What follows belongs to an exercise in optimizing a design on an open flow for small area, a short achievable clock period and few clock cycles; a production flow would make more cautious choices.
RTL that was checked went through simulation tests only; none was proved equivalent to the original.
Not every run is shown, and edits may drop behaviour that the tests do not exercise.
Only the layout flow was run in runs 2 to 9; the RTL was not checked for function there.
Power is estimated from default activity; no workload was simulated.

[design/flow/run.sh]
#!/bin/bash
# synth_recipe.tcl (not shown) runs the flow's synth.tcl, then flattens the netlist and writes it again
# the make line also repeats each setting of config.mk as NAME=value (left out here)
make -C /OpenROAD-flow-scripts/flow DESIGN_CONFIG=/design/flow/config.mk WORK_HOME=/design/flow/orfs CLKGATE_MAP_FILE= SYNTH_SCRIPT=/design/flow/synth_recipe.tcl finish
[design/flow/constraint.sdc]
create_clock -name core_clock -period 13.0 [get_ports {clk}]
set_input_delay 2.6000 -clock core_clock [delete_from_list [all_inputs] [get_ports {clk}]]
set_output_delay 2.6000 -clock core_clock [all_outputs]
set_load 0.01 [all_outputs]
[design/flow/config.mk]
export PLATFORM = sky130hd
export DESIGN_NAME = LZ77_Encoder
export DESIGN_NICKNAME = LZ77_Encoder
export VERILOG_FILES = /design/flow/design.v
export SDC_FILE = /design/flow/constraint.sdc
export NUM_CORES = 8
export LEC_CHECK = 0
export CAP_MARGIN = 40
export CORE_MARGIN = 2
export CORE_UTILIZATION = 30
export PLACE_DENSITY = 0.35
export SLEW_MARGIN = 40
[design/flow/design.v]
module LZ77_Encoder(clk,reset,chardata,valid,encode,finish,offset,match_len,char_nxt);
input               clk;
input               reset;
input       [7:0]   chardata;
output reg          valid;
output              encode;
output reg          finish;
output reg  [3:0]   offset;
output reg  [2:0]   match_len;
output      [7:0]   char_nxt;
assign encode = 1'b1;
reg [79:0] hist;
reg [9:0]  vld;
reg        st;
reg [9:1]  al;
always @(posedge clk)
    hist <= {hist[71:0], chardata};
always @(posedge clk or posedge reset)
    if (reset) vld <= 10'd0;
    else       vld <= {vld[8:0], 1'b1};
wire [7:0] cur = hist[7:0];
assign char_nxt = hist[15:8];
wire [9:1] eq;
genvar g;
generate
    for (g = 1; g <= 9; g = g + 1) begin : cmp
        assign eq[g] = (hist[8*g +: 8] == cur);
    end
endgenerate
wire [9:1] ale = st ? vld[9:1] : al;
wire [2:0] je  = st ? 3'd0 : match_len;
wire [9:1] a   = ale & eq;
wire [2:0] jn  = je + 3'd1;
reg        stop;
reg [9:1]  a_pr;
integer k;
always @(*) begin
    stop = 1'b0;
    for (k = 1; k <= 7; k = k + 1)
        if (jn == k && a[k]) stop = 1'b1;
    for (k = 1; k <= 9; k = k + 1)
        a_pr[k] = a[k] & ~(stop && (jn > k));
end
reg [3:0] enc;
always @(*) begin
    enc = 4'd0;
    for (k = 1; k <= 9; k = k + 1)
        if (a_pr[k]) enc = k - 1;
end
wire kill = (a == 9'd0) || (je == 3'd7);
wire en   = vld[0];
wire emit = en & kill & ~finish;
always @(posedge clk) begin
    st <= kill | ~en;
    al <= a_pr;
    if (kill) begin
        match_len <= je;
        if (st) offset <= 4'd0;
    end else begin
        match_len <= jn;
        offset    <= enc;
    end
end
always @(posedge clk or posedge reset)
    if (reset) begin
        valid  <= 1'b0;
        finish <= 1'b0;
    end else begin
        valid <= emit;
        if (emit && cur == 8'h24) finish <= 1'b1;
    end
endmodule
**Run 1: path with the least slack**

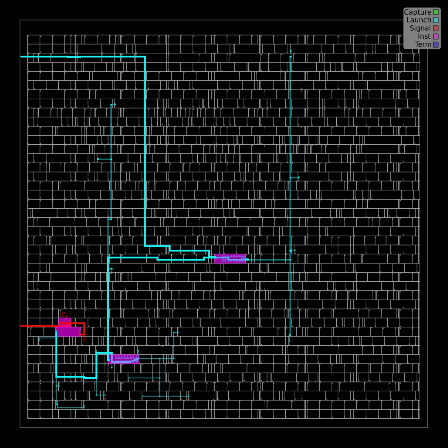
Final Util: 35.4%
setup slack after layout: 9.13 ns
Final TNS setup: 0 ns
fin crit period: 3.87 ns
Final Non-Filler Cells: 548

**Run 1: wiring by layer**

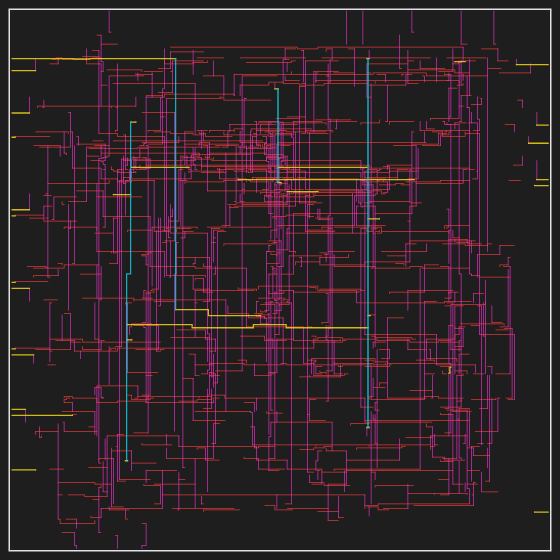
Magenta stands for metal 2, wire length 4220 um. Red stands for metal 1, wire length 4080 um. Yellow stands for metal 3, wire length 277 um. Cyan stands for metal 4, wire length 238 um.

==> flow_summary.toml, run 1 <==
[logic_synthesis]
synth_commonest_cells = "93 x dfxtp_1, 59 x xnor2_1, 16 x nand2_1"
synth_top_area_share_pct = 45.0
synthTopCellsByArea = "dfxtp_1 45%, xnor2_1 12%, dfrtp_1 7.3%, edfxtp_1 2.9%, buf_6 2.7%"
netlist.top_cell.by_area = "dfxtp_1"
syn-cell-area_sq_um = 4140
avgSynthCellArea_sq_um = 11.8
async_flop_share_pct = 11.0
yosysMostFrequentCell = "dfxtp_1"
synth_edf_count = 4
synthFlopType = "dfxtp_1"
synth_seq_cells = 109
syn_inst = 351
ys_warn_count = 1

[timing]
max_freq_ghz = 0.259
worst_pin_slew_ns = 0.841
fin_worst_skew_ns = 0.0105
rsz0062_at_grt = "false"
relSlewSlack_pct = 43.4
hold_slack_ns = 0.362
drv_slew = 0
min_period_over_period_pct = 29.7

[setup_path]
endpoint = "char_nxt[3]"
r2r_setup_slack_ns = 9.49
worstPathCellList = "clkdlybuf4s50_1"
startpoint_type = "register"
path_class = "reg -> out"
worst-path-buf-inv = 1
cp.depth = 1
r2r_end = "offset[0]$_SDFFCE_PP0P_"
worst_setup_path_end_kind = "primary output"
reg2reg_depth = 8
max_stage_delay_ns = 0.55
cp_slowest_cell = "clkdlybuf4s50_1"
crit_arrival_ns = 1.27
startpoint = "hist[11]$_DFF_P_"

[finish]
seqCellArea_sq_um = 2280
multi_input_gates = 212
drive_gt1_share_pct = 8.87
final_cell_area_sq_um = 4720
final_common_cell = "dfxtp_1"
buf_share_pct = 5.51
antenna_cells = 0
fin_nets = 382
multi_input_area_share_pct = 34.7
seq_share_pct = 48.3
nFillCells = 1386
buffers_excl_clock = 26
multi_input_area_sq_um = 1640
largest_class = "flip-flops and latches"

[pwr]
p_seq_uw = 368
combPwrFrac_pct = 6.6
leakage_uw = 0.00178
power_leader = "registers"
powerDensity_nw_per_um2 = 144
swShare_pct = 24.1
total_power_uw = 678
p_seq_share_pct = 54.3
power_switching_uw = 163

[clocking]
clockBufferDepth = 2
clock-root-buffer = "clkbuf_16"
post_cts_resized = 0
numCtsBuffers = 9
clkSlewWorstSetupHoldPaths_ns = 0.07
clock_sinks = 109

[global_routing]
antenna_found_initial = 0
gr-total-overflow = 0
use_met1_pct = 16.8
use_met3_pct = 2.77
grt_max_degree = 19
track_usage_pct = 13.5
grt_pass1_vias = 2505
grt-busiest-layer = "met2"
met2_usage_pct = 21.8

[min_path]
whs_endpoint = "hist[45]$_DFF_P_"
hp-class = "reg -> reg"
holdPathStages = 0
min_from = "hist[37]$_DFF_P_"

[place]
placed_area_sq_um = 4440
hpwl_um = 6950
place_congestion = 0.845
pre_cts_slack_ns = 9.51
io_buffers = 26
dp_cells = 532

[route]
wl_per_cell_um = 16.1
ant_nets = 0
viasPerCell = 4.37
first_iter_violations = 103
vias = 2396
drc = 0
firstDrtPassIters = 6
drt_wl_total_um = 8810

[floorplan]
tap_cells = 176
fp.dieArea_sq_um = 14700
coreArea_sq_um = 13300
start_util_pct = 31.0
num_rows = 42
io_pins = 28

[flow_run]
maxCapViolCount = 0

[run_status]
outcome = "finished clean"
Testbench counts for the RTL of run 1, summed over its fixed seeds: cycles 24,720.
**Run 1: the clock network**

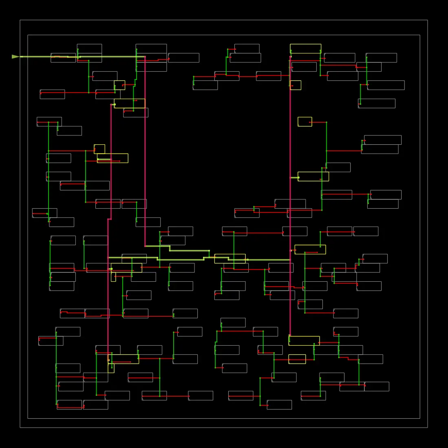
clock latency (worst-skew pair): 0.35 ns
Clock Buffer Count: 11
power in the clock group: 265 uW
sequential cell count: 109

**Run 1: close-up of the layout**

Bar = 5 um. Region (81, 81) to (101, 101) um. Cells in grey, sequential cells in the stronger grey; small squares are vias.
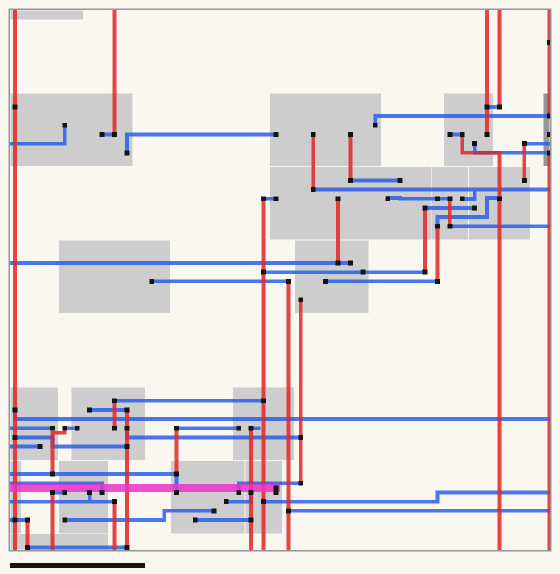
Magenta stands for metal 3. Red stands for metal 2. Blue stands for metal 1.
Most frequent: a21oi_1 (2), nor2_1 (2). Sequential cells in the window: 0. 14 logic cells have their middle in the window.

==> run 1: sequential cells by signal, summed over array words and instances (netlist names) <==
name / count
valid: 1
finish: 1
al: 9
hist: 80
match_len: 3
offset: 4
vld: 10
st: 1
==> run 1: kinds of logic (layout without fill, tap and decap cells) <==
| family | count (synthesis) | after routing | synth area share, % |
|---|---|---|---|
| AOI/OAI and AO/OA | 33 | 33 | 5.84 |
| xor gates and xnor gates | 73 | 73 | 16.2 |
| adders and majority gates | 5 | 5 | 1.51 |
| buffers and inverters | 31 | 51 | 5.44 |
| DFF | 109 | 109 | 55.2 |
| muxes | 7 | 7 | 2.00 |
| other | 1 | 2 | 0.0907 |
| and+or+nand+nor | 92 | 92 | 13.8 |
==> run 1: worst reg2reg max path, stage by stage (launching register included) <==
cell      delay (ns)
dfxtp_1         0.81
nand2b_1        0.40
ha_1            0.33
inv_1           0.12
nor4_1          0.76
o211ai_1        0.26
and2_1          0.24
nor4_1          0.23
a21oi_1         0.11
==> run 1: layer usage <==
metal  up-vias  wire (um)  part of all wire (%)
li1       1232          -                     -
met1      1107       4080                    46
met2        42       4220                    48
met3        15        277                   3.1
met4         0        237                   2.7
met5         -          0                     0
==> run 2, diff against run 1 <==
--- a/design/flow/design.v
+++ b/design/flow/design.v
@@ -10,27 +10,29 @@
 output      [7:0]   char_nxt;
 assign encode = 1'b1;
 reg [79:0] hist;
-reg [9:0]  vld;
+reg [3:0]  cnt;
 reg        st;
 reg [9:1]  al;
 always @(posedge clk)
     hist <= {hist[71:0], chardata};
 always @(posedge clk or posedge reset)
-    if (reset) vld <= 10'd0;
-    else       vld <= {vld[8:0], 1'b1};
+    if (reset)           cnt <= 4'd0;
+    else if (cnt != 4'd9) cnt <= cnt + 4'd1;
 wire [7:0] cur = hist[7:0];
 assign char_nxt = hist[15:8];
 wire [9:1] eq;
+wire [9:1] mask;
 genvar g;
 generate
     for (g = 1; g <= 9; g = g + 1) begin : cmp
-        assign eq[g] = (hist[8*g +: 8] == cur);
+        assign eq[g]   = (hist[8*g +: 8] == cur);
+        assign mask[g] = (cnt >= g);
     end
 endgenerate
-wire [9:1] ale = st ? vld[9:1] : al;
-wire [2:0] je  = st ? 3'd0 : match_len;
-wire [9:1] a   = ale & eq;
-wire [2:0] jn  = je + 3'd1;
+wire       en = (cnt != 4'd0);
+wire [2:0] je = st ? 3'd0 : match_len;
+wire [9:1] a  = al & eq;
+wire [2:0] jn = je + 3'd1;
 reg        stop;
 reg [9:1]  a_pr;
 integer k;
@@ -45,21 +47,16 @@
 always @(*) begin
     enc = 4'd0;
     for (k = 1; k <= 9; k = k + 1)
-        if (a_pr[k]) enc = k - 1;
+        if (a[k]) enc = k - 1;
 end
 wire kill = (a == 9'd0) || (je == 3'd7);
-wire en   = vld[0];
+wire nk   = kill | ~en;
 wire emit = en & kill & ~finish;
 always @(posedge clk) begin
-    st <= kill | ~en;
-    al <= a_pr;
-    if (kill) begin
-        match_len <= je;
-        if (st) offset <= 4'd0;
-    end else begin
-        match_len <= jn;
-        offset    <= enc;
-    end
+    st        <= nk;
+    al        <= nk ? mask : a_pr;
+    match_len <= kill ? je : jn;
+    if (!(kill && !st)) offset <= enc;
 end
 always @(posedge clk or posedge reset)
     if (reset) begin
**Run 2: cell density map**

Bar = 20 um. 12 x 12 tiles, from dark purple (low) to yellow (high), 0 to 100% covered.
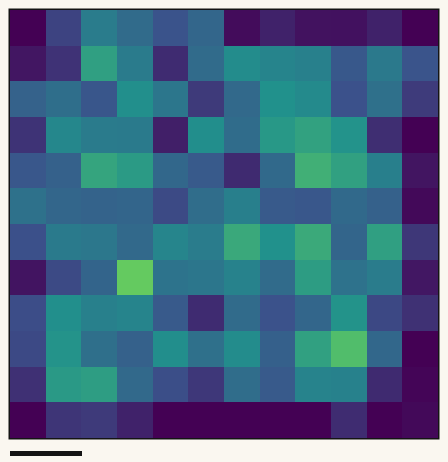
0.70% of the tiles are over 75% full. The mean over all tiles is 31%. The fullest tile reaches 76%. 8.3% of the tiles are nearly empty.
core box area: 13100 sq um
initial core utilization: 30.3%
Final Util: 34.9%

**Run 2: wiring by layer**

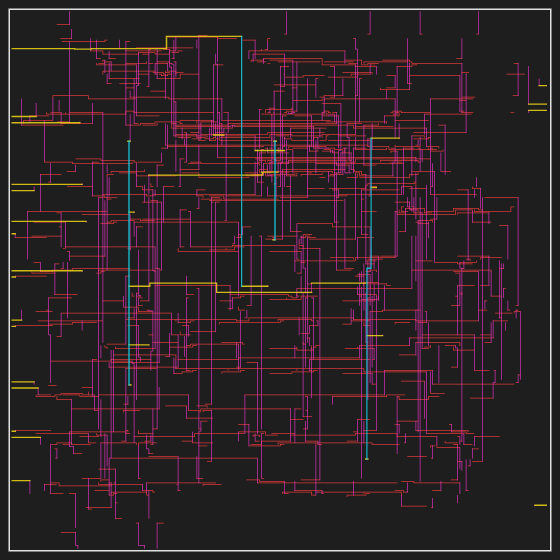
Total GRT Usage: 12.0%
via count: 2283
wire per inst: 14.1 um
DRT Wirelength: 7640 um

==> run 2 against run 1 <==
Against the previous run:
- utilization shrank 0.44 points
- clock power barely moved
- non-clock buffer count stayed put
- highest routed layer unchanged
- combinational power grew 7.4%
- still clean on timing, DRC and antenna
- largest cell class unchanged
- global-route usage decreased by 1.5 points
- cell count is 1.3% lower
- largest power group unchanged
==> flow_summary.toml, run 2 <==
[finish]
seqCellArea_sq_um = 2130
multi_input_area_share_pct = 35.8
largest_reg_flops = 80
drive_gt1_share_pct = 10.7
layout_common_cells = "93 x dfxtp_1, 68 x xnor2_1, 26 x clkdlybuf4s50_1"
inv_count = 9
multi_input_gates = 211
buf_share_pct = 5.69
antenna_cells = 0
fin_nets = 379
final_cell_area_sq_um = 4570
buffers_excl_clock = 26
nFillCells = 1315
multi_input_area_sq_um = 1630
regMostFlops = "hist"
final_common_cell = "dfxtp_1"
clk_share_pct = 6.35
area_growth_pct = 15.2
seq_share_pct = 46.6
final.clkbuf_count = 12
stdcell_count = 541
seq_cells = 103
largest_class = "flip-flops and latches"
reg.largest.list = "hist: 80 flops, al: 9 flops"

[floorplan]
tap_cells = 176
dieHeight_um = 119
die_x_um = 119
num_rows = 42
io_pins = 28
fp.dieArea_sq_um = 14200

[pwr]
powerDensity_nw_per_um2 = 145
p_comb_uw = 47.9
p_clk_uw = 262
clkPwrFrac_pct = 39.7
ir_drop_mv = 0.0481
leakage_uw = 0.00172
power_switching_uw = 155
power_leader = "registers"
swShare_pct = 23.5
p_int_uw = 506
p_seq_share_pct = 53.1
p_seq_uw = 351
combPwrFrac_pct = 7.2

[timing]
max_freq_ghz = 0.259
drv_slew = 0
relSlewSlack_pct = 53.6
fin_worst_skew_ns = 0.0101
hold_slack_ns = 0.363
finalSetupViolCount = 0
min_period_over_period_pct = 29.7
rsz0062_at_grt = "false"
finalCriticalPeriod_ns = 3.86
worst_pin_slew_ns = 0.695
hold_viol = 0
finalSetupTns_ns = 0

[setup_path]
crit_family = "buffers and inverters"
path_class = "reg -> out"
cp_slowest_cell = "clkdlybuf4s50_1"
max_stage_delay_ns = 0.55
path_max_fanout = 3
startpoint_type = "register"
crit_required_ns = 10.40
worstPathCellList = "clkdlybuf4s50_1"
worst_setup_path_end_kind = "primary output"
worst-path-buf-inv = 1
crit_arrival_ns = 1.26

[logic_synthesis]
syn-cell-area_sq_um = 3970
synthFlopType = "dfxtp_1"
synthTopCellsByArea = "dfxtp_1 47%, xnor2_1 15%, dfrtp_1 3.8%, edfxtp_1 3.0%, ha_1 2.8%"
synth_cell_type_count = 48
synth_fa_ha_area_share_pct = 2.84
synth_top_family_by_area = "XOR/XNOR gates"
async_flop_share_pct = 5.83
synthXorXnorAreaFrac_pct = 17.9
yosys-mux-area-fraction_pct = 0.757
synth_compound_area_share_pct = 6.78
ys_warn_count = 1
yosysSeqAreaShare_pct = 53.7
syn_inst = 343
synth_top_area_share_pct = 46.9
yosysMostFrequentCell = "dfxtp_1"
synth_seq_cells = 103
synth_commonest_cells = "93 x dfxtp_1, 68 x xnor2_1, 18 x nand2_1"
netlist.top_cell.by_area = "dfxtp_1"
synthSimpleGateAreaFrac_pct = 12.8
synth_edf_count = 4
avgSynthCellArea_sq_um = 11.6

[place]
hpwl_um = 5960
place_congestion = 0.794
dp_cells = 525
io_buffers = 26
placed_area_sq_um = 4280

[global_routing]
grt_pass1_vias = 2318
grt_first_pass_wirelength_um = 12600
grt_max_degree = 18
antenna_found_initial = 0
gr-total-overflow = 0

[clocking]
insertion_delay_ns = 0.34
postCtsSetupBuffers = 0
cts_tree = "done"
holdBufCountCts = 0
clkSlewWorstSetupHoldPaths_ns = 0.07
post_cts_resized = 0
clock_sinks = 103
numCtsBuffers = 9
clockBufferDepth = 2
cts_max_level = 3
clock-root-buffer = "clkbuf_16"

[route]
viasPerCell = 4.22
first_iter_violations = 63
ant_nets = 0
drc = 0
firstDrtPassIters = 4

[run_status]
outcome = "finished clean"

[min_path]
hp-class = "reg -> reg"

[flow_run]
maxCapViolCount = 0
**Run 2: M2 wires**

Bar = 20 um.
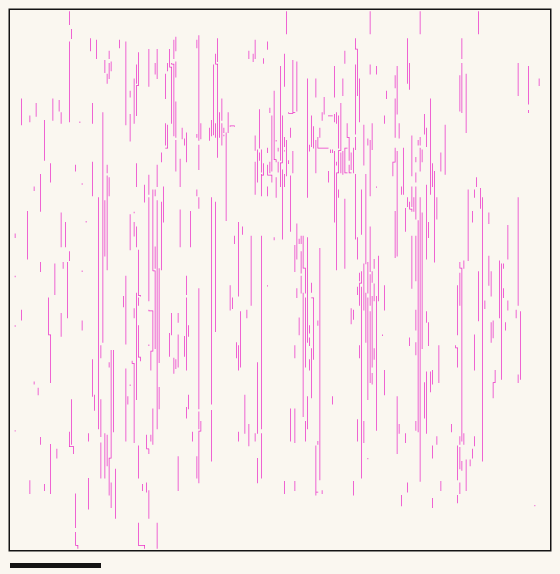
The layer carries 3410 um of wire. The wires run mostly vertical.
M2 GR Usage: 18.1%

-- run 2: layer usage --
metal | global-route usage [%] | part of all wire (%) | up-vias
li1 | - | - | 1180
met1 | 15.6 | 49 | 1050
met2 | 18.1 | 45 | 39
met3 | 3.16 | 3.6 | 14
met4 | 6.40 | 2.6 | 0
met5 | 0 | 0 | -
-- run 2: stage by stage --
step	total power (uW)	worst slack [ns]
final	661	9.14
after detailed placement	408	9.50
after global placement	408	9.52
after floorplan	393	9.95
after CTS	673	9.10
after global routing	692	9.07
-- run 2: final timing paths --
path	depth (start not counted)	end	from	slack [ns]
worst max-delay path	1	char_nxt[0]	hist[8]$_DFF_P_	9.14
worst min-delay path	0	hist[40]$_DFF_P_	hist[32]$_DFF_P_	0.36
worst max register to register	6	offset[0]$_SDFFCE_PP0N_	hist[4]$_DFF_P_	10.25
worst min register to register	0	hist[40]$_DFF_P_	hist[32]$_DFF_P_	0.36
max in group asynchronous	2	cnt[3]$_DFFE_PP0N_	reset	10.34
min in group asynchronous	2	valid$_DFF_PP0_	reset	2.47
==> run 3, diff against run 2 <==
==> design/flow/flow/run.sh (new file) <==
#!/bin/bash
# Standard synthesis, then the standard ORFS layout with faster port buffers
# and a setup margin that makes repair_timing work towards a short period.
set -euo pipefail
MARGIN=$(cat flow/margin.txt)
bash standard.sh synth > synth.log 2>&1
bash standard.sh "BUFFER_PORTS_ARGS=-buffer_cell sky130_fd_sc_hd__buf_2" \
  SETUP_SLACK_MARGIN=$MARGIN finish > layout.log 2>&1
==> design/flow/flow/margin.txt (new file) <==
9.6
==> design/flow/standard.sh (new file) <==
#!/bin/bash
# synth_recipe.tcl (not shown) runs the flow's synth.tcl, then flattens the netlist and writes it again
# the make line also repeats each setting of config.mk as NAME=value (left out here)
make -C /OpenROAD-flow-scripts/flow DESIGN_CONFIG=/design/flow/config.mk WORK_HOME=/design/flow/orfs CLKGATE_MAP_FILE= SYNTH_SCRIPT=/design/flow/synth_recipe.tcl "${@:-finish}"
removed: design/flow/run.sh
**Run 3: cell density map**

Bar = 20 um. 12 x 12 tiles, from dark purple (low) to yellow (high), 0 to 100% covered.
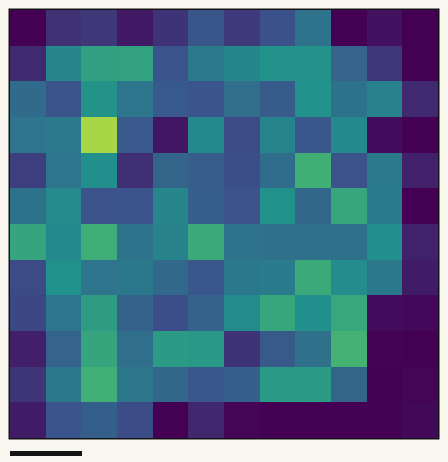
The fullest tile reaches 87%. 11% of the tiles are nearly empty. The mean over all tiles is 31%. 0.70% of the tiles are over 75% full. The emptiest ninth of the die: lower right.

**Run 3: M2 wires**

Bar = 20 um.
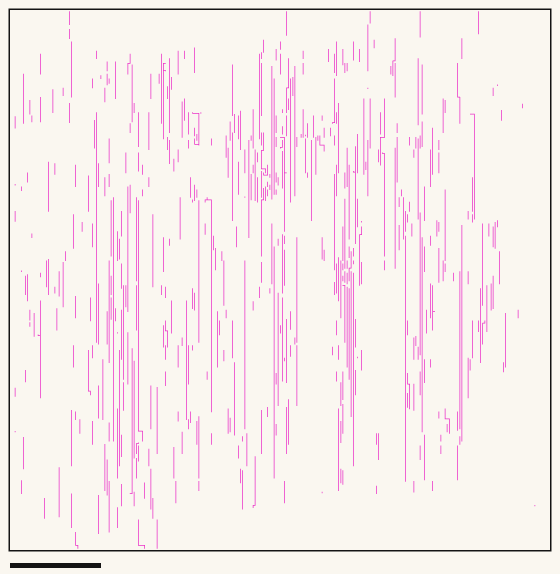
332 nets have wire on it. The layer carries 3510 um of wire. The layer holds 45% of the routed length.
via count: 2346
M2 GR Usage: 18.4%
DRT Wirelength: 7820 um

==> run 3 against run 2 <==
Against the previous run:
- synthesized area did not move
- total power rose by 5.0%
- still clean
- setup slack improved by 0.41 ns
- synthesized cell count did not move
- hold slack improved by 0.0019 ns
- critical path depth did not move
- sequential cell count did not move
- clock skew fell by 0.0030 ns
- clock-buffer cell count fell by 1
- critical path type unchanged
- fmax rose by 12%
- global-route usage rose by 0.41 points
- final area rose by 1.3%
==> flow_summary.toml, run 3 <==
[run_status]
outcome = "finished clean"

[clocking]
holdBufCountCts = 0
cts_tree = "done"
clockBufferDepth = 2
insertion_delay_ns = 0.35
clock-root-buffer = "clkbuf_16"
postCtsSetupBuffers = 9
post_cts_resized = 20
cts_max_level = 3
clkSlewWorstSetupHoldPaths_ns = 0.07

[route]
wl_per_cell_um = 14.2
wl_met2_um = 3510
wl_met3_um = 238
drc = 0
wl_met1_um = 3880
viasPerCell = 4.26
highest-signal-layer = "met4"
first_iter_violations = 77

[finish]
final_cell_area_sq_um = 4630
area_growth_pct = 16.7
antenna_cells = 0
stdcell_count = 551
drive_gt1_share_pct = 22.7
final_common_cell = "dfxtp_1"
layout_common_cells = "82 x dfxtp_1, 68 x xnor2_1, 18 x nand2_1"
largest_reg_flops = 80
fin_nets = 389
reg.largest.list = "hist: 80 flops, al: 9 flops"
regMostFlops = "hist"

[setup_path]
reg2reg_depth = 6
r2r_start = "hist[4]$_DFF_P_"
worstPathCellList = "buf_2"
startpoint_type = "register"
cp.depth = 1
r2r_setup_slack_ns = 10.26
crit_required_ns = 10.40
cp_slowest_cell = "dfrtp_1"
path_class = "reg -> out"
crit_family = "flip-flops"
r2r_end = "offset[1]$_SDFFCE_PP0N_"
worst_setup_path_end_kind = "primary output"
path_max_fanout = 2
worst-path-buf-inv = 1
startpoint = "finish$_DFFE_PP0P_"
max_stage_delay_ns = 0.37

[place]
placed_area_sq_um = 4150
pre_cts_slack_ns = 9.90
io_buffers = 26
hpwl_um = 5970
dp_cells = 525
place_congestion = 0.807

[logic_synthesis]
syn-cell-area_sq_um = 3970
ys_warn_count = 1
syn_inst = 343
synth_seq_cells = 103
yosysMostFrequentCell = "dfxtp_1"
synth_compound_area_share_pct = 6.78
synth_commonest_cells = "93 x dfxtp_1, 68 x xnor2_1, 18 x nand2_1"
synth_top_family_by_area = "XOR/XNOR gates"
synth_edf_count = 4
yosysSeqAreaShare_pct = 53.7
avgSynthCellArea_sq_um = 11.6
netlist.top_cell.by_area = "dfxtp_1"
async_flop_share_pct = 5.83
synthSimpleGateAreaFrac_pct = 12.8
synth_cell_type_count = 48
synth_top_area_share_pct = 46.9

[timing]
rsz0062_at_grt = "true"
drv_slew = 0
hold_viol = 0
finalSetupViolCount = 0
fin_worst_skew_ns = 0.00715
worst_pin_slew_ns = 0.698
max_freq_ghz = 0.290
relSlewSlack_pct = 53.4
finalSetupTns_ns = 0
hold_slack_ns = 0.365
min_period_over_period_pct = 26.6
finalWorstSetupSlack_ns = 9.55

[pwr]
total_power_uw = 694
ir_drop_mv = 0.0859
leakage_uw = 0.00181
powerDensity_nw_per_um2 = 150

[floorplan]
num_rows = 42
dieHeight_um = 119
die_x_um = 119
coreArea_sq_um = 13100
io_pins = 28
fp.dieArea_sq_um = 14200

[global_routing]
grt_first_pass_wirelength_um = 13000
track_usage_pct = 12.4
grt_max_degree = 18
grt-busiest-layer = "met2"
use_met1_pct = 16.8
grt_pass1_vias = 2402
gr-total-overflow = 0
antenna_found_initial = 0

[flow_run]
maxCapViolCount = 0

[min_path]
hp-class = "reg -> reg"
**Run 3: the clock network**

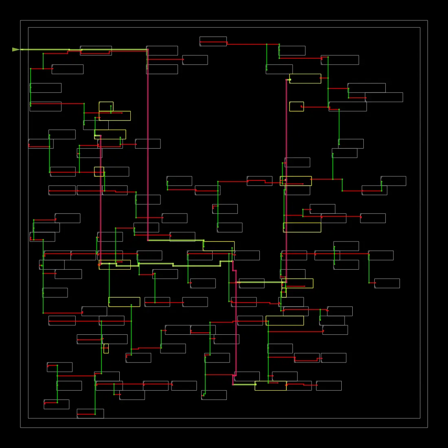
sequential cell count: 103
clock sinks: 103

[run 3: cell counts after synthesis]
Identical to the previous run, type by type.
[run 3: worst min path at each step]
stage                                start          endpoint  slack [ns]  depth (start not counted)
after global placement    hist[64]$_DFF_P_  hist[72]$_DFF_P_        0.35                          0
after detailed placement  hist[22]$_DFF_P_  hist[30]$_DFF_P_        0.36                          0
after CTS                 hist[21]$_DFF_P_  hist[29]$_DFF_P_        0.37                          0
after global routing      hist[21]$_DFF_P_  hist[29]$_DFF_P_        0.37                          0
after floorplan           hist[16]$_DFF_P_  hist[24]$_DFF_P_        0.35                          0
final                     hist[67]$_DFF_P_  hist[75]$_DFF_P_        0.37                          0
[run 3: cell type report]
cell class                      instances  area (sq um)
Inverter                                9          33.8
Sequential cell                       103          2150
Multi-Input combinational cell        211          1630
Tap cell                              176           220
Clock inverter                          5          90.1
Clock buffer                           11           233
Timing Repair Buffer                   36           274
Fill cell                            1350          8450
[run 3: where the power goes]
| part | internal (uW) | switching [uW] | total, uW |
|---|---|---|---|
| Clock | 172 | 123 | 295 |
| Sequential | 335 | 15.5 | 351 |
| Combinational | 27.5 | 20.8 | 48.4 |
| Total | 534 | 160 | 694 |
==> run 4, diff against run 3 <==
--- a/design/flow/design.v
+++ b/design/flow/design.v
@@ -15,9 +15,22 @@
 reg [9:1]  al;
 always @(posedge clk)
     hist <= {hist[71:0], chardata};
+reg [3:0] cnt_nx;
+always @(*)
+    case (cnt)
+        4'd0: cnt_nx = 4'd1;
+        4'd1: cnt_nx = 4'd2;
+        4'd2: cnt_nx = 4'd3;
+        4'd3: cnt_nx = 4'd4;
+        4'd4: cnt_nx = 4'd5;
+        4'd5: cnt_nx = 4'd6;
+        4'd6: cnt_nx = 4'd7;
+        4'd7: cnt_nx = 4'd8;
+        default: cnt_nx = 4'd9;
+    endcase
 always @(posedge clk or posedge reset)
-    if (reset)           cnt <= 4'd0;
-    else if (cnt != 4'd9) cnt <= cnt + 4'd1;
+    if (reset) cnt <= 4'd0;
+    else       cnt <= cnt_nx;
 wire [7:0] cur = hist[7:0];
 assign char_nxt = hist[15:8];
 wire [9:1] eq;
@@ -26,22 +39,30 @@
 generate
     for (g = 1; g <= 9; g = g + 1) begin : cmp
         assign eq[g]   = (hist[8*g +: 8] == cur);
-        assign mask[g] = (cnt >= g);
     end
 endgenerate
+assign mask[1] = |cnt;
+assign mask[2] = cnt[3] | cnt[2] | cnt[1];
+assign mask[3] = cnt[3] | cnt[2] | (cnt[1] & cnt[0]);
+assign mask[4] = cnt[3] | cnt[2];
+assign mask[5] = cnt[3] | (cnt[2] & (cnt[1] | cnt[0]));
+assign mask[6] = cnt[3] | (cnt[2] & cnt[1]);
+assign mask[7] = cnt[3] | (cnt[2] & cnt[1] & cnt[0]);
+assign mask[8] = cnt[3];
+assign mask[9] = cnt[3] & cnt[0];
 wire       en = (cnt != 4'd0);
 wire [2:0] je = st ? 3'd0 : match_len;
 wire [9:1] a  = al & eq;
-wire [2:0] jn = je + 3'd1;
+wire [2:0] jn = {je[2] ^ (je[1] & je[0]), je[1] ^ je[0], ~je[0]};
 reg        stop;
 reg [9:1]  a_pr;
 integer k;
 always @(*) begin
     stop = 1'b0;
     for (k = 1; k <= 7; k = k + 1)
-        if (jn == k && a[k]) stop = 1'b1;
+        if (je == k - 1 && a[k]) stop = 1'b1;
     for (k = 1; k <= 9; k = k + 1)
-        a_pr[k] = a[k] & ~(stop && (jn > k));
+        a_pr[k] = a[k] & ~(stop && (je >= k));
 end
 reg [3:0] enc;
 always @(*) begin
==> design/flow/flow/run.sh (replaced) <==
#!/bin/bash
# Layout flow: the standard synthesis, then the ORFS layout steps with
# settings from flow/params.sh (port buffer cell, setup margin for
# repair_timing, clock tree buffers), and optionally every logic cell reset to
# its smallest drive strength right after synthesis so that repair_timing
# only upsizes what the timing needs. Each tool's output goes to a log here.
set -euo pipefail
source flow/params.sh
R=orfs/results/$FLOW_PLATFORM/LZ77_Encoder/base
bash standard.sh synth > synth.log 2>&1
if [[ "${DOWNSIZE:-0}" == 1 ]]; then
  IN_DB=$R/1_synth.odb openroad -no_init -exit flow/downsize.tcl > downsize.log 2>&1
fi
bash standard.sh "${MAKEVARS[@]}" finish > layout.log 2>&1
==> design/flow/flow/downsize.tcl (new file) <==
# Swap every logic cell to the smallest-area cell of its family (same
# function, other drive strength). Flip-flops keep their type.
read_db $::env(IN_DB)
set db [ord::get_db]
set fam {}
foreach lib [$db getLibs] {
  foreach m [$lib getMasters] {
    set n [$m getName]
    if {[regexp {^(sky130_fd_sc_hd__[a-z0-9]+)_([0-9]+)$} $n -> base drv]} {
      dict lappend fam $base $m
    }
  }
}
set swapped 0
foreach inst [[ord::get_db_block] getInsts] {
  set m [$inst getMaster]
  set n [$m getName]
  if {![regexp {^(sky130_fd_sc_hd__[a-z0-9]+)_([0-9]+)$} $n -> base drv]} continue
  if {[regexp {__(df|edf|sdf|dl|sedf|clk|conb|tap|fill|decap)} $n]} continue
  set best $m
  set ba [expr {[$m getWidth] * [$m getHeight]}]
  foreach c [dict get $fam $base] {
    set a [expr {[$c getWidth] * [$c getHeight]}]
    if {$a < $ba} { set best $c; set ba $a }
  }
  if {$best ne $m} {
    $inst swapMaster $best
    incr swapped
  }
}
puts "downsized $swapped instances"
write_db $::env(IN_DB)
==> design/flow/flow/params.sh (new file) <==
DOWNSIZE=0
MAKEVARS=("BUFFER_PORTS_ARGS=-buffer_cell sky130_fd_sc_hd__buf_2" SETUP_SLACK_MARGIN=9.6)
removed: design/flow/flow/margin.txt
**Run 4: M2 wires**

Bar = 20 um.
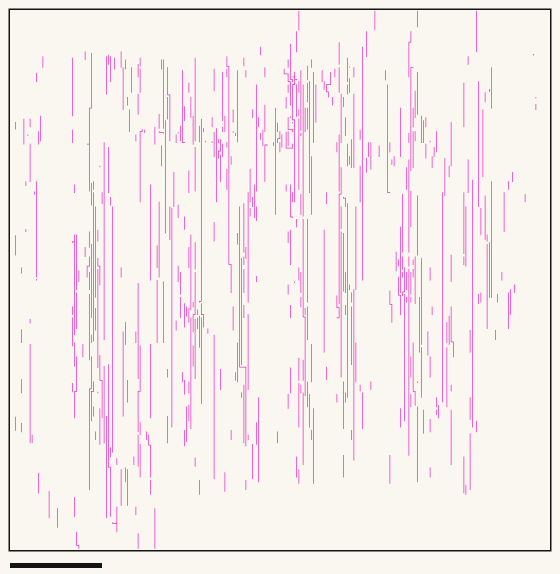
The layer holds 45% of the routed length. 326 nets have wire on it. The longest straight run is 53.7 um.

**Run 4: path with the least slack**

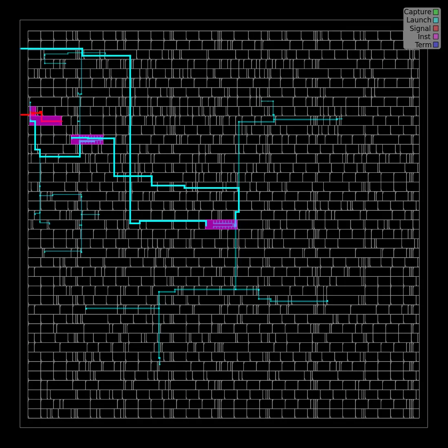
setup slack after layout: 9.52 ns
fin crit period: 3.48 ns
Final Non-Filler Cells: 544

==> run 4 against run 3 <==
Against the previous run:
- sequential power about the same
- hold slack got worse by 0.0045 ns
- first-iteration DRC count increased by 62%
- total power decreased by 2.9%
- clock-buffer cell count decreased by 2
- sequential cell count unchanged
- via count decreased by 0.98%
- clock power decreased by 5%
- critical path type unchanged
==> flow_summary.toml, run 4 <==
[run_status]
outcome = "finished clean"

[logic_synthesis]
yosysSeqAreaShare_pct = 55.3
synth_top_area_share_pct = 48.3
yosysMostFrequentCell = "dfxtp_1"
synth_edf_count = 4
synth_cell_type_count = 44
syn-cell-area_sq_um = 3860
async_flop_share_pct = 5.83
synthFlopType = "dfxtp_1"

[clocking]
clock-root-buffer = "clkbuf_16"
clockBufferDepth = 2
numCtsBuffers = 9
postCtsSetupBuffers = 10
holdBufCountCts = 0
cts_tree = "done"
post_cts_resized = 21

[route]
drc = 0
first_iter_violations = 125
firstDrtPassIters = 4
wl_per_cell_um = 14.7
ant_nets = 0
vias = 2323

[floorplan]
coreArea_sq_um = 12600
start_util_pct = 30.7
die_x_um = 117
tap_cells = 172

[timing]
max_freq_ghz = 0.287
min_period_over_period_pct = 26.8
finalSetupViolCount = 0
drv_slew = 0
rsz0062_at_grt = "true"
relSlewSlack_pct = 52.2

[global_routing]
grt_pass1_vias = 2350
use_met1_pct = 15.8
antenna_found_initial = 0
grt_max_degree = 19
met2_usage_pct = 19.6
use_met3_pct = 4.18

[pwr]
leakage_uw = 0.00172
power_switching_uw = 162
ir_drop_mv = 0.0871
clkPwrFrac_pct = 41.4
swShare_pct = 24.0

[finish]
seqCellArea_sq_um = 2150
final_cell_area_sq_um = 4480
multi_input_area_share_pct = 33.5
buffers_excl_clock = 36
nFillCells = 1273
layout_common_cells = "82 x dfxtp_1, 66 x xnor2_1, 18 x nand2_1"
final_common_cell = "dfxtp_1"
area_growth_pct = 16.2
largest_class = "flip-flops and latches"
seq_share_pct = 47.9
fin_nets = 386
antenna_cells = 0

[setup_path]
max_stage_delay_ns = 0.39
cp_slowest_cell = "dfrtp_1"
startpoint = "finish$_DFFE_PP0P_"
path_class = "reg -> out"
crit_arrival_ns = 0.88
crit_family = "flip-flops"
path_max_fanout = 3

[min_path]
whs_endpoint = "hist[29]$_DFF_P_"
hp-class = "reg -> reg"
holdPathStages = 0

[flow_run]
maxCapViolCount = 0

[place]
dp_cells = 518
hpwl_um = 6050
**Run 4: cell density map**

Bar = 20 um. 12 x 12 tiles, from dark purple (low) to yellow (high), 0 to 100% covered.
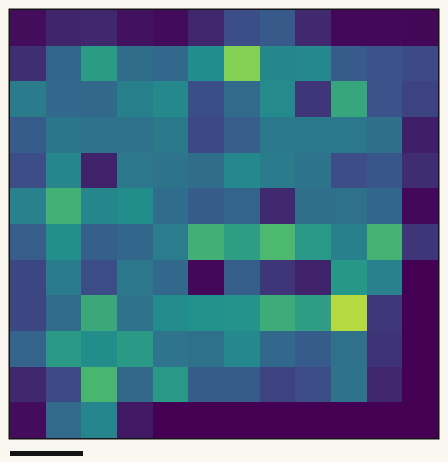
1.4% of the tiles are over 75% full. The emptiest ninth of the die: lower right. The mean over all tiles is 31%.

run 4: cell count changes in the layout (fill, tap and decap cells not counted), moves of 4 or more:
cell / delta
a21oi_1: -4
a31oi_1: +5
inv_1: +4
mux2i_1: +4
nor2_1: -6
nor3_1: +8
o21ai_0: -6
xnor2_2: -4
xor2_1: +7
run 4: logic make-up after synthesis:
kind of cell    after synthesis  synth area share [%]
compound gates               30                  5.94
xor+xnor                     73                  16.6
fa+ha+maj                     9                  2.92
buf+inv                      34                  5.77
flops                       103                  55.3
mux                           4                  1.04
other cells                   1                0.0972
simple gates                 88                  12.4
run 4: worst register-to-register path, cell delays in order, from the launching register on:
cell     delay, ns
dfxtp_1       0.74
xnor2_1       0.20
nand4_1       0.14
nor3_1        0.57
nor2_1        0.17
a41oi_4       0.58
or2_2         0.27
run 4: per-stage QoR:
step                      hold slack, ns  power (uW)  util (%)
after floorplan                    0.332         390         -
after global placement             0.355         400      32.0
after detailed placement           0.354         400      32.0
after CTS                          0.365         687      35.6
after global routing               0.368         704      35.7
final                              0.361         674      35.7
==> run 5, diff against run 4 <==
==> design/flow/flow/params.sh (replaced) <==
DOWNSIZE=1
MAKEVARS=("BUFFER_PORTS_ARGS=-buffer_cell sky130_fd_sc_hd__buf_2" SETUP_SLACK_MARGIN=9.6)
**Run 5: close-up of the layout**

Bar = 5 um. Region (76, 76) to (96, 96) um. Cells in grey, sequential cells in the stronger grey; small squares are vias.
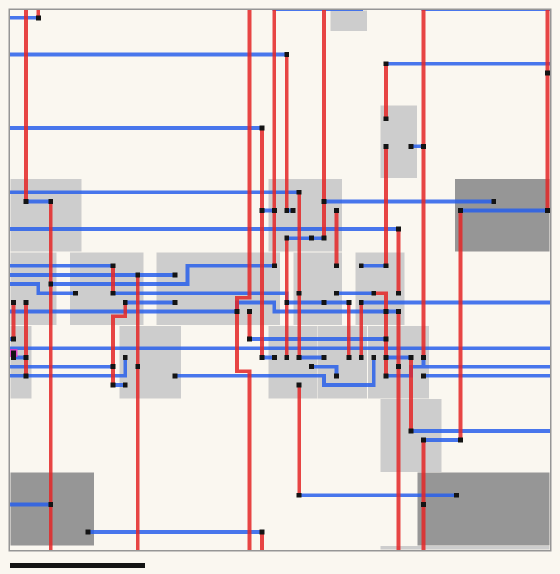
Blue stands for metal 1. Red stands for metal 2. Magenta stands for metal 3.
Most frequent: nor2_1 (2), nand3_1 (2). 14 logic cells have their middle in the window. Netlist names of flops here include al (1). Sequential cells in the window: 1.

**Run 5: cell density map**

Bar = 20 um. 12 x 12 tiles, from dark purple (low) to yellow (high), 0 to 100% covered.
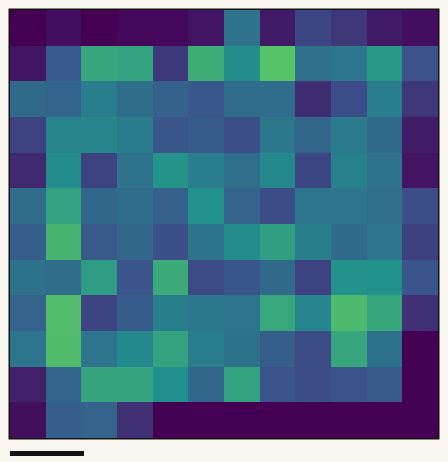
8.3% of the tiles are nearly empty. The fullest tile reaches 72%. The mean over all tiles is 32%.

==> run 5 against run 4 <==
Against the previous run:
- synthesized area fell by 3.8%
- first-iteration DRC count is 1.6% higher
- still clean on timing, DRC and antenna
- largest cell class unchanged
- critical endpoint unchanged
- sequential cell count stayed put
- cell count shrank 0.18%
- combinational power barely moved
- synthesized cell count unchanged
- clock skew shrank 0.0014 ns
- critical path depth unchanged
- clock-buffer cell count is 3 higher
- sequential power barely moved
- final area shrank 0.67%
==> flow_summary.toml, run 5 <==
[run_status]
outcome = "finished clean"

[timing]
worst_pin_slew_ns = 0.685
finalSetupTns_ns = 0
hold_slack_ns = 0.363
min_period_over_period_pct = 26.7
finalWorstSetupSlack_ns = 9.53
drv_slew = 0
finalCriticalPeriod_ns = 3.47
finalSetupViolCount = 0
max_freq_ghz = 0.288
relSlewSlack_pct = 54.3
rsz0062_at_grt = "true"
hold_viol = 0
fin_worst_skew_ns = 0.00757

[place]
hpwl_um = 5990
dp_cells = 516
place_congestion = 0.764
io_buffers = 26
pre_cts_slack_ns = 9.83
placed_area_sq_um = 3990

[pwr]
p_seq_uw = 350
p_clk_uw = 271
leakage_uw = 0.00171
ir_drop_mv = 0.0876
p_int_uw = 516
powerDensity_nw_per_um2 = 150
power_switching_uw = 150
p_comb_uw = 44.7
swShare_pct = 22.6
p_seq_share_pct = 52.6
clkPwrFrac_pct = 40.7
combPwrFrac_pct = 6.7
power_leader = "registers"
total_power_uw = 666

[flow_run]
maxCapViolCount = 0

[setup_path]
reg2reg_depth = 7
cp_slowest_cell = "dfrtp_1"
worstPathCellList = "buf_2"
cp.depth = 1
max_stage_delay_ns = 0.38
worst-path-buf-inv = 1
crit_required_ns = 10.40
path_class = "reg -> out"
startpoint_type = "register"
crit_arrival_ns = 0.87
path_max_fanout = 3
crit_family = "flip-flops"
worst_setup_path_end_kind = "primary output"

[route]
firstDrtPassIters = 4
ant_nets = 0
first_iter_violations = 127
viasPerCell = 4.28
drc = 0
wl_per_cell_um = 14.5

[finish]
final_common_cell = "dfxtp_1"
fin_nets = 389
antenna_cells = 0
fin_util_pct = 36.9
area_growth_pct = 19.9
drive_gt1_share_pct = 17.3
reg.largest.list = "hist: 80 flops, al: 9 flops"
regMostFlops = "hist"
stdcell_count = 543
largest_reg_flops = 80
final_cell_area_sq_um = 4450
layout_common_cells = "82 x dfxtp_1, 66 x xnor2_1, 19 x nand2_1"

[clocking]
numCtsBuffers = 9
insertion_delay_ns = 0.34
holdBufCountCts = 0
cts_max_level = 3
clock_sinks = 103
clkSlewWorstSetupHoldPaths_ns = 0.07
clock-root-buffer = "clkbuf_16"
cts_tree = "done"
clockBufferDepth = 2

[global_routing]
use_met1_pct = 16.0
grt_max_degree = 19
gr-total-overflow = 0
grt_pass1_vias = 2321
grt_first_pass_wirelength_um = 12500
use_met3_pct = 5.01
antenna_found_initial = 0
grt-busiest-layer = "met2"
track_usage_pct = 13.0

[floorplan]
fp.dieArea_sq_um = 13300
num_rows = 40
dieHeight_um = 115
die_x_um = 115
coreArea_sq_um = 12100
start_util_pct = 30.8
io_pins = 28

[logic_synthesis]
avgSynthCellArea_sq_um = 10.9
ys_warn_count = 1
syn_inst = 342
syn-cell-area_sq_um = 3710

[min_path]
hp-class = "reg -> reg"
holdPathStages = 0
**Run 5: M2 wires**

Bar = 20 um.
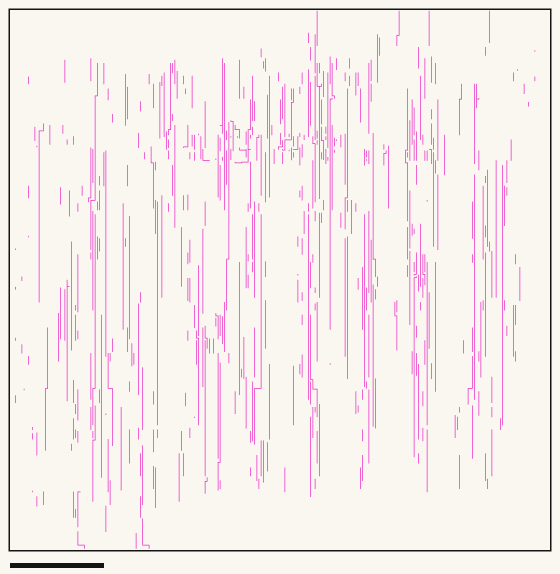
DRT Wirelength: 7850 um
M2 GR Usage: 21.0%
via count: 2325

==> run 5: timing repair <==
item                       in CTS  in global routing
setup buffers                  10                  1
pin swaps                       0                  0
setup endpoints to repair      17                 17
resized for setup              21                  2
==> run 5: cell type report <==
cell class,count,area [sq um]
Fill cell,1236,7610
Sequential cell,103,2150
Multi-Input combinational cell,205,1450
Timing Repair Buffer,39,297
Clock buffer,12,246
Tap cell,168,210
Clock inverter,4,52.6
Inverter,12,45.0
==> run 5: path summary, 6_finish.rpt <==
kind	to	slack, ns	start
min in group asynchronous	valid$_DFF_PP0_	2.16	reset
worst max register to register	offset[0]$_SDFFCE_PP0N_	10.28	hist[3]$_DFF_P_
worst min register to register	hist[71]$_DFF_P_	0.36	hist[63]$_DFF_P_
max in group asynchronous	cnt[3]$_DFF_PP0_	10.65	reset
worst max-delay path	finish	9.53	finish$_DFFE_PP0P_
worst min-delay path	hist[71]$_DFF_P_	0.36	hist[63]$_DFF_P_
==> run 5: metal layers <==
layer  vias up  part of all wire, %  wire length (um)
met4         0                  1.3                99
met2        51                   46              3640
met1      1068                   47              3720
li1       1198                    -                 -
met5         -                    0                 0
met3         8                  5.0               391
==> run 6, diff against run 5 <==
==> design/flow/flow/params.sh (replaced) <==
DOWNSIZE=1
MAKEVARS=("BUFFER_PORTS_ARGS=-buffer_cell sky130_fd_sc_hd__buf_2" SETUP_SLACK_MARGIN=9.6 "CTS_BUF_LIST=sky130_fd_sc_hd__clkbuf_8" CTS_CLUSTER_SIZE=30)
**Run 6: cell density map**

Bar = 20 um. 12 x 12 tiles, from dark purple (low) to yellow (high), 0 to 100% covered.
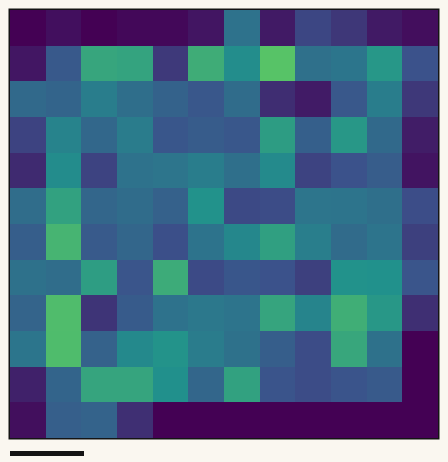
The emptiest ninth of the die: lower right. The fullest tile reaches 72%. 8.3% of the tiles are nearly empty. The mean over all tiles is 31%.

**Run 6: close-up of the layout**

Bar = 5 um. Region (76, 76) to (96, 96) um. Cells in grey, sequential cells in the stronger grey; small squares are vias.
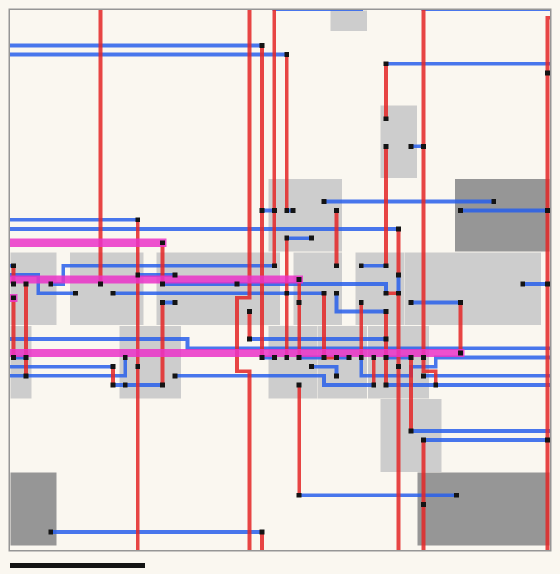
Blue stands for metal 1. Magenta stands for metal 3. Red stands for metal 2.
Most frequent: nor2_1 (2), nand3_1 (2). 15 logic cells have their middle in the window. Sequential cells in the window: 1. Netlist names of flops here include al (1).

==> run 6 against run 5 <==
Against the previous run:
- critical endpoint unchanged
- setup slack got worse by 0.042 ns
- global-route usage did not move
- critical path type unchanged
- synthesized area did not move
==> flow_summary.toml, run 6 <==
[run_status]
outcome = "finished clean"

[timing]
min_period_over_period_pct = 27.0
hold_viol = 0
hold_slack_ns = 0.368
max_freq_ghz = 0.285
relSlewSlack_pct = 53.4
finalSetupTns_ns = 0
rsz0062_at_grt = "true"
finalCriticalPeriod_ns = 3.51
finalSetupViolCount = 0
drv_slew = 0
fin_worst_skew_ns = 0.0121
worst_pin_slew_ns = 0.693
finalWorstSetupSlack_ns = 9.49

[pwr]
p_seq_share_pct = 58.6
p_int_uw = 454
combPwrFrac_pct = 7.5
leakage_uw = 0.00168
power_switching_uw = 144
total_power_uw = 598
swShare_pct = 24.1
ir_drop_mv = 0.0785
powerDensity_nw_per_um2 = 137
clkPwrFrac_pct = 33.9

[place]
dp_cells = 516
io_buffers = 26
placed_area_sq_um = 3990
hpwl_um = 5990
pre_cts_slack_ns = 9.83
place_congestion = 0.764

[finish]
stdcell_count = 543
final_cell_area_sq_um = 4350
final_common_cell = "dfxtp_1"
fin_nets = 389
drive_gt1_share_pct = 17.3
antenna_cells = 0
layout_common_cells = "82 x dfxtp_1, 66 x xnor2_1, 19 x nand2_1"
largest_reg_flops = 80
reg.largest.list = "hist: 80 flops, al: 9 flops"
area_growth_pct = 17.2
fin_util_pct = 36.1
regMostFlops = "hist"

[global_routing]
use_met1_pct = 16.0
grt_first_pass_wirelength_um = 12500
use_met3_pct = 5.17
grt-busiest-layer = "met2"
grt_pass1_vias = 2321
gr-total-overflow = 0
grt_max_degree = 19
met2_usage_pct = 21.0
antenna_found_initial = 0

[setup_path]
startpoint_type = "register"
path_max_fanout = 3
path_class = "reg -> out"
startpoint = "finish$_DFFE_PP0P_"
worst-path-buf-inv = 1
max_stage_delay_ns = 0.40
r2r_start = "hist[3]$_DFF_P_"
cp.depth = 1
r2r_setup_slack_ns = 10.26
crit_family = "flip-flops"
cp_slowest_cell = "dfrtp_1"
worstPathCellList = "buf_2"
crit_arrival_ns = 0.91
endpoint = "finish"
worst_setup_path_end_kind = "primary output"
reg2reg_depth = 7
crit_required_ns = 10.40
r2r_end = "offset[0]$_SDFFCE_PP0N_"

[logic_synthesis]
syn-cell-area_sq_um = 3710
ys_warn_count = 1
avgSynthCellArea_sq_um = 10.9
syn_inst = 342

[clocking]
clkSlewWorstSetupHoldPaths_ns = 0.10
postCtsSetupBuffers = 10
insertion_delay_ns = 0.38
holdBufCountCts = 0
clock-root-buffer = "clkbuf_8"
cts_tree = "done"
cts_max_level = 3
numCtsBuffers = 9
post_cts_resized = 21
clock_sinks = 103
clockBufferDepth = 2

[route]
wl_met1_um = 3690
vias = 2319
wl_met2_um = 3630
first_iter_violations = 136
viasPerCell = 4.27
firstDrtPassIters = 4
ant_nets = 0
highest-signal-layer = "met4"
drc = 0
drt_wl_total_um = 7860
wl_met3_um = 448

[floorplan]
coreArea_sq_um = 12100
fp.dieArea_sq_um = 13300
die_x_um = 115
num_rows = 40
dieHeight_um = 115
start_util_pct = 30.8
io_pins = 28

[flow_run]
maxCapViolCount = 0

[min_path]
hp-class = "reg -> reg"
**Run 6: wiring by layer**

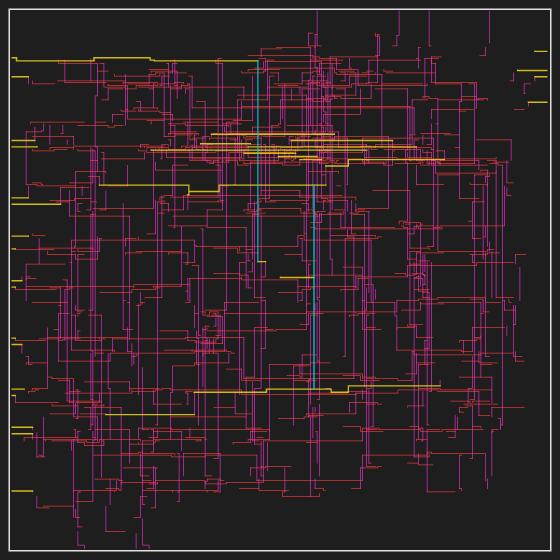
wire per inst: 14.5 um
Total GRT Usage: 13.0%

-- run 6: final cells by class --
cell class | count | area, sq um
Clock buffer | 10 | 138
Clock inverter | 6 | 60.1
Fill cell | 1243 | 7710
Inverter | 12 | 45.0
Multi-Input combinational cell | 205 | 1450
Sequential cell | 103 | 2150
Tap cell | 168 | 210
Timing Repair Buffer | 39 | 297
-- run 6: power by group through the flow --
stage / Clock (uW) / Sequential (uW) / Combinational, uW
detailed placement: 0 / 358 / 41.4
floorplan: 0 / 351 / 34.9
global placement: 0 / 358 / 41.7
CTS: 213 / 351 / 45.4
global route: 225 / 353 / 49.8
finish: 203 / 350 / 44.7
-- run 6: worst min path at each step --
stage / depth (start not counted) / to / startpoint / slack, ns
after global placement: 0 / hist[76]$_DFF_P_ / hist[68]$_DFF_P_ / 0.35
after CTS: 0 / hist[53]$_DFF_P_ / hist[45]$_DFF_P_ / 0.37
after global routing: 0 / hist[71]$_DFF_P_ / hist[63]$_DFF_P_ / 0.37
final: 0 / hist[38]$_DFF_P_ / hist[30]$_DFF_P_ / 0.37
after floorplan: 0 / hist[10]$_DFF_P_ / hist[2]$_DFF_P_ / 0.33
after detailed placement: 0 / hist[71]$_DFF_P_ / hist[63]$_DFF_P_ / 0.35
==> run 7, diff against run 6 <==
==> design/flow/flow/params.sh (replaced) <==
DOWNSIZE=1
MAKEVARS=("BUFFER_PORTS_ARGS=-buffer_cell sky130_fd_sc_hd__buf_2" "CTS_BUF_LIST=sky130_fd_sc_hd__clkbuf_8" CTS_CLUSTER_SIZE=30)
**Run 7: cell density map**

Bar = 20 um. 12 x 12 tiles, from dark purple (low) to yellow (high), 0 to 100% covered.
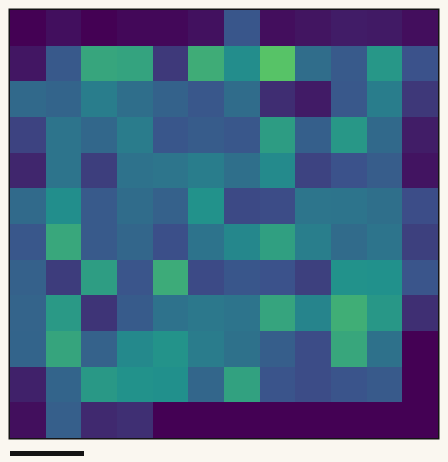
8.3% of the tiles are nearly empty. The mean over all tiles is 30%. The fullest tile reaches 72%. The densest ninth of the die: centre.

**Run 7: close-up of the layout**

Bar = 5 um. Region (76, 76) to (96, 96) um. Cells in grey, sequential cells in the stronger grey; small squares are vias.
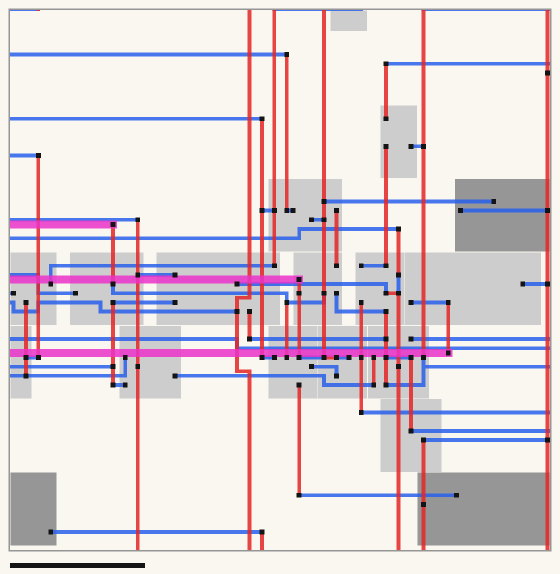
Red stands for metal 2. Magenta stands for metal 3. Blue stands for metal 1.
Netlist names of flops here include al (1). Sequential cells in the window: 1. 15 logic cells have their middle in the window. Most frequent: nor2_1 (2), nand3_1 (2).

==> run 7 against run 6 <==
Against the previous run:
- sequential power hardly changed
- synthesized cell count did not move
- clock skew down 0.0025 ns
- cell count decreased by 2.0%
- non-clock buffer count fell by 11
- setup slack got worse by 0.054 ns
- clock power is essentially flat
- via count is 2.3% lower
- global-route usage decreased by 0.10 points
==> flow_summary.toml, run 7 <==
[finish]
largest_reg_flops = 80
regMostFlops = "hist"
reg.largest.list = "hist: 80 flops, al: 9 flops"
fin_util_pct = 34.7
layout_common_cells = "93 x dfxtp_1, 66 x xnor2_1, 26 x buf_2"
area_growth_pct = 12.7
nFillCells = 1246
antenna_cells = 0
fin_nets = 378

[pwr]
ir_drop_mv = 0.0772
clkPwrFrac_pct = 34.1
combPwrFrac_pct = 6.8
p_clk_uw = 203
total_power_uw = 593
leakage_uw = 0.00160
swShare_pct = 24.1

[global_routing]
antenna_found_initial = 0
grt-busiest-layer = "met2"
grt_first_pass_wirelength_um = 12400
grt_max_degree = 19
gr-total-overflow = 0
met2_usage_pct = 20.9

[run_status]
outcome = "finished clean"

[logic_synthesis]
ys_warn_count = 1
avgSynthCellArea_sq_um = 10.9
syn-cell-area_sq_um = 3710

[route]
firstDrtPassIters = 4
viasPerCell = 4.26
drc = 0
wl_per_cell_um = 14.7
first_iter_violations = 116
vias = 2266
drt_wl_total_um = 7790

[setup_path]
r2r_end = "offset[0]$_SDFFCE_PP0N_"
crit_family = "flip-flops"
cp.depth = 1
startpoint_type = "register"
max_stage_delay_ns = 0.43
r2r_setup_slack_ns = 10.28
worst-path-buf-inv = 1
startpoint = "match_len[0]$_DFF_P_"
worstPathCellList = "buf_2"
r2r_start = "hist[3]$_DFF_P_"
cp_slowest_cell = "dfxtp_1"
endpoint = "match_len[0]"
crit_arrival_ns = 0.97

[floorplan]
start_util_pct = 30.8
io_pins = 28
die_x_um = 115
fp.dieArea_sq_um = 13300
dieHeight_um = 115
coreArea_sq_um = 12100
num_rows = 40

[clocking]
insertion_delay_ns = 0.37
holdBufCountCts = 0
postCtsSetupBuffers = 0
cts_max_level = 3
post_cts_resized = 0
clock_sinks = 103
clkSlewWorstSetupHoldPaths_ns = 0.09
clockBufferDepth = 2
numCtsBuffers = 9
cts_tree = "done"

[timing]
hold_viol = 0
hold_slack_ns = 0.368
finalCriticalPeriod_ns = 3.57
max_freq_ghz = 0.280
finalWorstSetupSlack_ns = 9.43
min_period_over_period_pct = 27.4
relSlewSlack_pct = 54.1
fin_worst_skew_ns = 0.00965
worst_pin_slew_ns = 0.688

[min_path]
whs_endpoint = "hist[38]$_DFF_P_"
hp-class = "reg -> reg"
holdPathStages = 0

[place]
hpwl_um = 5990
pre_cts_slack_ns = 9.83

[flow_run]
maxCapViolCount = 0
**Run 7: wiring by layer**

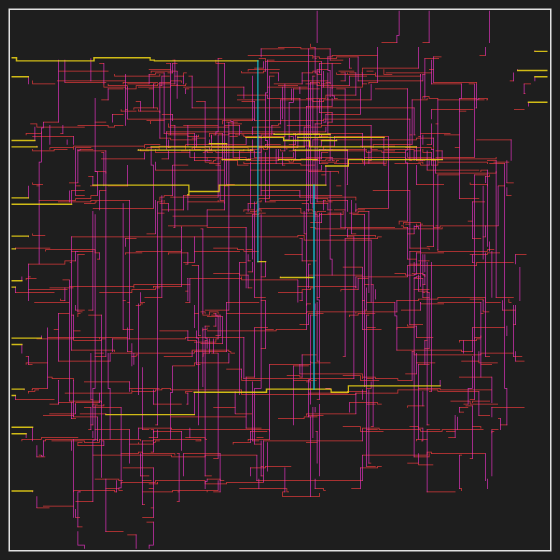
Red stands for metal 1, wire length 3680 um. Yellow stands for metal 3, wire length 450 um. Cyan stands for metal 4, wire length 86.4 um. Magenta stands for metal 2, wire length 3580 um.

==> run 7: cell types whose count changed in the layout (fill, tap and decap cells not counted) <==
| cell | delta |
|---|---|
| dfxtp_1 | +11 |
| dfxtp_2 | -10 |
| buf_4 | -11 |
| buf_2 | +11 |
| buf_6 | -11 |
| dfxtp_4 | -1 |
==> run 7: metal layers <==
| metal | wire (um) | share of wire, % |
|---|---|---|
| met3 | 450 | 5.8 |
| met2 | 3580 | 46 |
| met5 | 0 | 0 |
| met4 | 86 | 1.1 |
| met1 | 3680 | 47 |
==> run 7: final cells by class <==
| cell class | instances | area [sq um] | area share, % |
|---|---|---|---|
| inverter | 12 | 45.0 | 1.08 |
| timing repair buffer | 28 | 145 | 3.47 |
| clock buffer | 10 | 138 | 3.29 |
| sequential | 103 | 2130 | 51.0 |
| multi-input combinational | 205 | 1450 | 34.7 |
| tap | 168 | 210 | 5.03 |
| clock inverter | 6 | 60.1 | 1.44 |
==> run 7: metrics by stage <==
| step | instance area (sq um) | instances |
|---|---|---|
| after floorplan | 3710 | 342 |
| after global placement | 3990 | 516 |
| after detailed placement | 3990 | 516 |
| after CTS | 4180 | 532 |
| after global routing | 4180 | 532 |
| final | 4180 | 532 |
==> run 8, diff against run 7 <==
==> design/flow/flow/params.sh (replaced) <==
DOWNSIZE=1
MAKEVARS=("BUFFER_PORTS_ARGS=-buffer_cell sky130_fd_sc_hd__buf_2" "CTS_BUF_LIST=sky130_fd_sc_hd__clkbuf_8" CTS_CLUSTER_SIZE=30 SETUP_SLACK_MARGIN=9.45)
**Run 8: cell density map**

Bar = 20 um. 12 x 12 tiles, from dark purple (low) to yellow (high), 0 to 100% covered.
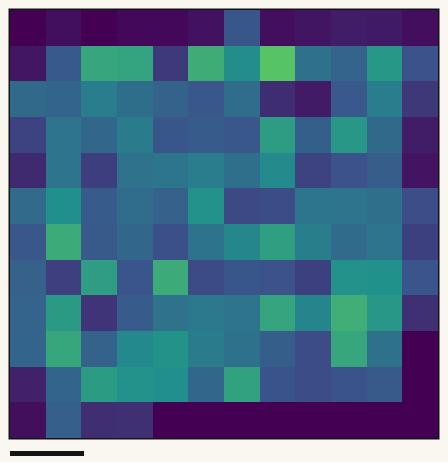
The densest ninth of the die: centre. The fullest tile reaches 72%. 8.3% of the tiles are nearly empty. The mean over all tiles is 30%.

**Run 8: wiring by layer**

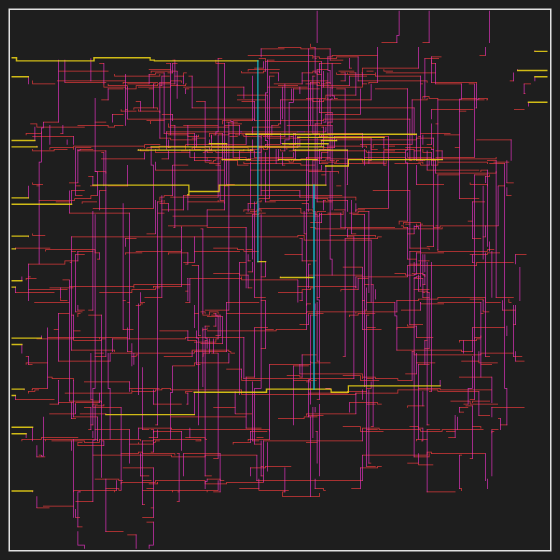
Magenta stands for metal 2, wire length 3580 um. Red stands for metal 1, wire length 3670 um. Yellow stands for metal 3, wire length 450 um. Cyan stands for metal 4, wire length 86.4 um.
DRT Wirelength: 7790 um
Total GRT Usage: 12.9%

==> run 8 against run 7 <==
Against the previous run:
- hold slack barely moved
- via count is essentially flat
- setup slack better by 0.057 ns
- synthesized area is the same
- critical path depth is the same
- cell count stayed put
- clock-buffer cell count is the same
- utilization grew 0.11 points
- sequential share of layout area grew 0.16 points
- register-to-register slack lost 0.04 ns
- highest routed layer unchanged
==> flow_summary.toml, run 8 <==
[run_status]
outcome = "finished clean"

[timing]
min_period_over_period_pct = 27.0
drv_slew = 0
max_freq_ghz = 0.285
finalWorstSetupSlack_ns = 9.49
finalCriticalPeriod_ns = 3.51
finalSetupViolCount = 0
fin_worst_skew_ns = 0.00948
worst_pin_slew_ns = 0.719
rsz0062_at_grt = "true"
finalSetupTns_ns = 0
relSlewSlack_pct = 51.7
hold_viol = 0

[setup_path]
r2r_start = "hist[3]$_DFF_P_"
cp_slowest_cell = "dfrtp_1"
r2r_end = "offset[0]$_SDFFCE_PP0N_"
path_class = "reg -> out"
cp.depth = 1
r2r_setup_slack_ns = 10.24
worst-path-buf-inv = 1
crit_arrival_ns = 0.91
crit_family = "flip-flops"
startpoint_type = "register"
crit_required_ns = 10.40
worst_setup_path_end_kind = "primary output"
max_stage_delay_ns = 0.39
path_max_fanout = 3
worstPathCellList = "buf_2"
reg2reg_depth = 7

[logic_synthesis]
ys_warn_count = 1
avgSynthCellArea_sq_um = 10.9
syn-cell-area_sq_um = 3710

[pwr]
leakage_uw = 0.00160
powerDensity_nw_per_um2 = 141
ir_drop_mv = 0.0768

[finish]
antenna_cells = 0
drive_gt1_share_pct = 14.3
final_common_cell = "dfxtp_1"
largest_reg_flops = 80
layout_common_cells = "84 x dfxtp_1, 66 x xnor2_1, 26 x buf_2"
regMostFlops = "hist"
area_growth_pct = 13.0
nFillCells = 1251
seqCellArea_sq_um = 2150
fin_nets = 378
reg.largest.list = "hist: 80 flops, al: 9 flops"
multi_input_area_sq_um = 1450

[clocking]
cts_tree = "done"
postCtsSetupBuffers = 0
cts_max_level = 3
clockBufferDepth = 2
insertion_delay_ns = 0.37
holdBufCountCts = 0
clkSlewWorstSetupHoldPaths_ns = 0.10
post_cts_resized = 1
clock_sinks = 103
numCtsBuffers = 9
clock-root-buffer = "clkbuf_8"

[floorplan]
coreArea_sq_um = 12100
dieHeight_um = 115
num_rows = 40
fp.dieArea_sq_um = 13300
die_x_um = 115
start_util_pct = 30.8
io_pins = 28

[route]
first_iter_violations = 115
viasPerCell = 4.26
highest-signal-layer = "met4"
drc = 0
wl_met1_um = 3670
wl_per_cell_um = 14.6
ant_nets = 0
wl_met3_um = 449
firstDrtPassIters = 4
wl_met2_um = 3580

[global_routing]
gr-total-overflow = 0
grt_first_pass_wirelength_um = 12400
use_met1_pct = 15.7
antenna_found_initial = 0
use_met3_pct = 5.17
grt-busiest-layer = "met2"
grt_max_degree = 19
grt_pass1_vias = 2277

[min_path]
holdPathStages = 0
whs_endpoint = "hist[38]$_DFF_P_"
hp-class = "reg -> reg"
min_from = "hist[30]$_DFF_P_"

[flow_run]
maxCapViolCount = 0

[place]
io_buffers = 26
place_congestion = 0.764
hpwl_um = 5990
pre_cts_slack_ns = 9.83
**Run 8: M2 wires**

Bar = 20 um.
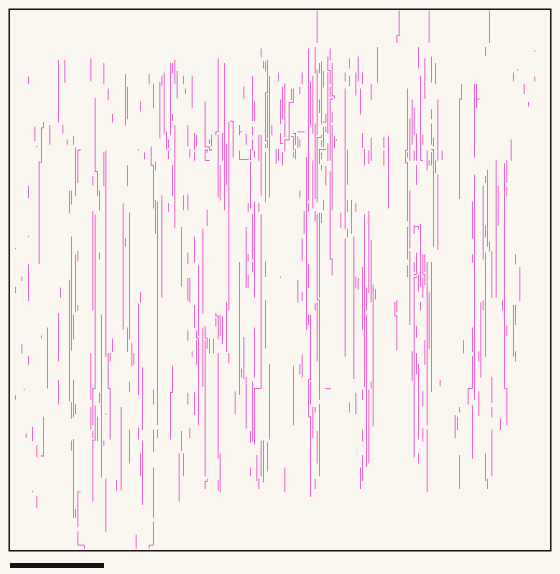
314 nets have wire on it. The wires run mostly vertical. The layer holds 46% of the routed length. The longest straight run is 47.9 um.
via count: 2264
M2 GR Usage: 20.9%

-- run 8: how the worst max path moves through the flow --
stage                               from      endpoint
global placement    match_len[0]$_DFF_P_  match_len[0]
finish                finish$_DFFE_PP0P_        finish
floorplan                hist[8]$_DFF_P_   char_nxt[0]
detailed placement  match_len[0]$_DFF_P_  match_len[0]
CTS                   finish$_DFFE_PP0P_        finish
global route          finish$_DFFE_PP0P_        finish
-- run 8: cell type report --
class                      count  area share [%]
tap                          168            5.01
clock buffer                  10            3.28
inverter                      12            1.07
multi-input combinational    205            34.6
timing repair buffer          28            3.46
sequential                   103            51.1
clock inverter                 6            1.43
-- run 8: through the flow --
step	util, %	std cells	cell area (sq um)	total power [uW]	hold slack (ns)
final	34.8	532	4200	593	0.368
after global routing	34.8	532	4200	623	0.374
after CTS	34.7	532	4180	605	0.369
after detailed placement	33.0	516	3990	400	0.354
after global placement	33.0	516	3990	400	0.353
after floorplan	-	342	3710	386	0.329
-- run 8: power breakdown --
group,internal (uW),switching (uW)
registers,335,15.5
clock network,93.8,108
logic,21.7,18.6
total,450,143
==> run 9, diff against run 8 <==
==> design/flow/flow/params.sh (replaced) <==
DOWNSIZE=1
MAKEVARS=("BUFFER_PORTS_ARGS=-buffer_cell sky130_fd_sc_hd__buf_2" "CTS_BUF_LIST=sky130_fd_sc_hd__clkbuf_8" CTS_CLUSTER_SIZE=30 SETUP_SLACK_MARGIN=9.3)
**Run 9: M2 wires**

Bar = 20 um.
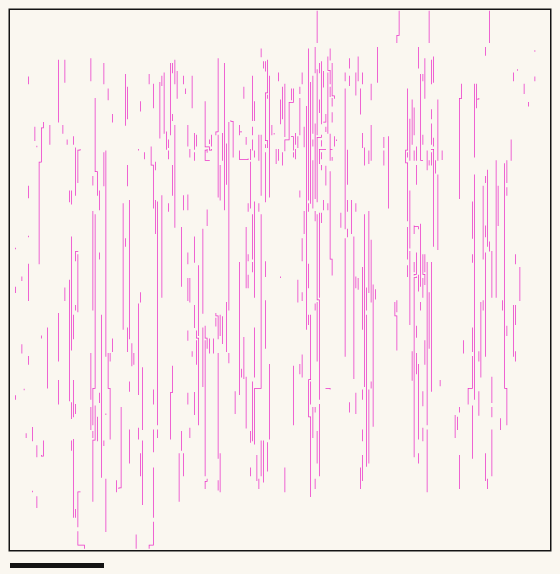
The layer carries 3580 um of wire. The longest straight run is 47.9 um. 314 nets have wire on it. The wires run mostly vertical. The layer holds 46% of the routed length.
DRT Wirelength: 7790 um
via count: 2266

**Run 9: path with the least slack**

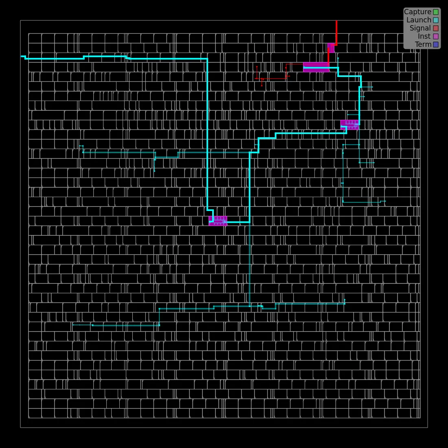
fin crit period: 3.57 ns
Final Non-Filler Cells: 532
Final Util: 34.7%
setup slack after layout: 9.43 ns

==> run 9 against run 8 <==
Against the previous run:
- synthesized area is the same
- cell count is the same
- still clean on timing, DRC and antenna
- sequential share of layout area shrank 0.16 points
- critical path depth is the same
- utilization shrank 0.11 points
- sequential power is essentially flat
- largest cell class unchanged
- largest power group unchanged
- register-to-register slack gained 0.04 ns
- die area is the same
==> flow_summary.toml, run 9 <==
[run_status]
outcome = "finished clean"

[timing]
finalSetupViolCount = 0
relSlewSlack_pct = 54.1
rsz0062_at_grt = "false"
max_freq_ghz = 0.280
drv_slew = 0
hold_slack_ns = 0.368
finalSetupTns_ns = 0

[pwr]
ir_drop_mv = 0.0772
leakage_uw = 0.00160
total_power_uw = 593
power_switching_uw = 143
combPwrFrac_pct = 6.8
p_int_uw = 450
p_seq_share_pct = 59.1
swShare_pct = 24.1
powerDensity_nw_per_um2 = 142

[finish]
largest_reg_flops = 80
antenna_cells = 0
layout_common_cells = "93 x dfxtp_1, 66 x xnor2_1, 26 x buf_2"
final_cell_area_sq_um = 4180
area_growth_pct = 12.7
nFillCells = 1246
fin_nets = 378

[floorplan]
start_util_pct = 30.8
coreArea_sq_um = 12100
die_x_um = 115
io_pins = 28
dieHeight_um = 115

[setup_path]
startpoint_type = "register"
path_max_fanout = 7
worstPathCellList = "buf_2"
r2r_end = "offset[0]$_SDFFCE_PP0N_"
crit_arrival_ns = 0.97
endpoint = "match_len[0]"
worst-path-buf-inv = 1
r2r_setup_slack_ns = 10.28
crit_required_ns = 10.40
startpoint = "match_len[0]$_DFF_P_"
cp.depth = 1
reg2reg_depth = 7
path_class = "reg -> out"

[logic_synthesis]
ys_warn_count = 1
syn-cell-area_sq_um = 3710
syn_inst = 342

[global_routing]
met2_usage_pct = 20.9
antenna_found_initial = 0
track_usage_pct = 12.9
use_met3_pct = 5.17
use_met1_pct = 15.7
grt_pass1_vias = 2277
gr-total-overflow = 0

[clocking]
holdBufCountCts = 0
postCtsSetupBuffers = 0
cts_tree = "done"
cts_max_level = 3
post_cts_resized = 0
clock-root-buffer = "clkbuf_8"
clockBufferDepth = 2

[place]
hpwl_um = 5990
placed_area_sq_um = 3990
place_congestion = 0.764
pre_cts_slack_ns = 9.83
io_buffers = 26

[route]
wl_per_cell_um = 14.7
firstDrtPassIters = 4
first_iter_violations = 116

[min_path]
hp-class = "reg -> reg"
holdPathStages = 0
min_from = "hist[30]$_DFF_P_"
whs_endpoint = "hist[38]$_DFF_P_"

[flow_run]
maxCapViolCount = 0
**Run 9: the clock network**

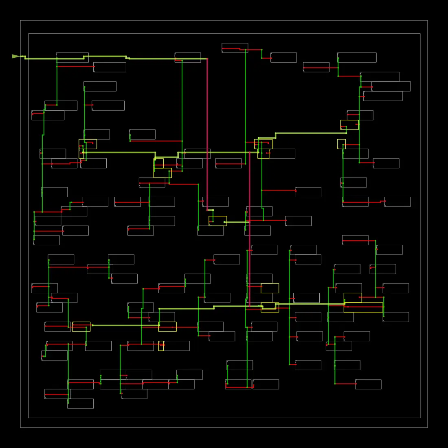
CTS buffer count: 9
Clock Buffer Count: 10
power in the clock group: 203 uW
clock latency (worst-skew pair): 0.37 ns
Clock Skews: 0.00965 ns

## run 9: worst reg2reg max path, cell delays in order, from the launching register on
cell	delay [ns]
dfxtp_1	0.73
xnor2_1	0.18
nand3_1	0.13
nor3_1	0.58
nor2_1	0.11
a41oi_1	0.23
buf_4	0.26
or2_2	0.20
## run 9: final cells by class
type                       count  area (sq um)  area share [%]
sequential                   103          2130            51.0
clock inverter                 6          60.1            1.44
multi-input combinational    205          1450            34.7
timing repair buffer          28           145            3.47
clock buffer                  10           138            3.29
tap                          168           210            5.03
inverter                      12          45.0            1.08
## run 9: metal layers
layer | vias up | wire length [um]
li1 | 1174 | -
met1 | 1035 | 3680
met2 | 52 | 3580
met3 | 5 | 450
met4 | 0 | 86
met5 | - | 0
## run 9: power groups by stage
stage | Clock [uW] | Combinational [uW] | Sequential, uW
floorplan | 0 | 34.9 | 351
global placement | 0 | 41.7 | 358
detailed placement | 0 | 41.4 | 358
CTS | 213 | 41.6 | 351
global route | 224 | 45.0 | 353
finish | 203 | 40.2 | 350
==> run 10, diff against run 9 <==
--- a/design/flow/design.v
+++ b/design/flow/design.v
@@ -34,13 +34,13 @@
 wire [7:0] cur = hist[7:0];
 assign char_nxt = hist[15:8];
 wire [9:1] eq;
-wire [9:1] mask;
 genvar g;
 generate
     for (g = 1; g <= 9; g = g + 1) begin : cmp
-        assign eq[g]   = (hist[8*g +: 8] == cur);
+        assign eq[g] = (hist[8*g +: 8] == cur);
     end
 endgenerate
+wire [9:1] mask;
 assign mask[1] = |cnt;
 assign mask[2] = cnt[3] | cnt[2] | cnt[1];
 assign mask[3] = cnt[3] | cnt[2] | (cnt[1] & cnt[0]);
@@ -54,17 +54,8 @@
 wire [2:0] je = st ? 3'd0 : match_len;
 wire [9:1] a  = al & eq;
 wire [2:0] jn = {je[2] ^ (je[1] & je[0]), je[1] ^ je[0], ~je[0]};
-reg        stop;
-reg [9:1]  a_pr;
+reg [3:0] enc;
 integer k;
-always @(*) begin
-    stop = 1'b0;
-    for (k = 1; k <= 7; k = k + 1)
-        if (je == k - 1 && a[k]) stop = 1'b1;
-    for (k = 1; k <= 9; k = k + 1)
-        a_pr[k] = a[k] & ~(stop && (je >= k));
-end
-reg [3:0] enc;
 always @(*) begin
     enc = 4'd0;
     for (k = 1; k <= 9; k = k + 1)
@@ -75,7 +66,7 @@
 wire emit = en & kill & ~finish;
 always @(posedge clk) begin
     st        <= nk;
-    al        <= nk ? mask : a_pr;
+    al        <= nk ? mask : a;
     match_len <= kill ? je : jn;
     if (!(kill && !st)) offset <= enc;
 end
==> design/flow/flow/params.sh (replaced) <==
DOWNSIZE=1
MAKEVARS=("BUFFER_PORTS_ARGS=-buffer_cell sky130_fd_sc_hd__buf_2" "CTS_ARGS=-sink_clustering_enable -repair_clock_nets -dont_use_dummy_load -sink_clustering_size 30 -buf_list sky130_fd_sc_hd__clkbuf_8" SETUP_SLACK_MARGIN=9.45)
**Run 10: path with the least slack**

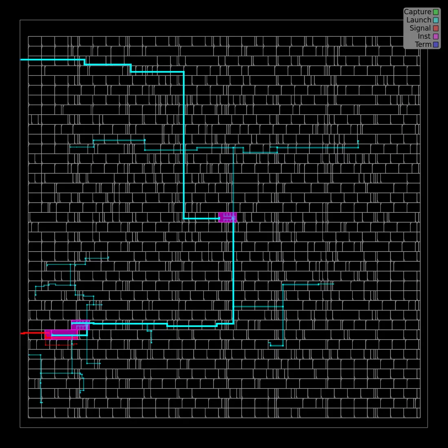
Final Util: 34.4%
fin crit period: 3.49 ns
Final Non-Filler Cells: 485
setup slack after layout: 9.51 ns

**Run 10: the clock network**

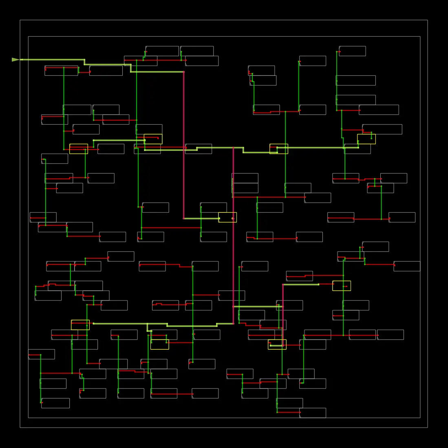
Clock Skews: 0.0158 ns
Clock Buffer Count: 9
power in the clock group: 159 uW

==> run 10 against run 9 <==
Against the previous run:
- clock-buffer cell count down 1
- highest routed layer unchanged
- critical path type unchanged
- first-iteration DRC count down 22%
- utilization down 0.30 points
- largest cell class unchanged
- synthesized area down 3.3%
- largest power group unchanged
==> flow_summary.toml, run 10 <==
[place]
hpwl_um = 5860
placed_area_sq_um = 3830
dp_cells = 475
place_congestion = 0.732
io_buffers = 26
pre_cts_slack_ns = 9.86

[clocking]
clock-root-buffer = "clkbuf_8"
cts_tree = "done"
holdBufCountCts = 0
clock_sinks = 103
clkSlewWorstSetupHoldPaths_ns = 0.09
insertion_delay_ns = 0.37
cts_max_level = 3
clockBufferDepth = 2
numCtsBuffers = 9

[global_routing]
antenna_found_initial = 0
grt_max_degree = 17
grt_first_pass_wirelength_um = 12300
use_met3_pct = 4.84
grt-busiest-layer = "met2"
gr-total-overflow = 0
grt_pass1_vias = 2260
use_met1_pct = 16.9
track_usage_pct = 13.2

[route]
firstDrtPassIters = 4
wl_met1_um = 3630
wl_met2_um = 3490
first_iter_violations = 91
drc = 0
ant_nets = 0
viasPerCell = 4.46
wl_per_cell_um = 15.6
highest-signal-layer = "met4"
drt_wl_total_um = 7580
wl_met3_um = 300

[setup_path]
worst_setup_path_end_kind = "primary output"
reg2reg_depth = 7
crit_family = "flip-flops"
r2r_end = "offset[0]$_SDFFCE_PP0N_"
crit_arrival_ns = 0.89
max_stage_delay_ns = 0.37
endpoint = "char_nxt[5]"
r2r_setup_slack_ns = 10.19
r2r_start = "hist[3]$_DFF_P_"
path_max_fanout = 3
worstPathCellList = "buf_2"
startpoint = "hist[13]$_DFF_P_"
worst-path-buf-inv = 1
crit_required_ns = 10.40
cp_slowest_cell = "dfxtp_1"
startpoint_type = "register"
cp.depth = 1
path_class = "reg -> out"

[finish]
layout_common_cells = "86 x dfxtp_1, 72 x xnor2_1, 26 x buf_2"
final_common_cell = "dfxtp_1"
clk_share_pct = 3.12
seq_share_pct = 53.8
drive_gt1_share_pct = 14.6
final_cell_area_sq_um = 3980
fin_nets = 359
multi_input_area_share_pct = 34.6
area_growth_pct = 10.8
reg.largest.list = "hist: 80 flops, al: 9 flops"
largest_reg_flops = 80
seq_cells = 103
nFillCells = 1179
buffers_excl_clock = 27
antenna_cells = 0
multi_input_gates = 198
buf_share_pct = 3.46
multi_input_area_sq_um = 1380
regMostFlops = "hist"
seqCellArea_sq_um = 2140
largest_class = "flip-flops and latches"
inv_count = 5

[floorplan]
num_rows = 39
io_pins = 28
coreArea_sq_um = 11600
tap_cells = 143
die_x_um = 113
dieHeight_um = 113
start_util_pct = 31.0
fp.dieArea_sq_um = 12900

[timing]
rsz0062_at_grt = "false"
finalSetupViolCount = 0
relSlewSlack_pct = 54.6
min_period_over_period_pct = 26.9
hold_viol = 0
drv_slew = 0
worst_pin_slew_ns = 0.680
finalSetupTns_ns = 0
hold_slack_ns = 0.363
max_freq_ghz = 0.286

[pwr]
total_power_uw = 553
p_int_uw = 420
power_switching_uw = 133
p_seq_share_pct = 63.4
powerDensity_nw_per_um2 = 139
combPwrFrac_pct = 8.0
swShare_pct = 24.0
ir_drop_mv = 0.0781
clkPwrFrac_pct = 28.7
leakage_uw = 0.00151

[flow_run]
maxCapViolCount = 0

[logic_synthesis]
syn-cell-area_sq_um = 3590
ys_warn_count = 1
syn_inst = 325
avgSynthCellArea_sq_um = 11.0

[run_status]
outcome = "finished clean"

[min_path]
hp-class = "reg -> reg"
Testbench counts for the RTL of run 10, summed over its fixed seeds: cycles 24,720.
**Run 10: M2 wires**

Bar = 20 um.
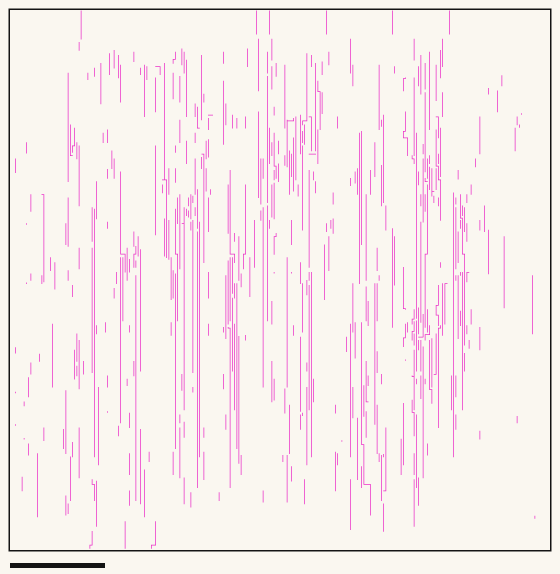
The longest straight run is 55.4 um. The wires run mostly vertical. The layer carries 3490 um of wire. 307 nets have wire on it. The layer holds 46% of the routed length.
M2 GR Usage: 20.6%
via count: 2162

## run 10: cell types whose count changed in the layout (fill, tap and decap cells not counted), sizes merged, moves of 4 or more
cell | previous run | this run
nand2 | 19 | 23
xnor2 | 66 | 72
ha | 9 | 5
a31oi | 5 | 1
inv | 16 | 5
xor2 | 7 | 1
## run 10: how the worst min path moves through the flow
stage	from	to	slack, ns	cells after the start
2_1_floorplan	hist[2]$_DFF_P_	hist[10]$_DFF_P_	0.33	0
3_3_place_gp	hist[31]$_DFF_P_	hist[39]$_DFF_P_	0.35	0
3_5_place_dp	hist[23]$_DFF_P_	hist[31]$_DFF_P_	0.36	0
4_1_cts	hist[67]$_DFF_P_	hist[75]$_DFF_P_	0.37	0
5_1_grt	hist[21]$_DFF_P_	hist[29]$_DFF_P_	0.37	0
6_report	hist[67]$_DFF_P_	hist[75]$_DFF_P_	0.36	0
## run 10: what timing repair did
action	CTS	global route
gates resized for setup	0	7
setup endpoints to repair	0	8
buffers inserted	0	1
## run 10: power by group through the flow
stage	sequential, uW	clock (uW)	combinational (uW)
finish	350	159	44.0
global route	354	183	49.5
CTS	351	170	44.5
detailed placement	358	0	44.3
global placement	359	0	44.8
floorplan	351	0	36.8
==> run 11, diff against run 10 <==
==> design/flow/flow/params.sh (replaced) <==
DOWNSIZE=1
MAKEVARS=("BUFFER_PORTS_ARGS=-buffer_cell sky130_fd_sc_hd__buf_2" "CTS_ARGS=-sink_clustering_enable -repair_clock_nets -dont_use_dummy_load -sink_clustering_size 55 -buf_list sky130_fd_sc_hd__clkbuf_16" SETUP_SLACK_MARGIN=9.45)
**Run 11: path with the least slack**

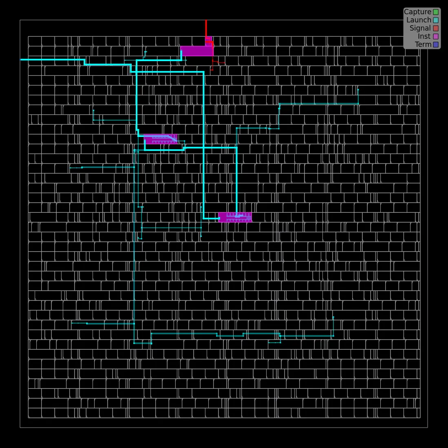
setup slack after layout: 9.53 ns
Final Non-Filler Cells: 484
Final Util: 35.1%

**Run 11: M2 wires**

Bar = 20 um.
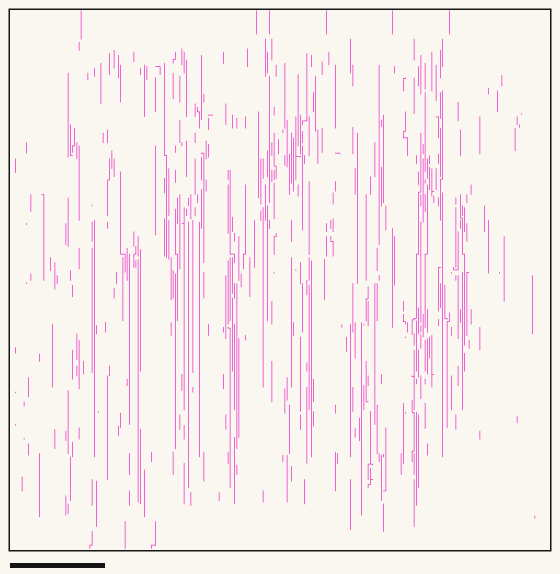
304 nets have wire on it. The wires run mostly vertical. The layer holds 45% of the routed length. The longest straight run is 55.8 um. The layer carries 3450 um of wire.
DRT Wirelength: 7590 um
M2 GR Usage: 20.4%

==> run 11 against run 10 <==
Against the previous run:
- combinational power decreased by 2%
- register-to-register slack about the same
- wire length increased by 0.18%
- critical endpoint is now finish
- largest power group unchanged
- setup slack improved by 0.020 ns
- synthesized cell count unchanged
- die area unchanged
- highest routed layer unchanged
==> flow_summary.toml, run 11 <==
[finish]
area_growth_pct = 13.2
multi_input_gates = 198
final.clkbuf_count = 9
seq_share_pct = 52.5
buf_share_pct = 3.20
seqCellArea_sq_um = 2130
multi_input_area_sq_um = 1380
largest_class = "flip-flops and latches"
regMostFlops = "hist"
multi_input_area_share_pct = 33.9
largest_reg_flops = 80
nFillCells = 1172
drive_gt1_share_pct = 12.3
final_common_cell = "dfxtp_1"
inv_count = 5
layout_common_cells = "93 x dfxtp_1, 72 x xnor2_1, 26 x buf_2"
seq_cells = 103
reg.largest.list = "hist: 80 flops, al: 9 flops"
clk_share_pct = 5.55
buffers_excl_clock = 26
antenna_cells = 0
fin_nets = 358

[pwr]
combPwrFrac_pct = 6.9
p_clk_uw = 228
clkPwrFrac_pct = 36.7
ir_drop_mv = 0.0836
p_seq_share_pct = 56.4
powerDensity_nw_per_um2 = 153
p_int_uw = 480
leakage_uw = 0.00155
swShare_pct = 22.9
power_leader = "registers"
power_switching_uw = 142
p_seq_uw = 351
p_comb_uw = 43.2

[route]
firstDrtPassIters = 4
vias = 2162
first_iter_violations = 76
viasPerCell = 4.47
wl_per_cell_um = 15.7
ant_nets = 0
drc = 0

[clocking]
post_cts_resized = 0
insertion_delay_ns = 0.35
cts_tree = "done"
holdBufCountCts = 0
postCtsSetupBuffers = 0
clock_sinks = 103
clkSlewWorstSetupHoldPaths_ns = 0.06
clock-root-buffer = "clkbuf_16"
cts_max_level = 3
clockBufferDepth = 2
numCtsBuffers = 9

[floorplan]
num_rows = 39
start_util_pct = 31.0
coreArea_sq_um = 11600
dieHeight_um = 113
die_x_um = 113
tap_cells = 143
fp.dieArea_sq_um = 12900
io_pins = 28

[timing]
relSlewSlack_pct = 54.1
fin_worst_skew_ns = 0.0101
hold_viol = 0
finalSetupTns_ns = 0
max_freq_ghz = 0.288
finalCriticalPeriod_ns = 3.47
rsz0062_at_grt = "false"
drv_slew = 0
finalSetupViolCount = 0
min_period_over_period_pct = 26.7
worst_pin_slew_ns = 0.687

[setup_path]
worst-path-buf-inv = 1
path_class = "reg -> out"
crit_required_ns = 10.40
path_max_fanout = 3
startpoint_type = "register"
worstPathCellList = "buf_2"
crit_arrival_ns = 0.87
cp.depth = 1
max_stage_delay_ns = 0.39
endpoint = "finish"
startpoint = "finish$_DFFE_PP0P_"
r2r_setup_slack_ns = 10.19
crit_family = "flip-flops"
worst_setup_path_end_kind = "primary output"
r2r_end = "offset[2]$_SDFFCE_PP0N_"
reg2reg_depth = 7
cp_slowest_cell = "dfrtp_1"
r2r_start = "hist[4]$_DFF_P_"

[global_routing]
antenna_found_initial = 0
grt_pass1_vias = 2263
track_usage_pct = 13.3
grt_first_pass_wirelength_um = 12300
gr-total-overflow = 0
grt_max_degree = 17

[run_status]
outcome = "finished clean"

[place]
hpwl_um = 5860
io_buffers = 26
pre_cts_slack_ns = 9.86
place_congestion = 0.732

[logic_synthesis]
ys_warn_count = 1
syn-cell-area_sq_um = 3590
syn_inst = 325
avgSynthCellArea_sq_um = 11.0

[min_path]
hp-class = "reg -> reg"

[flow_run]
maxCapViolCount = 0
**Run 11: cell density map**

Bar = 20 um. 11 x 11 tiles, from dark purple (low) to yellow (high), 0 to 100% covered.
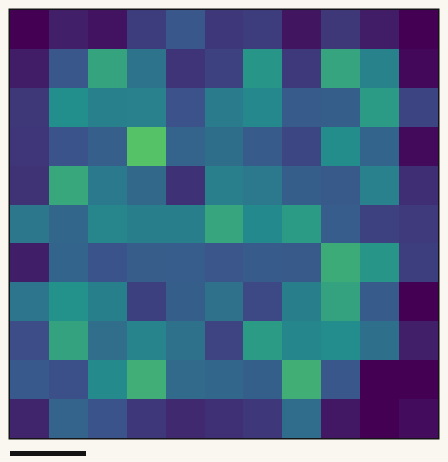
The mean over all tiles is 30%. The fullest tile reaches 72%. 5.0% of the tiles are nearly empty.

==> run 11: worst min path at each step <==
stage                     start                to  cells after the start
6_report       hist[67]$_DFF_P_  hist[75]$_DFF_P_                      0
5_1_grt        hist[21]$_DFF_P_  hist[29]$_DFF_P_                      0
4_1_cts        hist[67]$_DFF_P_  hist[75]$_DFF_P_                      0
3_5_place_dp   hist[23]$_DFF_P_  hist[31]$_DFF_P_                      0
3_3_place_gp   hist[31]$_DFF_P_  hist[39]$_DFF_P_                      0
2_1_floorplan   hist[2]$_DFF_P_  hist[10]$_DFF_P_                      0
==> run 11: stage by stage <==
stage / power (uW) / cells / hold WS (ns) / instance area, sq um
finish: 622 / 484 / 0.362 / 4060
global placement: 403 / 475 / 0.354 / 3830
floorplan: 387 / 325 / 0.329 / 3590
CTS: 634 / 484 / 0.362 / 4050
detailed placement: 403 / 475 / 0.356 / 3830
global route: 654 / 484 / 0.370 / 4060
==> run 11: layer usage <==
layer  wire length (um)  part of all wire, %  vias up  track usage [%]
li1                   -                    -     1108                -
met1               3630                   48      998             16.8
met2               3450                   45       43             20.4
met3                320                  4.2       13             4.94
met4                188                  2.5        0             5.69
met5                  0                    0        -                0
==> run 12, diff against run 11 <==
==> design/flow/flow/params.sh (replaced) <==
DOWNSIZE=1
MAKEVARS=("BUFFER_PORTS_ARGS=-buffer_cell sky130_fd_sc_hd__buf_2" "CTS_ARGS=-sink_clustering_enable -repair_clock_nets -dont_use_dummy_load -sink_clustering_size 30 -buf_list {sky130_fd_sc_hd__clkbuf_4 sky130_fd_sc_hd__clkbuf_8}" SETUP_SLACK_MARGIN=9.45)
**Run 12: close-up of the layout**

Bar = 5 um. Region (75, 75) to (95, 95) um. Cells in grey, sequential cells in the stronger grey; small squares are vias.
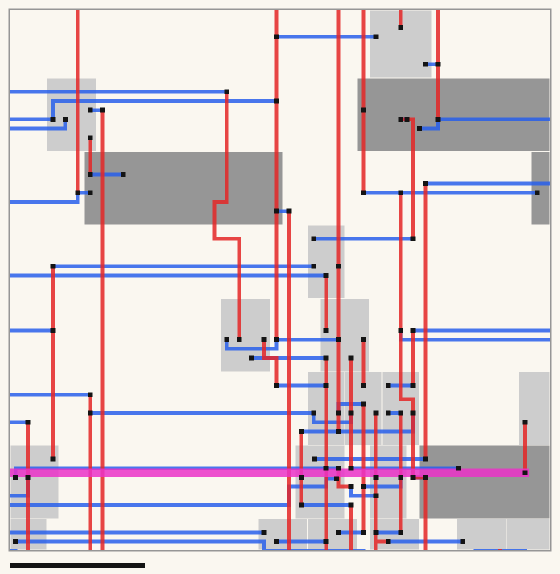
Blue stands for metal 1. Red stands for metal 2. Magenta stands for metal 3.
Sequential cells in the window: 3. 14 logic cells have their middle in the window. Netlist names of flops here include al (2), offset (1). Most frequent: nor2_1 (3), o21ai_0 (3).

**Run 12: wiring by layer**

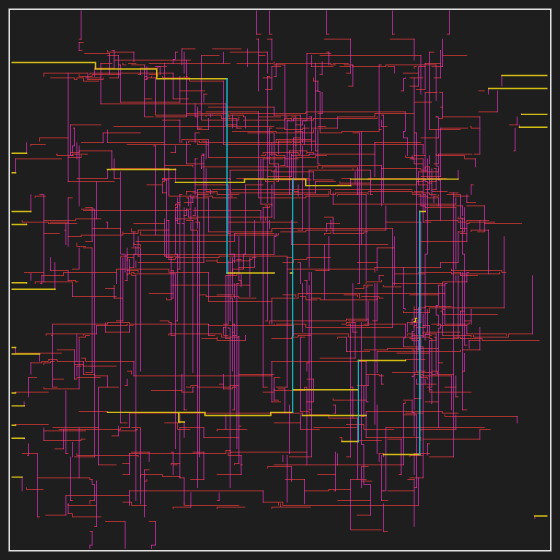
Total GRT Usage: 13.2%
DRT Wirelength: 7580 um

==> run 12 against run 11 <==
Against the previous run:
- sequential power barely moved
- critical path type unchanged
- utilization fell by 0.74 points
- synthesized area did not move
- largest power group unchanged
- combinational power rose by 2%
- total power fell by 11%
- critical endpoint is now char_nxt[5]
- still clean on timing, DRC and antenna
- synthesized cell count did not move
==> flow_summary.toml, run 12 <==
[clocking]
clkSlewWorstSetupHoldPaths_ns = 0.09
numCtsBuffers = 9
clock-root-buffer = "clkbuf_8"
insertion_delay_ns = 0.37
cts_tree = "done"
clockBufferDepth = 2
cts_max_level = 3
postCtsSetupBuffers = 0
post_cts_resized = 0
holdBufCountCts = 0
clock_sinks = 103

[pwr]
total_power_uw = 553
p_clk_uw = 159
p_int_uw = 420
clkPwrFrac_pct = 28.7
combPwrFrac_pct = 8.0
powerDensity_nw_per_um2 = 139
power_leader = "registers"
p_comb_uw = 44.0
swShare_pct = 24.0
power_switching_uw = 133
leakage_uw = 0.00151
p_seq_uw = 350
p_seq_share_pct = 63.4
ir_drop_mv = 0.0781

[timing]
relSlewSlack_pct = 54.6
rsz0062_at_grt = "false"
finalCriticalPeriod_ns = 3.49
min_period_over_period_pct = 26.9
hold_viol = 0
worst_pin_slew_ns = 0.680
max_freq_ghz = 0.286
finalSetupTns_ns = 0
finalSetupViolCount = 0
fin_worst_skew_ns = 0.0158
drv_slew = 0

[floorplan]
fp.dieArea_sq_um = 12900
dieHeight_um = 113
io_pins = 28
die_x_um = 113
num_rows = 39

[route]
viasPerCell = 4.46
drc = 0
vias = 2162
wl_met1_um = 3630
first_iter_violations = 91
ant_nets = 0
firstDrtPassIters = 4
wl_per_cell_um = 15.6
wl_met2_um = 3490
highest-signal-layer = "met4"
wl_met3_um = 300

[setup_path]
reg2reg_depth = 7
worstPathCellList = "buf_2"
startpoint_type = "register"
path_class = "reg -> out"
cp_slowest_cell = "dfxtp_1"
worst_setup_path_end_kind = "primary output"
r2r_setup_slack_ns = 10.19
r2r_start = "hist[3]$_DFF_P_"
crit_arrival_ns = 0.89
crit_required_ns = 10.40
worst-path-buf-inv = 1
path_max_fanout = 3
max_stage_delay_ns = 0.37
r2r_end = "offset[0]$_SDFFCE_PP0N_"
crit_family = "flip-flops"

[finish]
nFillCells = 1179
largest_reg_flops = 80
fin_nets = 359
drive_gt1_share_pct = 14.6
area_growth_pct = 10.8
layout_common_cells = "86 x dfxtp_1, 72 x xnor2_1, 26 x buf_2"
stdcell_count = 485
regMostFlops = "hist"
reg.largest.list = "hist: 80 flops, al: 9 flops"
antenna_cells = 0
final_common_cell = "dfxtp_1"

[min_path]
min_from = "hist[67]$_DFF_P_"
hp-class = "reg -> reg"
whs_endpoint = "hist[75]$_DFF_P_"
holdPathStages = 0

[global_routing]
met2_usage_pct = 20.6
grt_first_pass_wirelength_um = 12300
grt-busiest-layer = "met2"
grt_pass1_vias = 2260
antenna_found_initial = 0
gr-total-overflow = 0
use_met1_pct = 16.9
grt_max_degree = 17
use_met3_pct = 4.84

[place]
place_congestion = 0.732
hpwl_um = 5860
io_buffers = 26
dp_cells = 475

[logic_synthesis]
avgSynthCellArea_sq_um = 11.0
syn_inst = 325
ys_warn_count = 1
syn-cell-area_sq_um = 3590

[run_status]
outcome = "finished clean"

[flow_run]
maxCapViolCount = 0
**Run 12: cell density map**

Bar = 20 um. 11 x 11 tiles, from dark purple (low) to yellow (high), 0 to 100% covered.
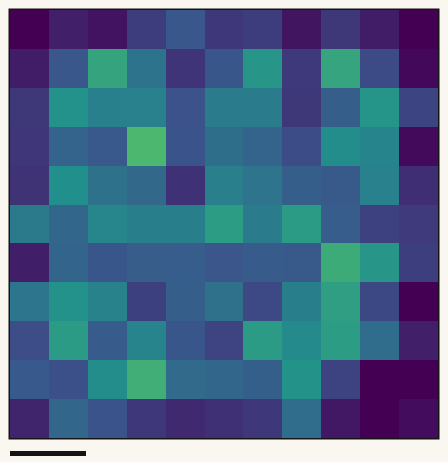
The mean over all tiles is 30%. 5.0% of the tiles are nearly empty. The fullest tile reaches 68%.
Final Util: 34.4%
initial core utilization: 31.0%
core box area: 11600 sq um

-- run 12: worst max path at each step --
stage | startpoint | end | slack, ns | depth (start not counted)
after global placement | finish$_DFFE_PP0P_ | finish | 9.89 | 1
after CTS | finish$_DFFE_PP0P_ | finish | 9.46 | 1
after global routing | finish$_DFFE_PP0P_ | finish | 9.46 | 1
final | hist[13]$_DFF_P_ | char_nxt[5] | 9.51 | 1
after detailed placement | hist[4]$_DFF_P_ | offset[0]$_SDFFCE_PP0N_ | 9.86 | 7
after floorplan | hist[8]$_DFF_P_ | char_nxt[0] | 9.93 | 1
-- run 12: layout make-up --
class,instances,area (sq um),share of cell area [%]
Clock buffer,9,124,3.12
Inverter,5,18.8,0.472
Multi-Input combinational cell,198,1380,34.6
Sequential cell,103,2140,53.8
Tap cell,143,179,4.50
Timing Repair Buffer,27,138,3.46
-- run 12: stage by stage --
stage / hold WS [ns] / area (sq um) / setup WS (ns)
2_1_floorplan: 0.329 / 3590 / 9.93
3_3_place_gp: 0.354 / 3830 / 9.89
3_5_place_dp: 0.356 / 3830 / 9.86
4_1_cts: 0.365 / 3950 / 9.46
5_1_grt: 0.374 / 3980 / 9.46
6_report: 0.363 / 3980 / 9.51
==> run 13, diff against run 12 <==
==> design/flow/flow/params.sh (replaced) <==
DOWNSIZE=1
MAKEVARS=("BUFFER_PORTS_ARGS=-buffer_cell sky130_fd_sc_hd__buf_2" "CTS_ARGS=-sink_clustering_enable -repair_clock_nets -dont_use_dummy_load -sink_clustering_size 30 -buf_list sky130_fd_sc_hd__clkbuf_8" SETUP_SLACK_MARGIN=9.6)
**Run 13: the clock network**

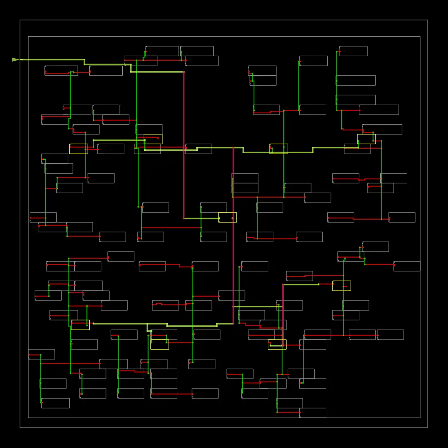
Clock Skews: 0.0164 ns

**Run 13: path with the least slack**

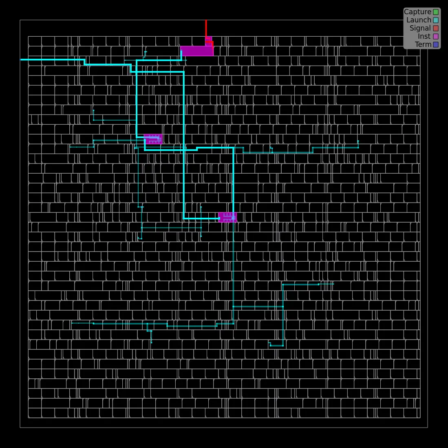
Final Util: 35.5%
fin crit period: 3.48 ns
setup slack after layout: 9.52 ns

==> run 13 against run 12 <==
Against the previous run:
- critical path type unchanged
- setup slack better by 0.013 ns
- wire length is 1.5% higher
- utilization is 1.1 points higher
- first-iteration DRC count is 19% higher
- cell count is 1.4% higher
- sequential cell count stayed put
- global-route usage is 0.11 points higher
- critical endpoint is now finish
- die area stayed put
- clock skew is 0.00059 ns higher
- sequential power hardly changed
- combinational power is 8.4% higher
- fmax is 0.36% higher
==> flow_summary.toml, run 13 <==
[finish]
drive_gt1_share_pct = 17.5
reg.largest.list = "hist: 80 flops, al: 9 flops"
fin_nets = 366
stdcell_count = 492
largest_reg_flops = 80
regMostFlops = "hist"
final_common_cell = "dfxtp_1"
antenna_cells = 0
area_growth_pct = 14.3
final_cell_area_sq_um = 4100
layout_common_cells = "82 x dfxtp_1, 72 x xnor2_1, 23 x nand2_1"

[global_routing]
antenna_found_initial = 0
gr-total-overflow = 0
grt_max_degree = 17
grt-busiest-layer = "met2"
met2_usage_pct = 20.8
use_met1_pct = 17.0
grt_first_pass_wirelength_um = 12400
use_met3_pct = 4.84
grt_pass1_vias = 2295

[timing]
relSlewSlack_pct = 56.3
max_freq_ghz = 0.287
rsz0062_at_grt = "true"
hold_slack_ns = 0.364
worst_pin_slew_ns = 0.654
min_period_over_period_pct = 26.8
finalSetupTns_ns = 0
finalSetupViolCount = 0
drv_slew = 0
hold_viol = 0

[min_path]
min_from = "hist[67]$_DFF_P_"
whs_endpoint = "hist[75]$_DFF_P_"
holdPathStages = 0
hp-class = "reg -> reg"

[place]
dp_cells = 475
placed_area_sq_um = 3830
hpwl_um = 5860
place_congestion = 0.732
pre_cts_slack_ns = 9.86
io_buffers = 26

[setup_path]
reg2reg_depth = 7
r2r_end = "offset[0]$_SDFFCE_PP0N_"
worstPathCellList = "buf_2"
path_class = "reg -> out"
startpoint_type = "register"
max_stage_delay_ns = 0.38
r2r_setup_slack_ns = 10.16
worst-path-buf-inv = 1
path_max_fanout = 2
cp_slowest_cell = "dfrtp_1"
crit_arrival_ns = 0.88
worst_setup_path_end_kind = "primary output"
crit_required_ns = 10.40
r2r_start = "hist[4]$_DFF_P_"
crit_family = "flip-flops"

[logic_synthesis]
syn_inst = 325
ys_warn_count = 1
avgSynthCellArea_sq_um = 11.0
syn-cell-area_sq_um = 3590

[flow_run]
maxCapViolCount = 0

[pwr]
clkPwrFrac_pct = 28.5
total_power_uw = 557
combPwrFrac_pct = 8.6
p_seq_share_pct = 62.9
ir_drop_mv = 0.0780
swShare_pct = 24.0
power_switching_uw = 134
powerDensity_nw_per_um2 = 136
leakage_uw = 0.00157
p_int_uw = 423

[run_status]
outcome = "finished clean"

[route]
viasPerCell = 4.45
first_iter_violations = 108
highest-signal-layer = "met4"
wl_met3_um = 309
wl_met1_um = 3650
drc = 0
wl_met2_um = 3570
firstDrtPassIters = 4
ant_nets = 0

[clocking]
clock_sinks = 103
clkSlewWorstSetupHoldPaths_ns = 0.09
clock-root-buffer = "clkbuf_8"
cts_tree = "done"
clockBufferDepth = 2
holdBufCountCts = 0
cts_max_level = 3
post_cts_resized = 22
insertion_delay_ns = 0.37
numCtsBuffers = 9
postCtsSetupBuffers = 7

[floorplan]
start_util_pct = 31.0
io_pins = 28
fp.dieArea_sq_um = 12900
coreArea_sq_um = 11600
dieHeight_um = 113
num_rows = 39
die_x_um = 113
**Run 13: wiring by layer**

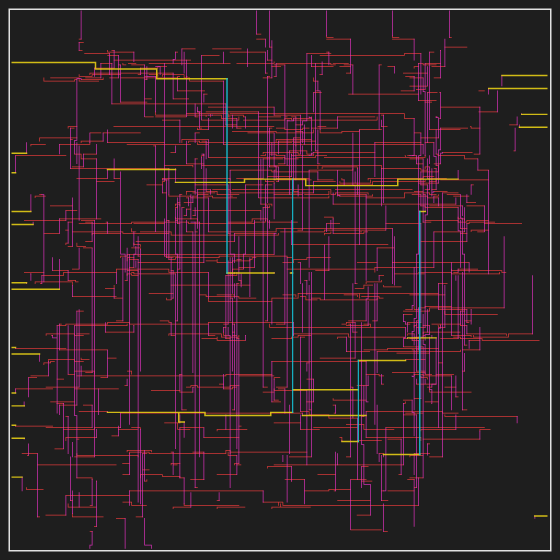
Magenta stands for metal 2, wire length 3570 um. Yellow stands for metal 3, wire length 309 um. Red stands for metal 1, wire length 3650 um. Cyan stands for metal 4, wire length 158 um.
DRT Wirelength: 7690 um
via count: 2189
wire per inst: 15.6 um
Total GRT Usage: 13.3%

[run 13: cell count changes in the layout (fill, tap and decap cells not counted)]
cell,change
buf_2,-11
buf_6,+11
buf_4,+7
dfxtp_1,-4
dfxtp_2,+4
[run 13: area by class of cell]
type                    count  area (sq um)
clock buffers               9           124
fillers                  1176          7460
inverters                   5          18.8
multi-input cells         198          1380
flip-flops and latches    103          2150
well taps                 143           179
repair buffers             34           259
[run 13: worst max-delay path by stage]
stage / to / from / cells after the start
3_5_place_dp: offset[0]$_SDFFCE_PP0N_ / hist[4]$_DFF_P_ / 7
3_3_place_gp: finish / finish$_DFFE_PP0P_ / 1
4_1_cts: finish / finish$_DFFE_PP0P_ / 1
2_1_floorplan: char_nxt[0] / hist[8]$_DFF_P_ / 1
5_1_grt: finish / finish$_DFFE_PP0P_ / 1
6_report: finish / finish$_DFFE_PP0P_ / 1
[run 13: power by group through the flow]
stage | clock network, uW | registers, uW | logic, uW
floorplan | 0 | 351 | 36.8
global placement | 0 | 359 | 44.8
detailed placement | 0 | 358 | 44.3
CTS | 170 | 351 | 48.7
global route | 182 | 354 | 53.3
finish | 159 | 351 | 47.7
==> run 14, diff against run 13 <==
==> design/flow/flow/params.sh (replaced) <==
DOWNSIZE=1
MAKEVARS=("BUFFER_PORTS_ARGS=-buffer_cell sky130_fd_sc_hd__buf_2" "CTS_ARGS=-sink_clustering_enable -repair_clock_nets -dont_use_dummy_load -sink_clustering_size 30 -buf_list sky130_fd_sc_hd__clkbuf_8" SETUP_SLACK_MARGIN=9.75)
**Run 14: cell density map**

Bar = 20 um. 11 x 11 tiles, from dark purple (low) to yellow (high), 0 to 100% covered.
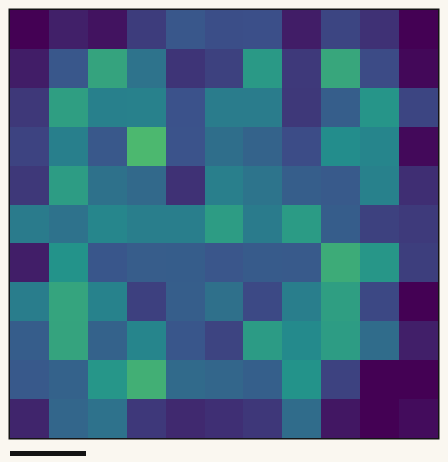
The fullest tile reaches 68%. The emptiest ninth of the die: lower right. The mean over all tiles is 31%. 5.0% of the tiles are nearly empty.

**Run 14: close-up of the layout**

Bar = 5 um. Region (75, 75) to (95, 95) um. Cells in grey, sequential cells in the stronger grey; small squares are vias.
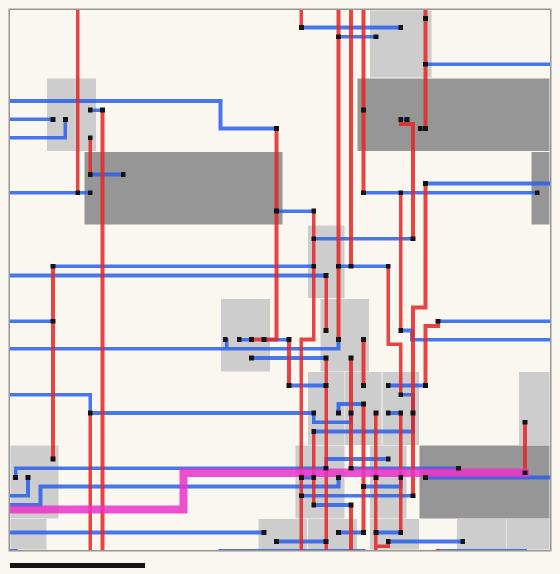
Magenta stands for metal 3. Blue stands for metal 1. Red stands for metal 2.
Most frequent: nor2_1 (3), o21ai_0 (3). Netlist names of flops here include al (2), offset (1). Sequential cells in the window: 3. 14 logic cells have their middle in the window.

==> run 14 against run 13 <==
Against the previous run:
- still clean on timing, DRC and antenna
- largest cell class unchanged
- hold slack did not move
- cell count did not move
- die area did not move
- fmax did not move
- utilization did not move
==> flow_summary.toml, run 14 <==
[place]
dp_cells = 475
hpwl_um = 5860
place_congestion = 0.732
io_buffers = 26

[route]
wl_met1_um = 3650
viasPerCell = 4.45
vias = 2189
ant_nets = 0
wl_met3_um = 309
first_iter_violations = 108
wl_met2_um = 3570
wl_per_cell_um = 15.6
highest-signal-layer = "met4"
drt_wl_total_um = 7690

[floorplan]
num_rows = 39
io_pins = 28
dieHeight_um = 113
fp.dieArea_sq_um = 12900
coreArea_sq_um = 11600
start_util_pct = 31.0
die_x_um = 113

[clocking]
clkSlewWorstSetupHoldPaths_ns = 0.09
clock_sinks = 103
cts_tree = "done"
insertion_delay_ns = 0.37
holdBufCountCts = 0

[pwr]
combPwrFrac_pct = 8.6
power_leader = "registers"
ir_drop_mv = 0.0780
clkPwrFrac_pct = 28.5
p_int_uw = 423
leakage_uw = 0.00157
powerDensity_nw_per_um2 = 136
p_clk_uw = 159
p_seq_share_pct = 62.9
swShare_pct = 24.0

[setup_path]
cp_slowest_cell = "dfrtp_1"
max_stage_delay_ns = 0.38
worstPathCellList = "buf_2"
crit_arrival_ns = 0.88
crit_required_ns = 10.40
startpoint_type = "register"
crit_family = "flip-flops"
path_class = "reg -> out"
worst-path-buf-inv = 1
path_max_fanout = 2

[finish]
fin_util_pct = 35.5
stdcell_count = 492
reg.largest.list = "hist: 80 flops, al: 9 flops"
antenna_cells = 0
fin_nets = 366
largest_reg_flops = 80
layout_common_cells = "82 x dfxtp_1, 72 x xnor2_1, 23 x nand2_1"
drive_gt1_share_pct = 17.5
area_growth_pct = 14.3

[global_routing]
gr-total-overflow = 0
track_usage_pct = 13.3
use_met3_pct = 4.84
grt_pass1_vias = 2295
grt_first_pass_wirelength_um = 12400
use_met1_pct = 17.0
grt-busiest-layer = "met2"
grt_max_degree = 17
antenna_found_initial = 0

[timing]
finalSetupTns_ns = 0
min_period_over_period_pct = 26.8
worst_pin_slew_ns = 0.654
drv_slew = 0
hold_viol = 0
hold_slack_ns = 0.364
finalSetupViolCount = 0

[logic_synthesis]
syn_inst = 325
avgSynthCellArea_sq_um = 11.0

[run_status]
outcome = "finished clean"

[flow_run]
maxCapViolCount = 0
**Run 14: M2 wires**

Bar = 20 um.
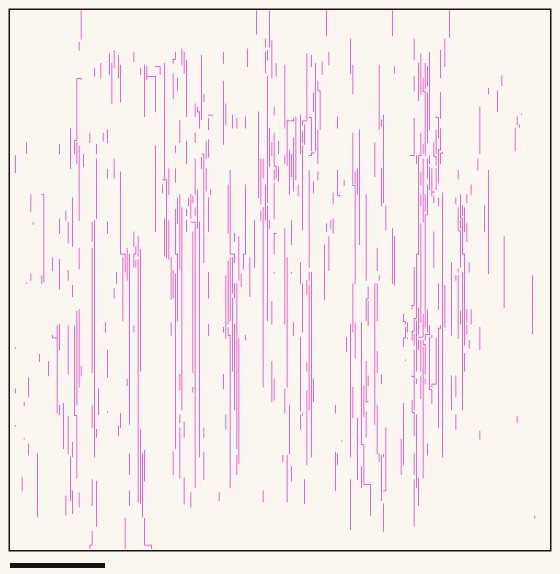
313 nets have wire on it. The layer carries 3570 um of wire.

==> run 14: stage by stage <==
stage               total power (uW)  area (sq um)  setup slack (ns)
floorplan                        387          3590              9.93
global placement                 403          3830              9.89
detailed placement               403          3830              9.86
CTS                              570          4090              9.48
global route                     589          4100              9.47
finish                           557          4100              9.52
==> run 14: path summary, 6_finish.rpt <==
check	startpoint	end	slack, ns	depth (start not counted)
max in group asynchronous	reset	valid$_DFF_PP0_	10.68	2
hold reg to reg	hist[67]$_DFF_P_	hist[75]$_DFF_P_	0.36	0
min in group asynchronous	reset	cnt[1]$_DFF_PP0_	2.13	2
setup reg to reg	hist[4]$_DFF_P_	offset[0]$_SDFFCE_PP0N_	10.16	7
hold / removal	hist[67]$_DFF_P_	hist[75]$_DFF_P_	0.36	0
setup / recovery	finish$_DFFE_PP0P_	finish	9.52	1
==> run 14: timing repair <==
item	in CTS	in global routing
gates resized for setup	22	0
setup endpoints to repair	17	17
setup buffers	7	1
==> run 14: area by class of cell <==
type                       count  area [sq um]
sequential                   103          2150
multi-input combinational    198          1380
tap                          143           179
fill                        1176          7460
timing repair buffer          34           259
clock buffer                   9           124
inverter                       5          18.8
==> run 15, diff against run 14 <==
==> design/flow/flow/params.sh (replaced) <==
DOWNSIZE=1
MAKEVARS=("BUFFER_PORTS_ARGS=-buffer_cell sky130_fd_sc_hd__buf_2" "CTS_BUF_LIST=sky130_fd_sc_hd__clkbuf_8" CTS_CLUSTER_SIZE=30 SETUP_SLACK_MARGIN=9.45)
**Run 15: wiring by layer**

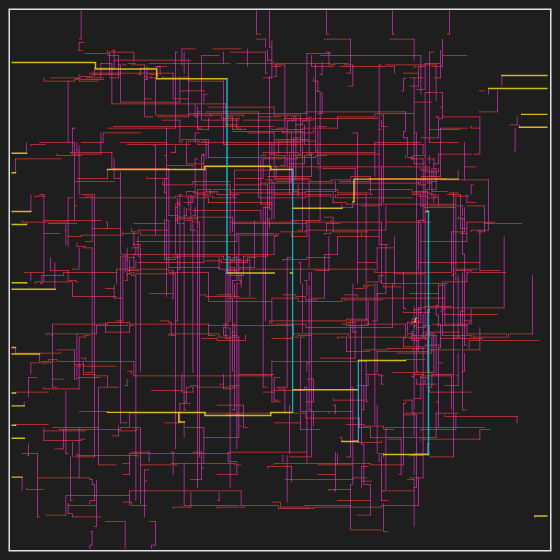
Total GRT Usage: 13.2%
DRT Wirelength: 7620 um

**Run 15: cell density map**

Bar = 20 um. 11 x 11 tiles, from dark purple (low) to yellow (high), 0 to 100% covered.
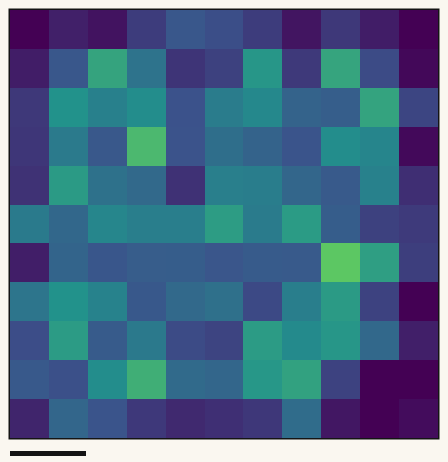
The mean over all tiles is 30%. The fullest tile reaches 74%. 5.0% of the tiles are nearly empty. The emptiest ninth of the die: lower right.

==> run 15 against run 14 <==
Against the previous run:
- clock-buffer cell count increased by 1
- utilization fell by 0.25 points
- critical path depth is the same
- sequential cell count unchanged
- synthesized area unchanged
- die area is the same
- fmax shrank 0.43%
- final area decreased by 0.70%
- via count shrank 0.82%
- sequential share of layout area increased by 0.25 points
- critical endpoint unchanged
==> flow_summary.toml, run 15 <==
[run_status]
outcome = "finished clean"

[global_routing]
use_met3_pct = 5.15
grt_pass1_vias = 2263
met2_usage_pct = 20.4
use_met1_pct = 17.0
grt_first_pass_wirelength_um = 12400
grt_max_degree = 17
gr-total-overflow = 0
grt-busiest-layer = "met2"
antenna_found_initial = 0

[setup_path]
cp_slowest_cell = "dfrtp_1"
worstPathCellList = "buf_2"
worst_setup_path_end_kind = "primary output"
startpoint = "finish$_DFFE_PP0P_"
crit_required_ns = 10.40
r2r_end = "offset[0]$_SDFFCE_PP0N_"
crit_arrival_ns = 0.90
endpoint = "finish"
r2r_setup_slack_ns = 10.21
cp.depth = 1
r2r_start = "hist[4]$_DFF_P_"
crit_family = "flip-flops"
startpoint_type = "register"
worst-path-buf-inv = 1
path_class = "reg -> out"
max_stage_delay_ns = 0.38
reg2reg_depth = 7
path_max_fanout = 2

[clocking]
numCtsBuffers = 9
clkSlewWorstSetupHoldPaths_ns = 0.10
clock_sinks = 103
cts_max_level = 3
cts_tree = "done"
insertion_delay_ns = 0.38
clock-root-buffer = "clkbuf_8"
clockBufferDepth = 2

[min_path]
hp-class = "reg -> reg"
min_from = "hist[26]$_DFF_P_"
whs_endpoint = "hist[34]$_DFF_P_"
holdPathStages = 0

[route]
wl_per_cell_um = 15.5
ant_nets = 0
highest-signal-layer = "met4"
wl_met1_um = 3660
firstDrtPassIters = 4
wl_met2_um = 3510
first_iter_violations = 91
drc = 0
vias = 2171
viasPerCell = 4.41
wl_met3_um = 290

[timing]
drv_slew = 0
finalCriticalPeriod_ns = 3.50
rsz0062_at_grt = "false"
fin_worst_skew_ns = 0.00930
hold_viol = 0
min_period_over_period_pct = 26.9
finalSetupViolCount = 0
finalSetupTns_ns = 0
hold_slack_ns = 0.362
max_freq_ghz = 0.286
relSlewSlack_pct = 55.0
worst_pin_slew_ns = 0.675

[flow_run]
maxCapViolCount = 0

[pwr]
ir_drop_mv = 0.0780
leakage_uw = 0.00156
powerDensity_nw_per_um2 = 152

[finish]
final_common_cell = "dfxtp_1"
nFillCells = 1178
largest_reg_flops = 80
drive_gt1_share_pct = 16.0
regMostFlops = "hist"
final_cell_area_sq_um = 4070
area_growth_pct = 13.5
layout_common_cells = "86 x dfxtp_1, 72 x xnor2_1, 26 x buf_2"
fin_nets = 359
reg.largest.list = "hist: 80 flops, al: 9 flops"
antenna_cells = 0

[logic_synthesis]
avgSynthCellArea_sq_um = 11.0
ys_warn_count = 1
syn_inst = 325
syn-cell-area_sq_um = 3590

[place]
hpwl_um = 5860
place_congestion = 0.732
placed_area_sq_um = 3830
io_buffers = 26

[floorplan]
fp.dieArea_sq_um = 12900
num_rows = 39
dieHeight_um = 113
start_util_pct = 31.0
coreArea_sq_um = 11600
io_pins = 28
die_x_um = 113
**Run 15: M2 wires**

Bar = 20 um.
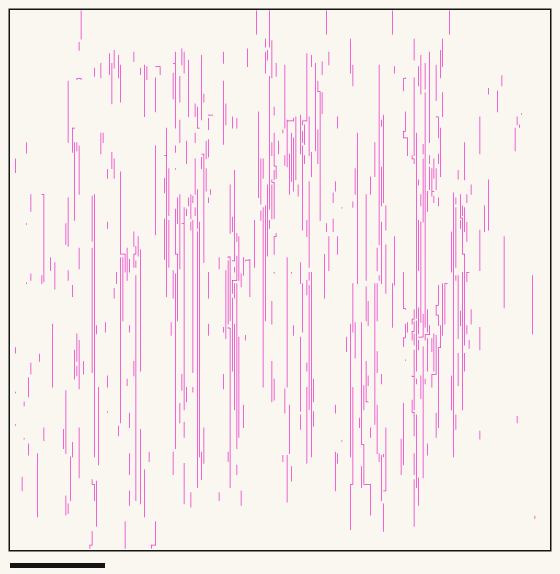
The layer carries 3510 um of wire. The wires run mostly vertical.

[run 15: metrics by stage]
stage | setup WS [ns] | std cells | power (uW) | utilization, %
6_report | 9.50 | 492 | 618 | 35.2
5_1_grt | 9.46 | 492 | 650 | 35.2
4_1_cts | 9.47 | 492 | 629 | 35.1
3_5_place_dp | 9.86 | 475 | 403 | 33.1
3_3_place_gp | 9.89 | 475 | 403 | 33.1
2_1_floorplan | 9.93 | 325 | 387 | -
[run 15: cell type report]
class / count / area (sq um) / area share, %
Sequential cell: 103 / 2140 / 52.5
Multi-Input combinational cell: 198 / 1380 / 33.8
Tap cell: 143 / 179 / 4.39
Clock buffer: 10 / 138 / 3.38
Timing Repair Buffer: 27 / 138 / 3.38
Clock inverter: 6 / 83.8 / 2.06
Inverter: 5 / 18.8 / 0.461
[run 15: report_power, final]
part | internal, uW | total (uW) | switching (uW)
Sequential | 335 | 350 | 15.4
Clock | 113 | 223 | 110
Combinational | 23.0 | 44.1 | 21.0
Total | 471 | 618 | 147
[run 15: timing repair]
item / in CTS / in global routing
resized for setup: 0 / 7
hold buffers: 0 / 0
endpoints found under the setup margin: 1 / 7
pin swaps: 0 / 0
setup buffers: 1 / 0

==> gallery <==
Wiring by layer.
panel A
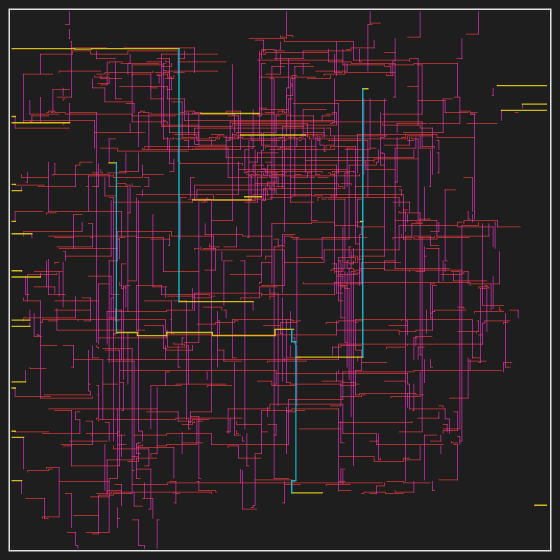
panel B
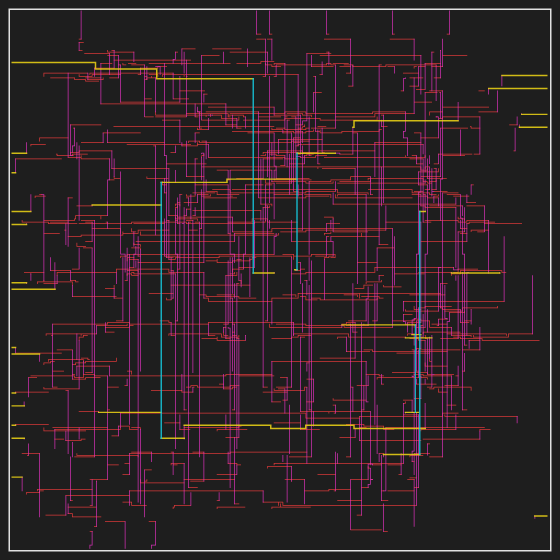
panel C
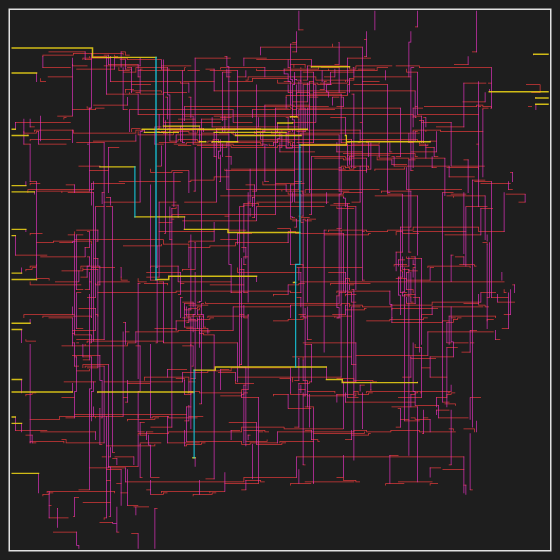
- run 3 = panel A
- run 11 = panel B
- run 4 = panel C

## re-timing with driven ports
In the flow no input, the clock included, has a driving cell. The finished layouts below were timed again as built, in two steps.
Step 1 sets driving cells, clkbuf_16 on the clock port and buf_2 on the other inputs (assumed; they add their load-dependent delay and slew).
Step 2 times the ports against the registers' clock, not the clock port: input delays grow and output delays shrink by t, the midpoint of the rising clock arrivals with the driver on.
Slacks: ideal / step 1 / step 2; pairs: ideal / step 1.
run	t, ns	slack for setup (ns)	worst setup path at the end
run 1	0.388	9.134 / 9.092 / 9.480	register to output
run 2	0.379	9.136 / 9.097 / 9.476	register to output
run 3	0.385	9.546 / 9.506 / 9.891	register to output
run 4	0.390	9.518 / 9.477 / 9.866	register to output
run 5	0.378	9.531 / 9.493 / 9.871	register to output
run 6	0.402	9.489 / 9.456 / 9.858	register to output
run 7	0.401	9.435 / 9.402 / 9.803	register to output
run 8	0.402	9.492 / 9.459 / 9.860	register to output
run 9	0.401	9.435 / 9.402 / 9.803	register to output
run 10	0.398	9.507 / 9.473 / 9.871	register to output
run 11	0.383	9.527 / 9.489 / 9.872	register to output
run 12	0.398	9.507 / 9.473 / 9.871	register to output
run 13	0.399	9.520 / 9.486 / 9.885	register to output
run 14	0.399	9.520 / 9.486 / 9.885	register to output
run 15	0.407	9.505 / 9.470 / 9.877	register to output
After both steps setup and hold are still met in every run listed.
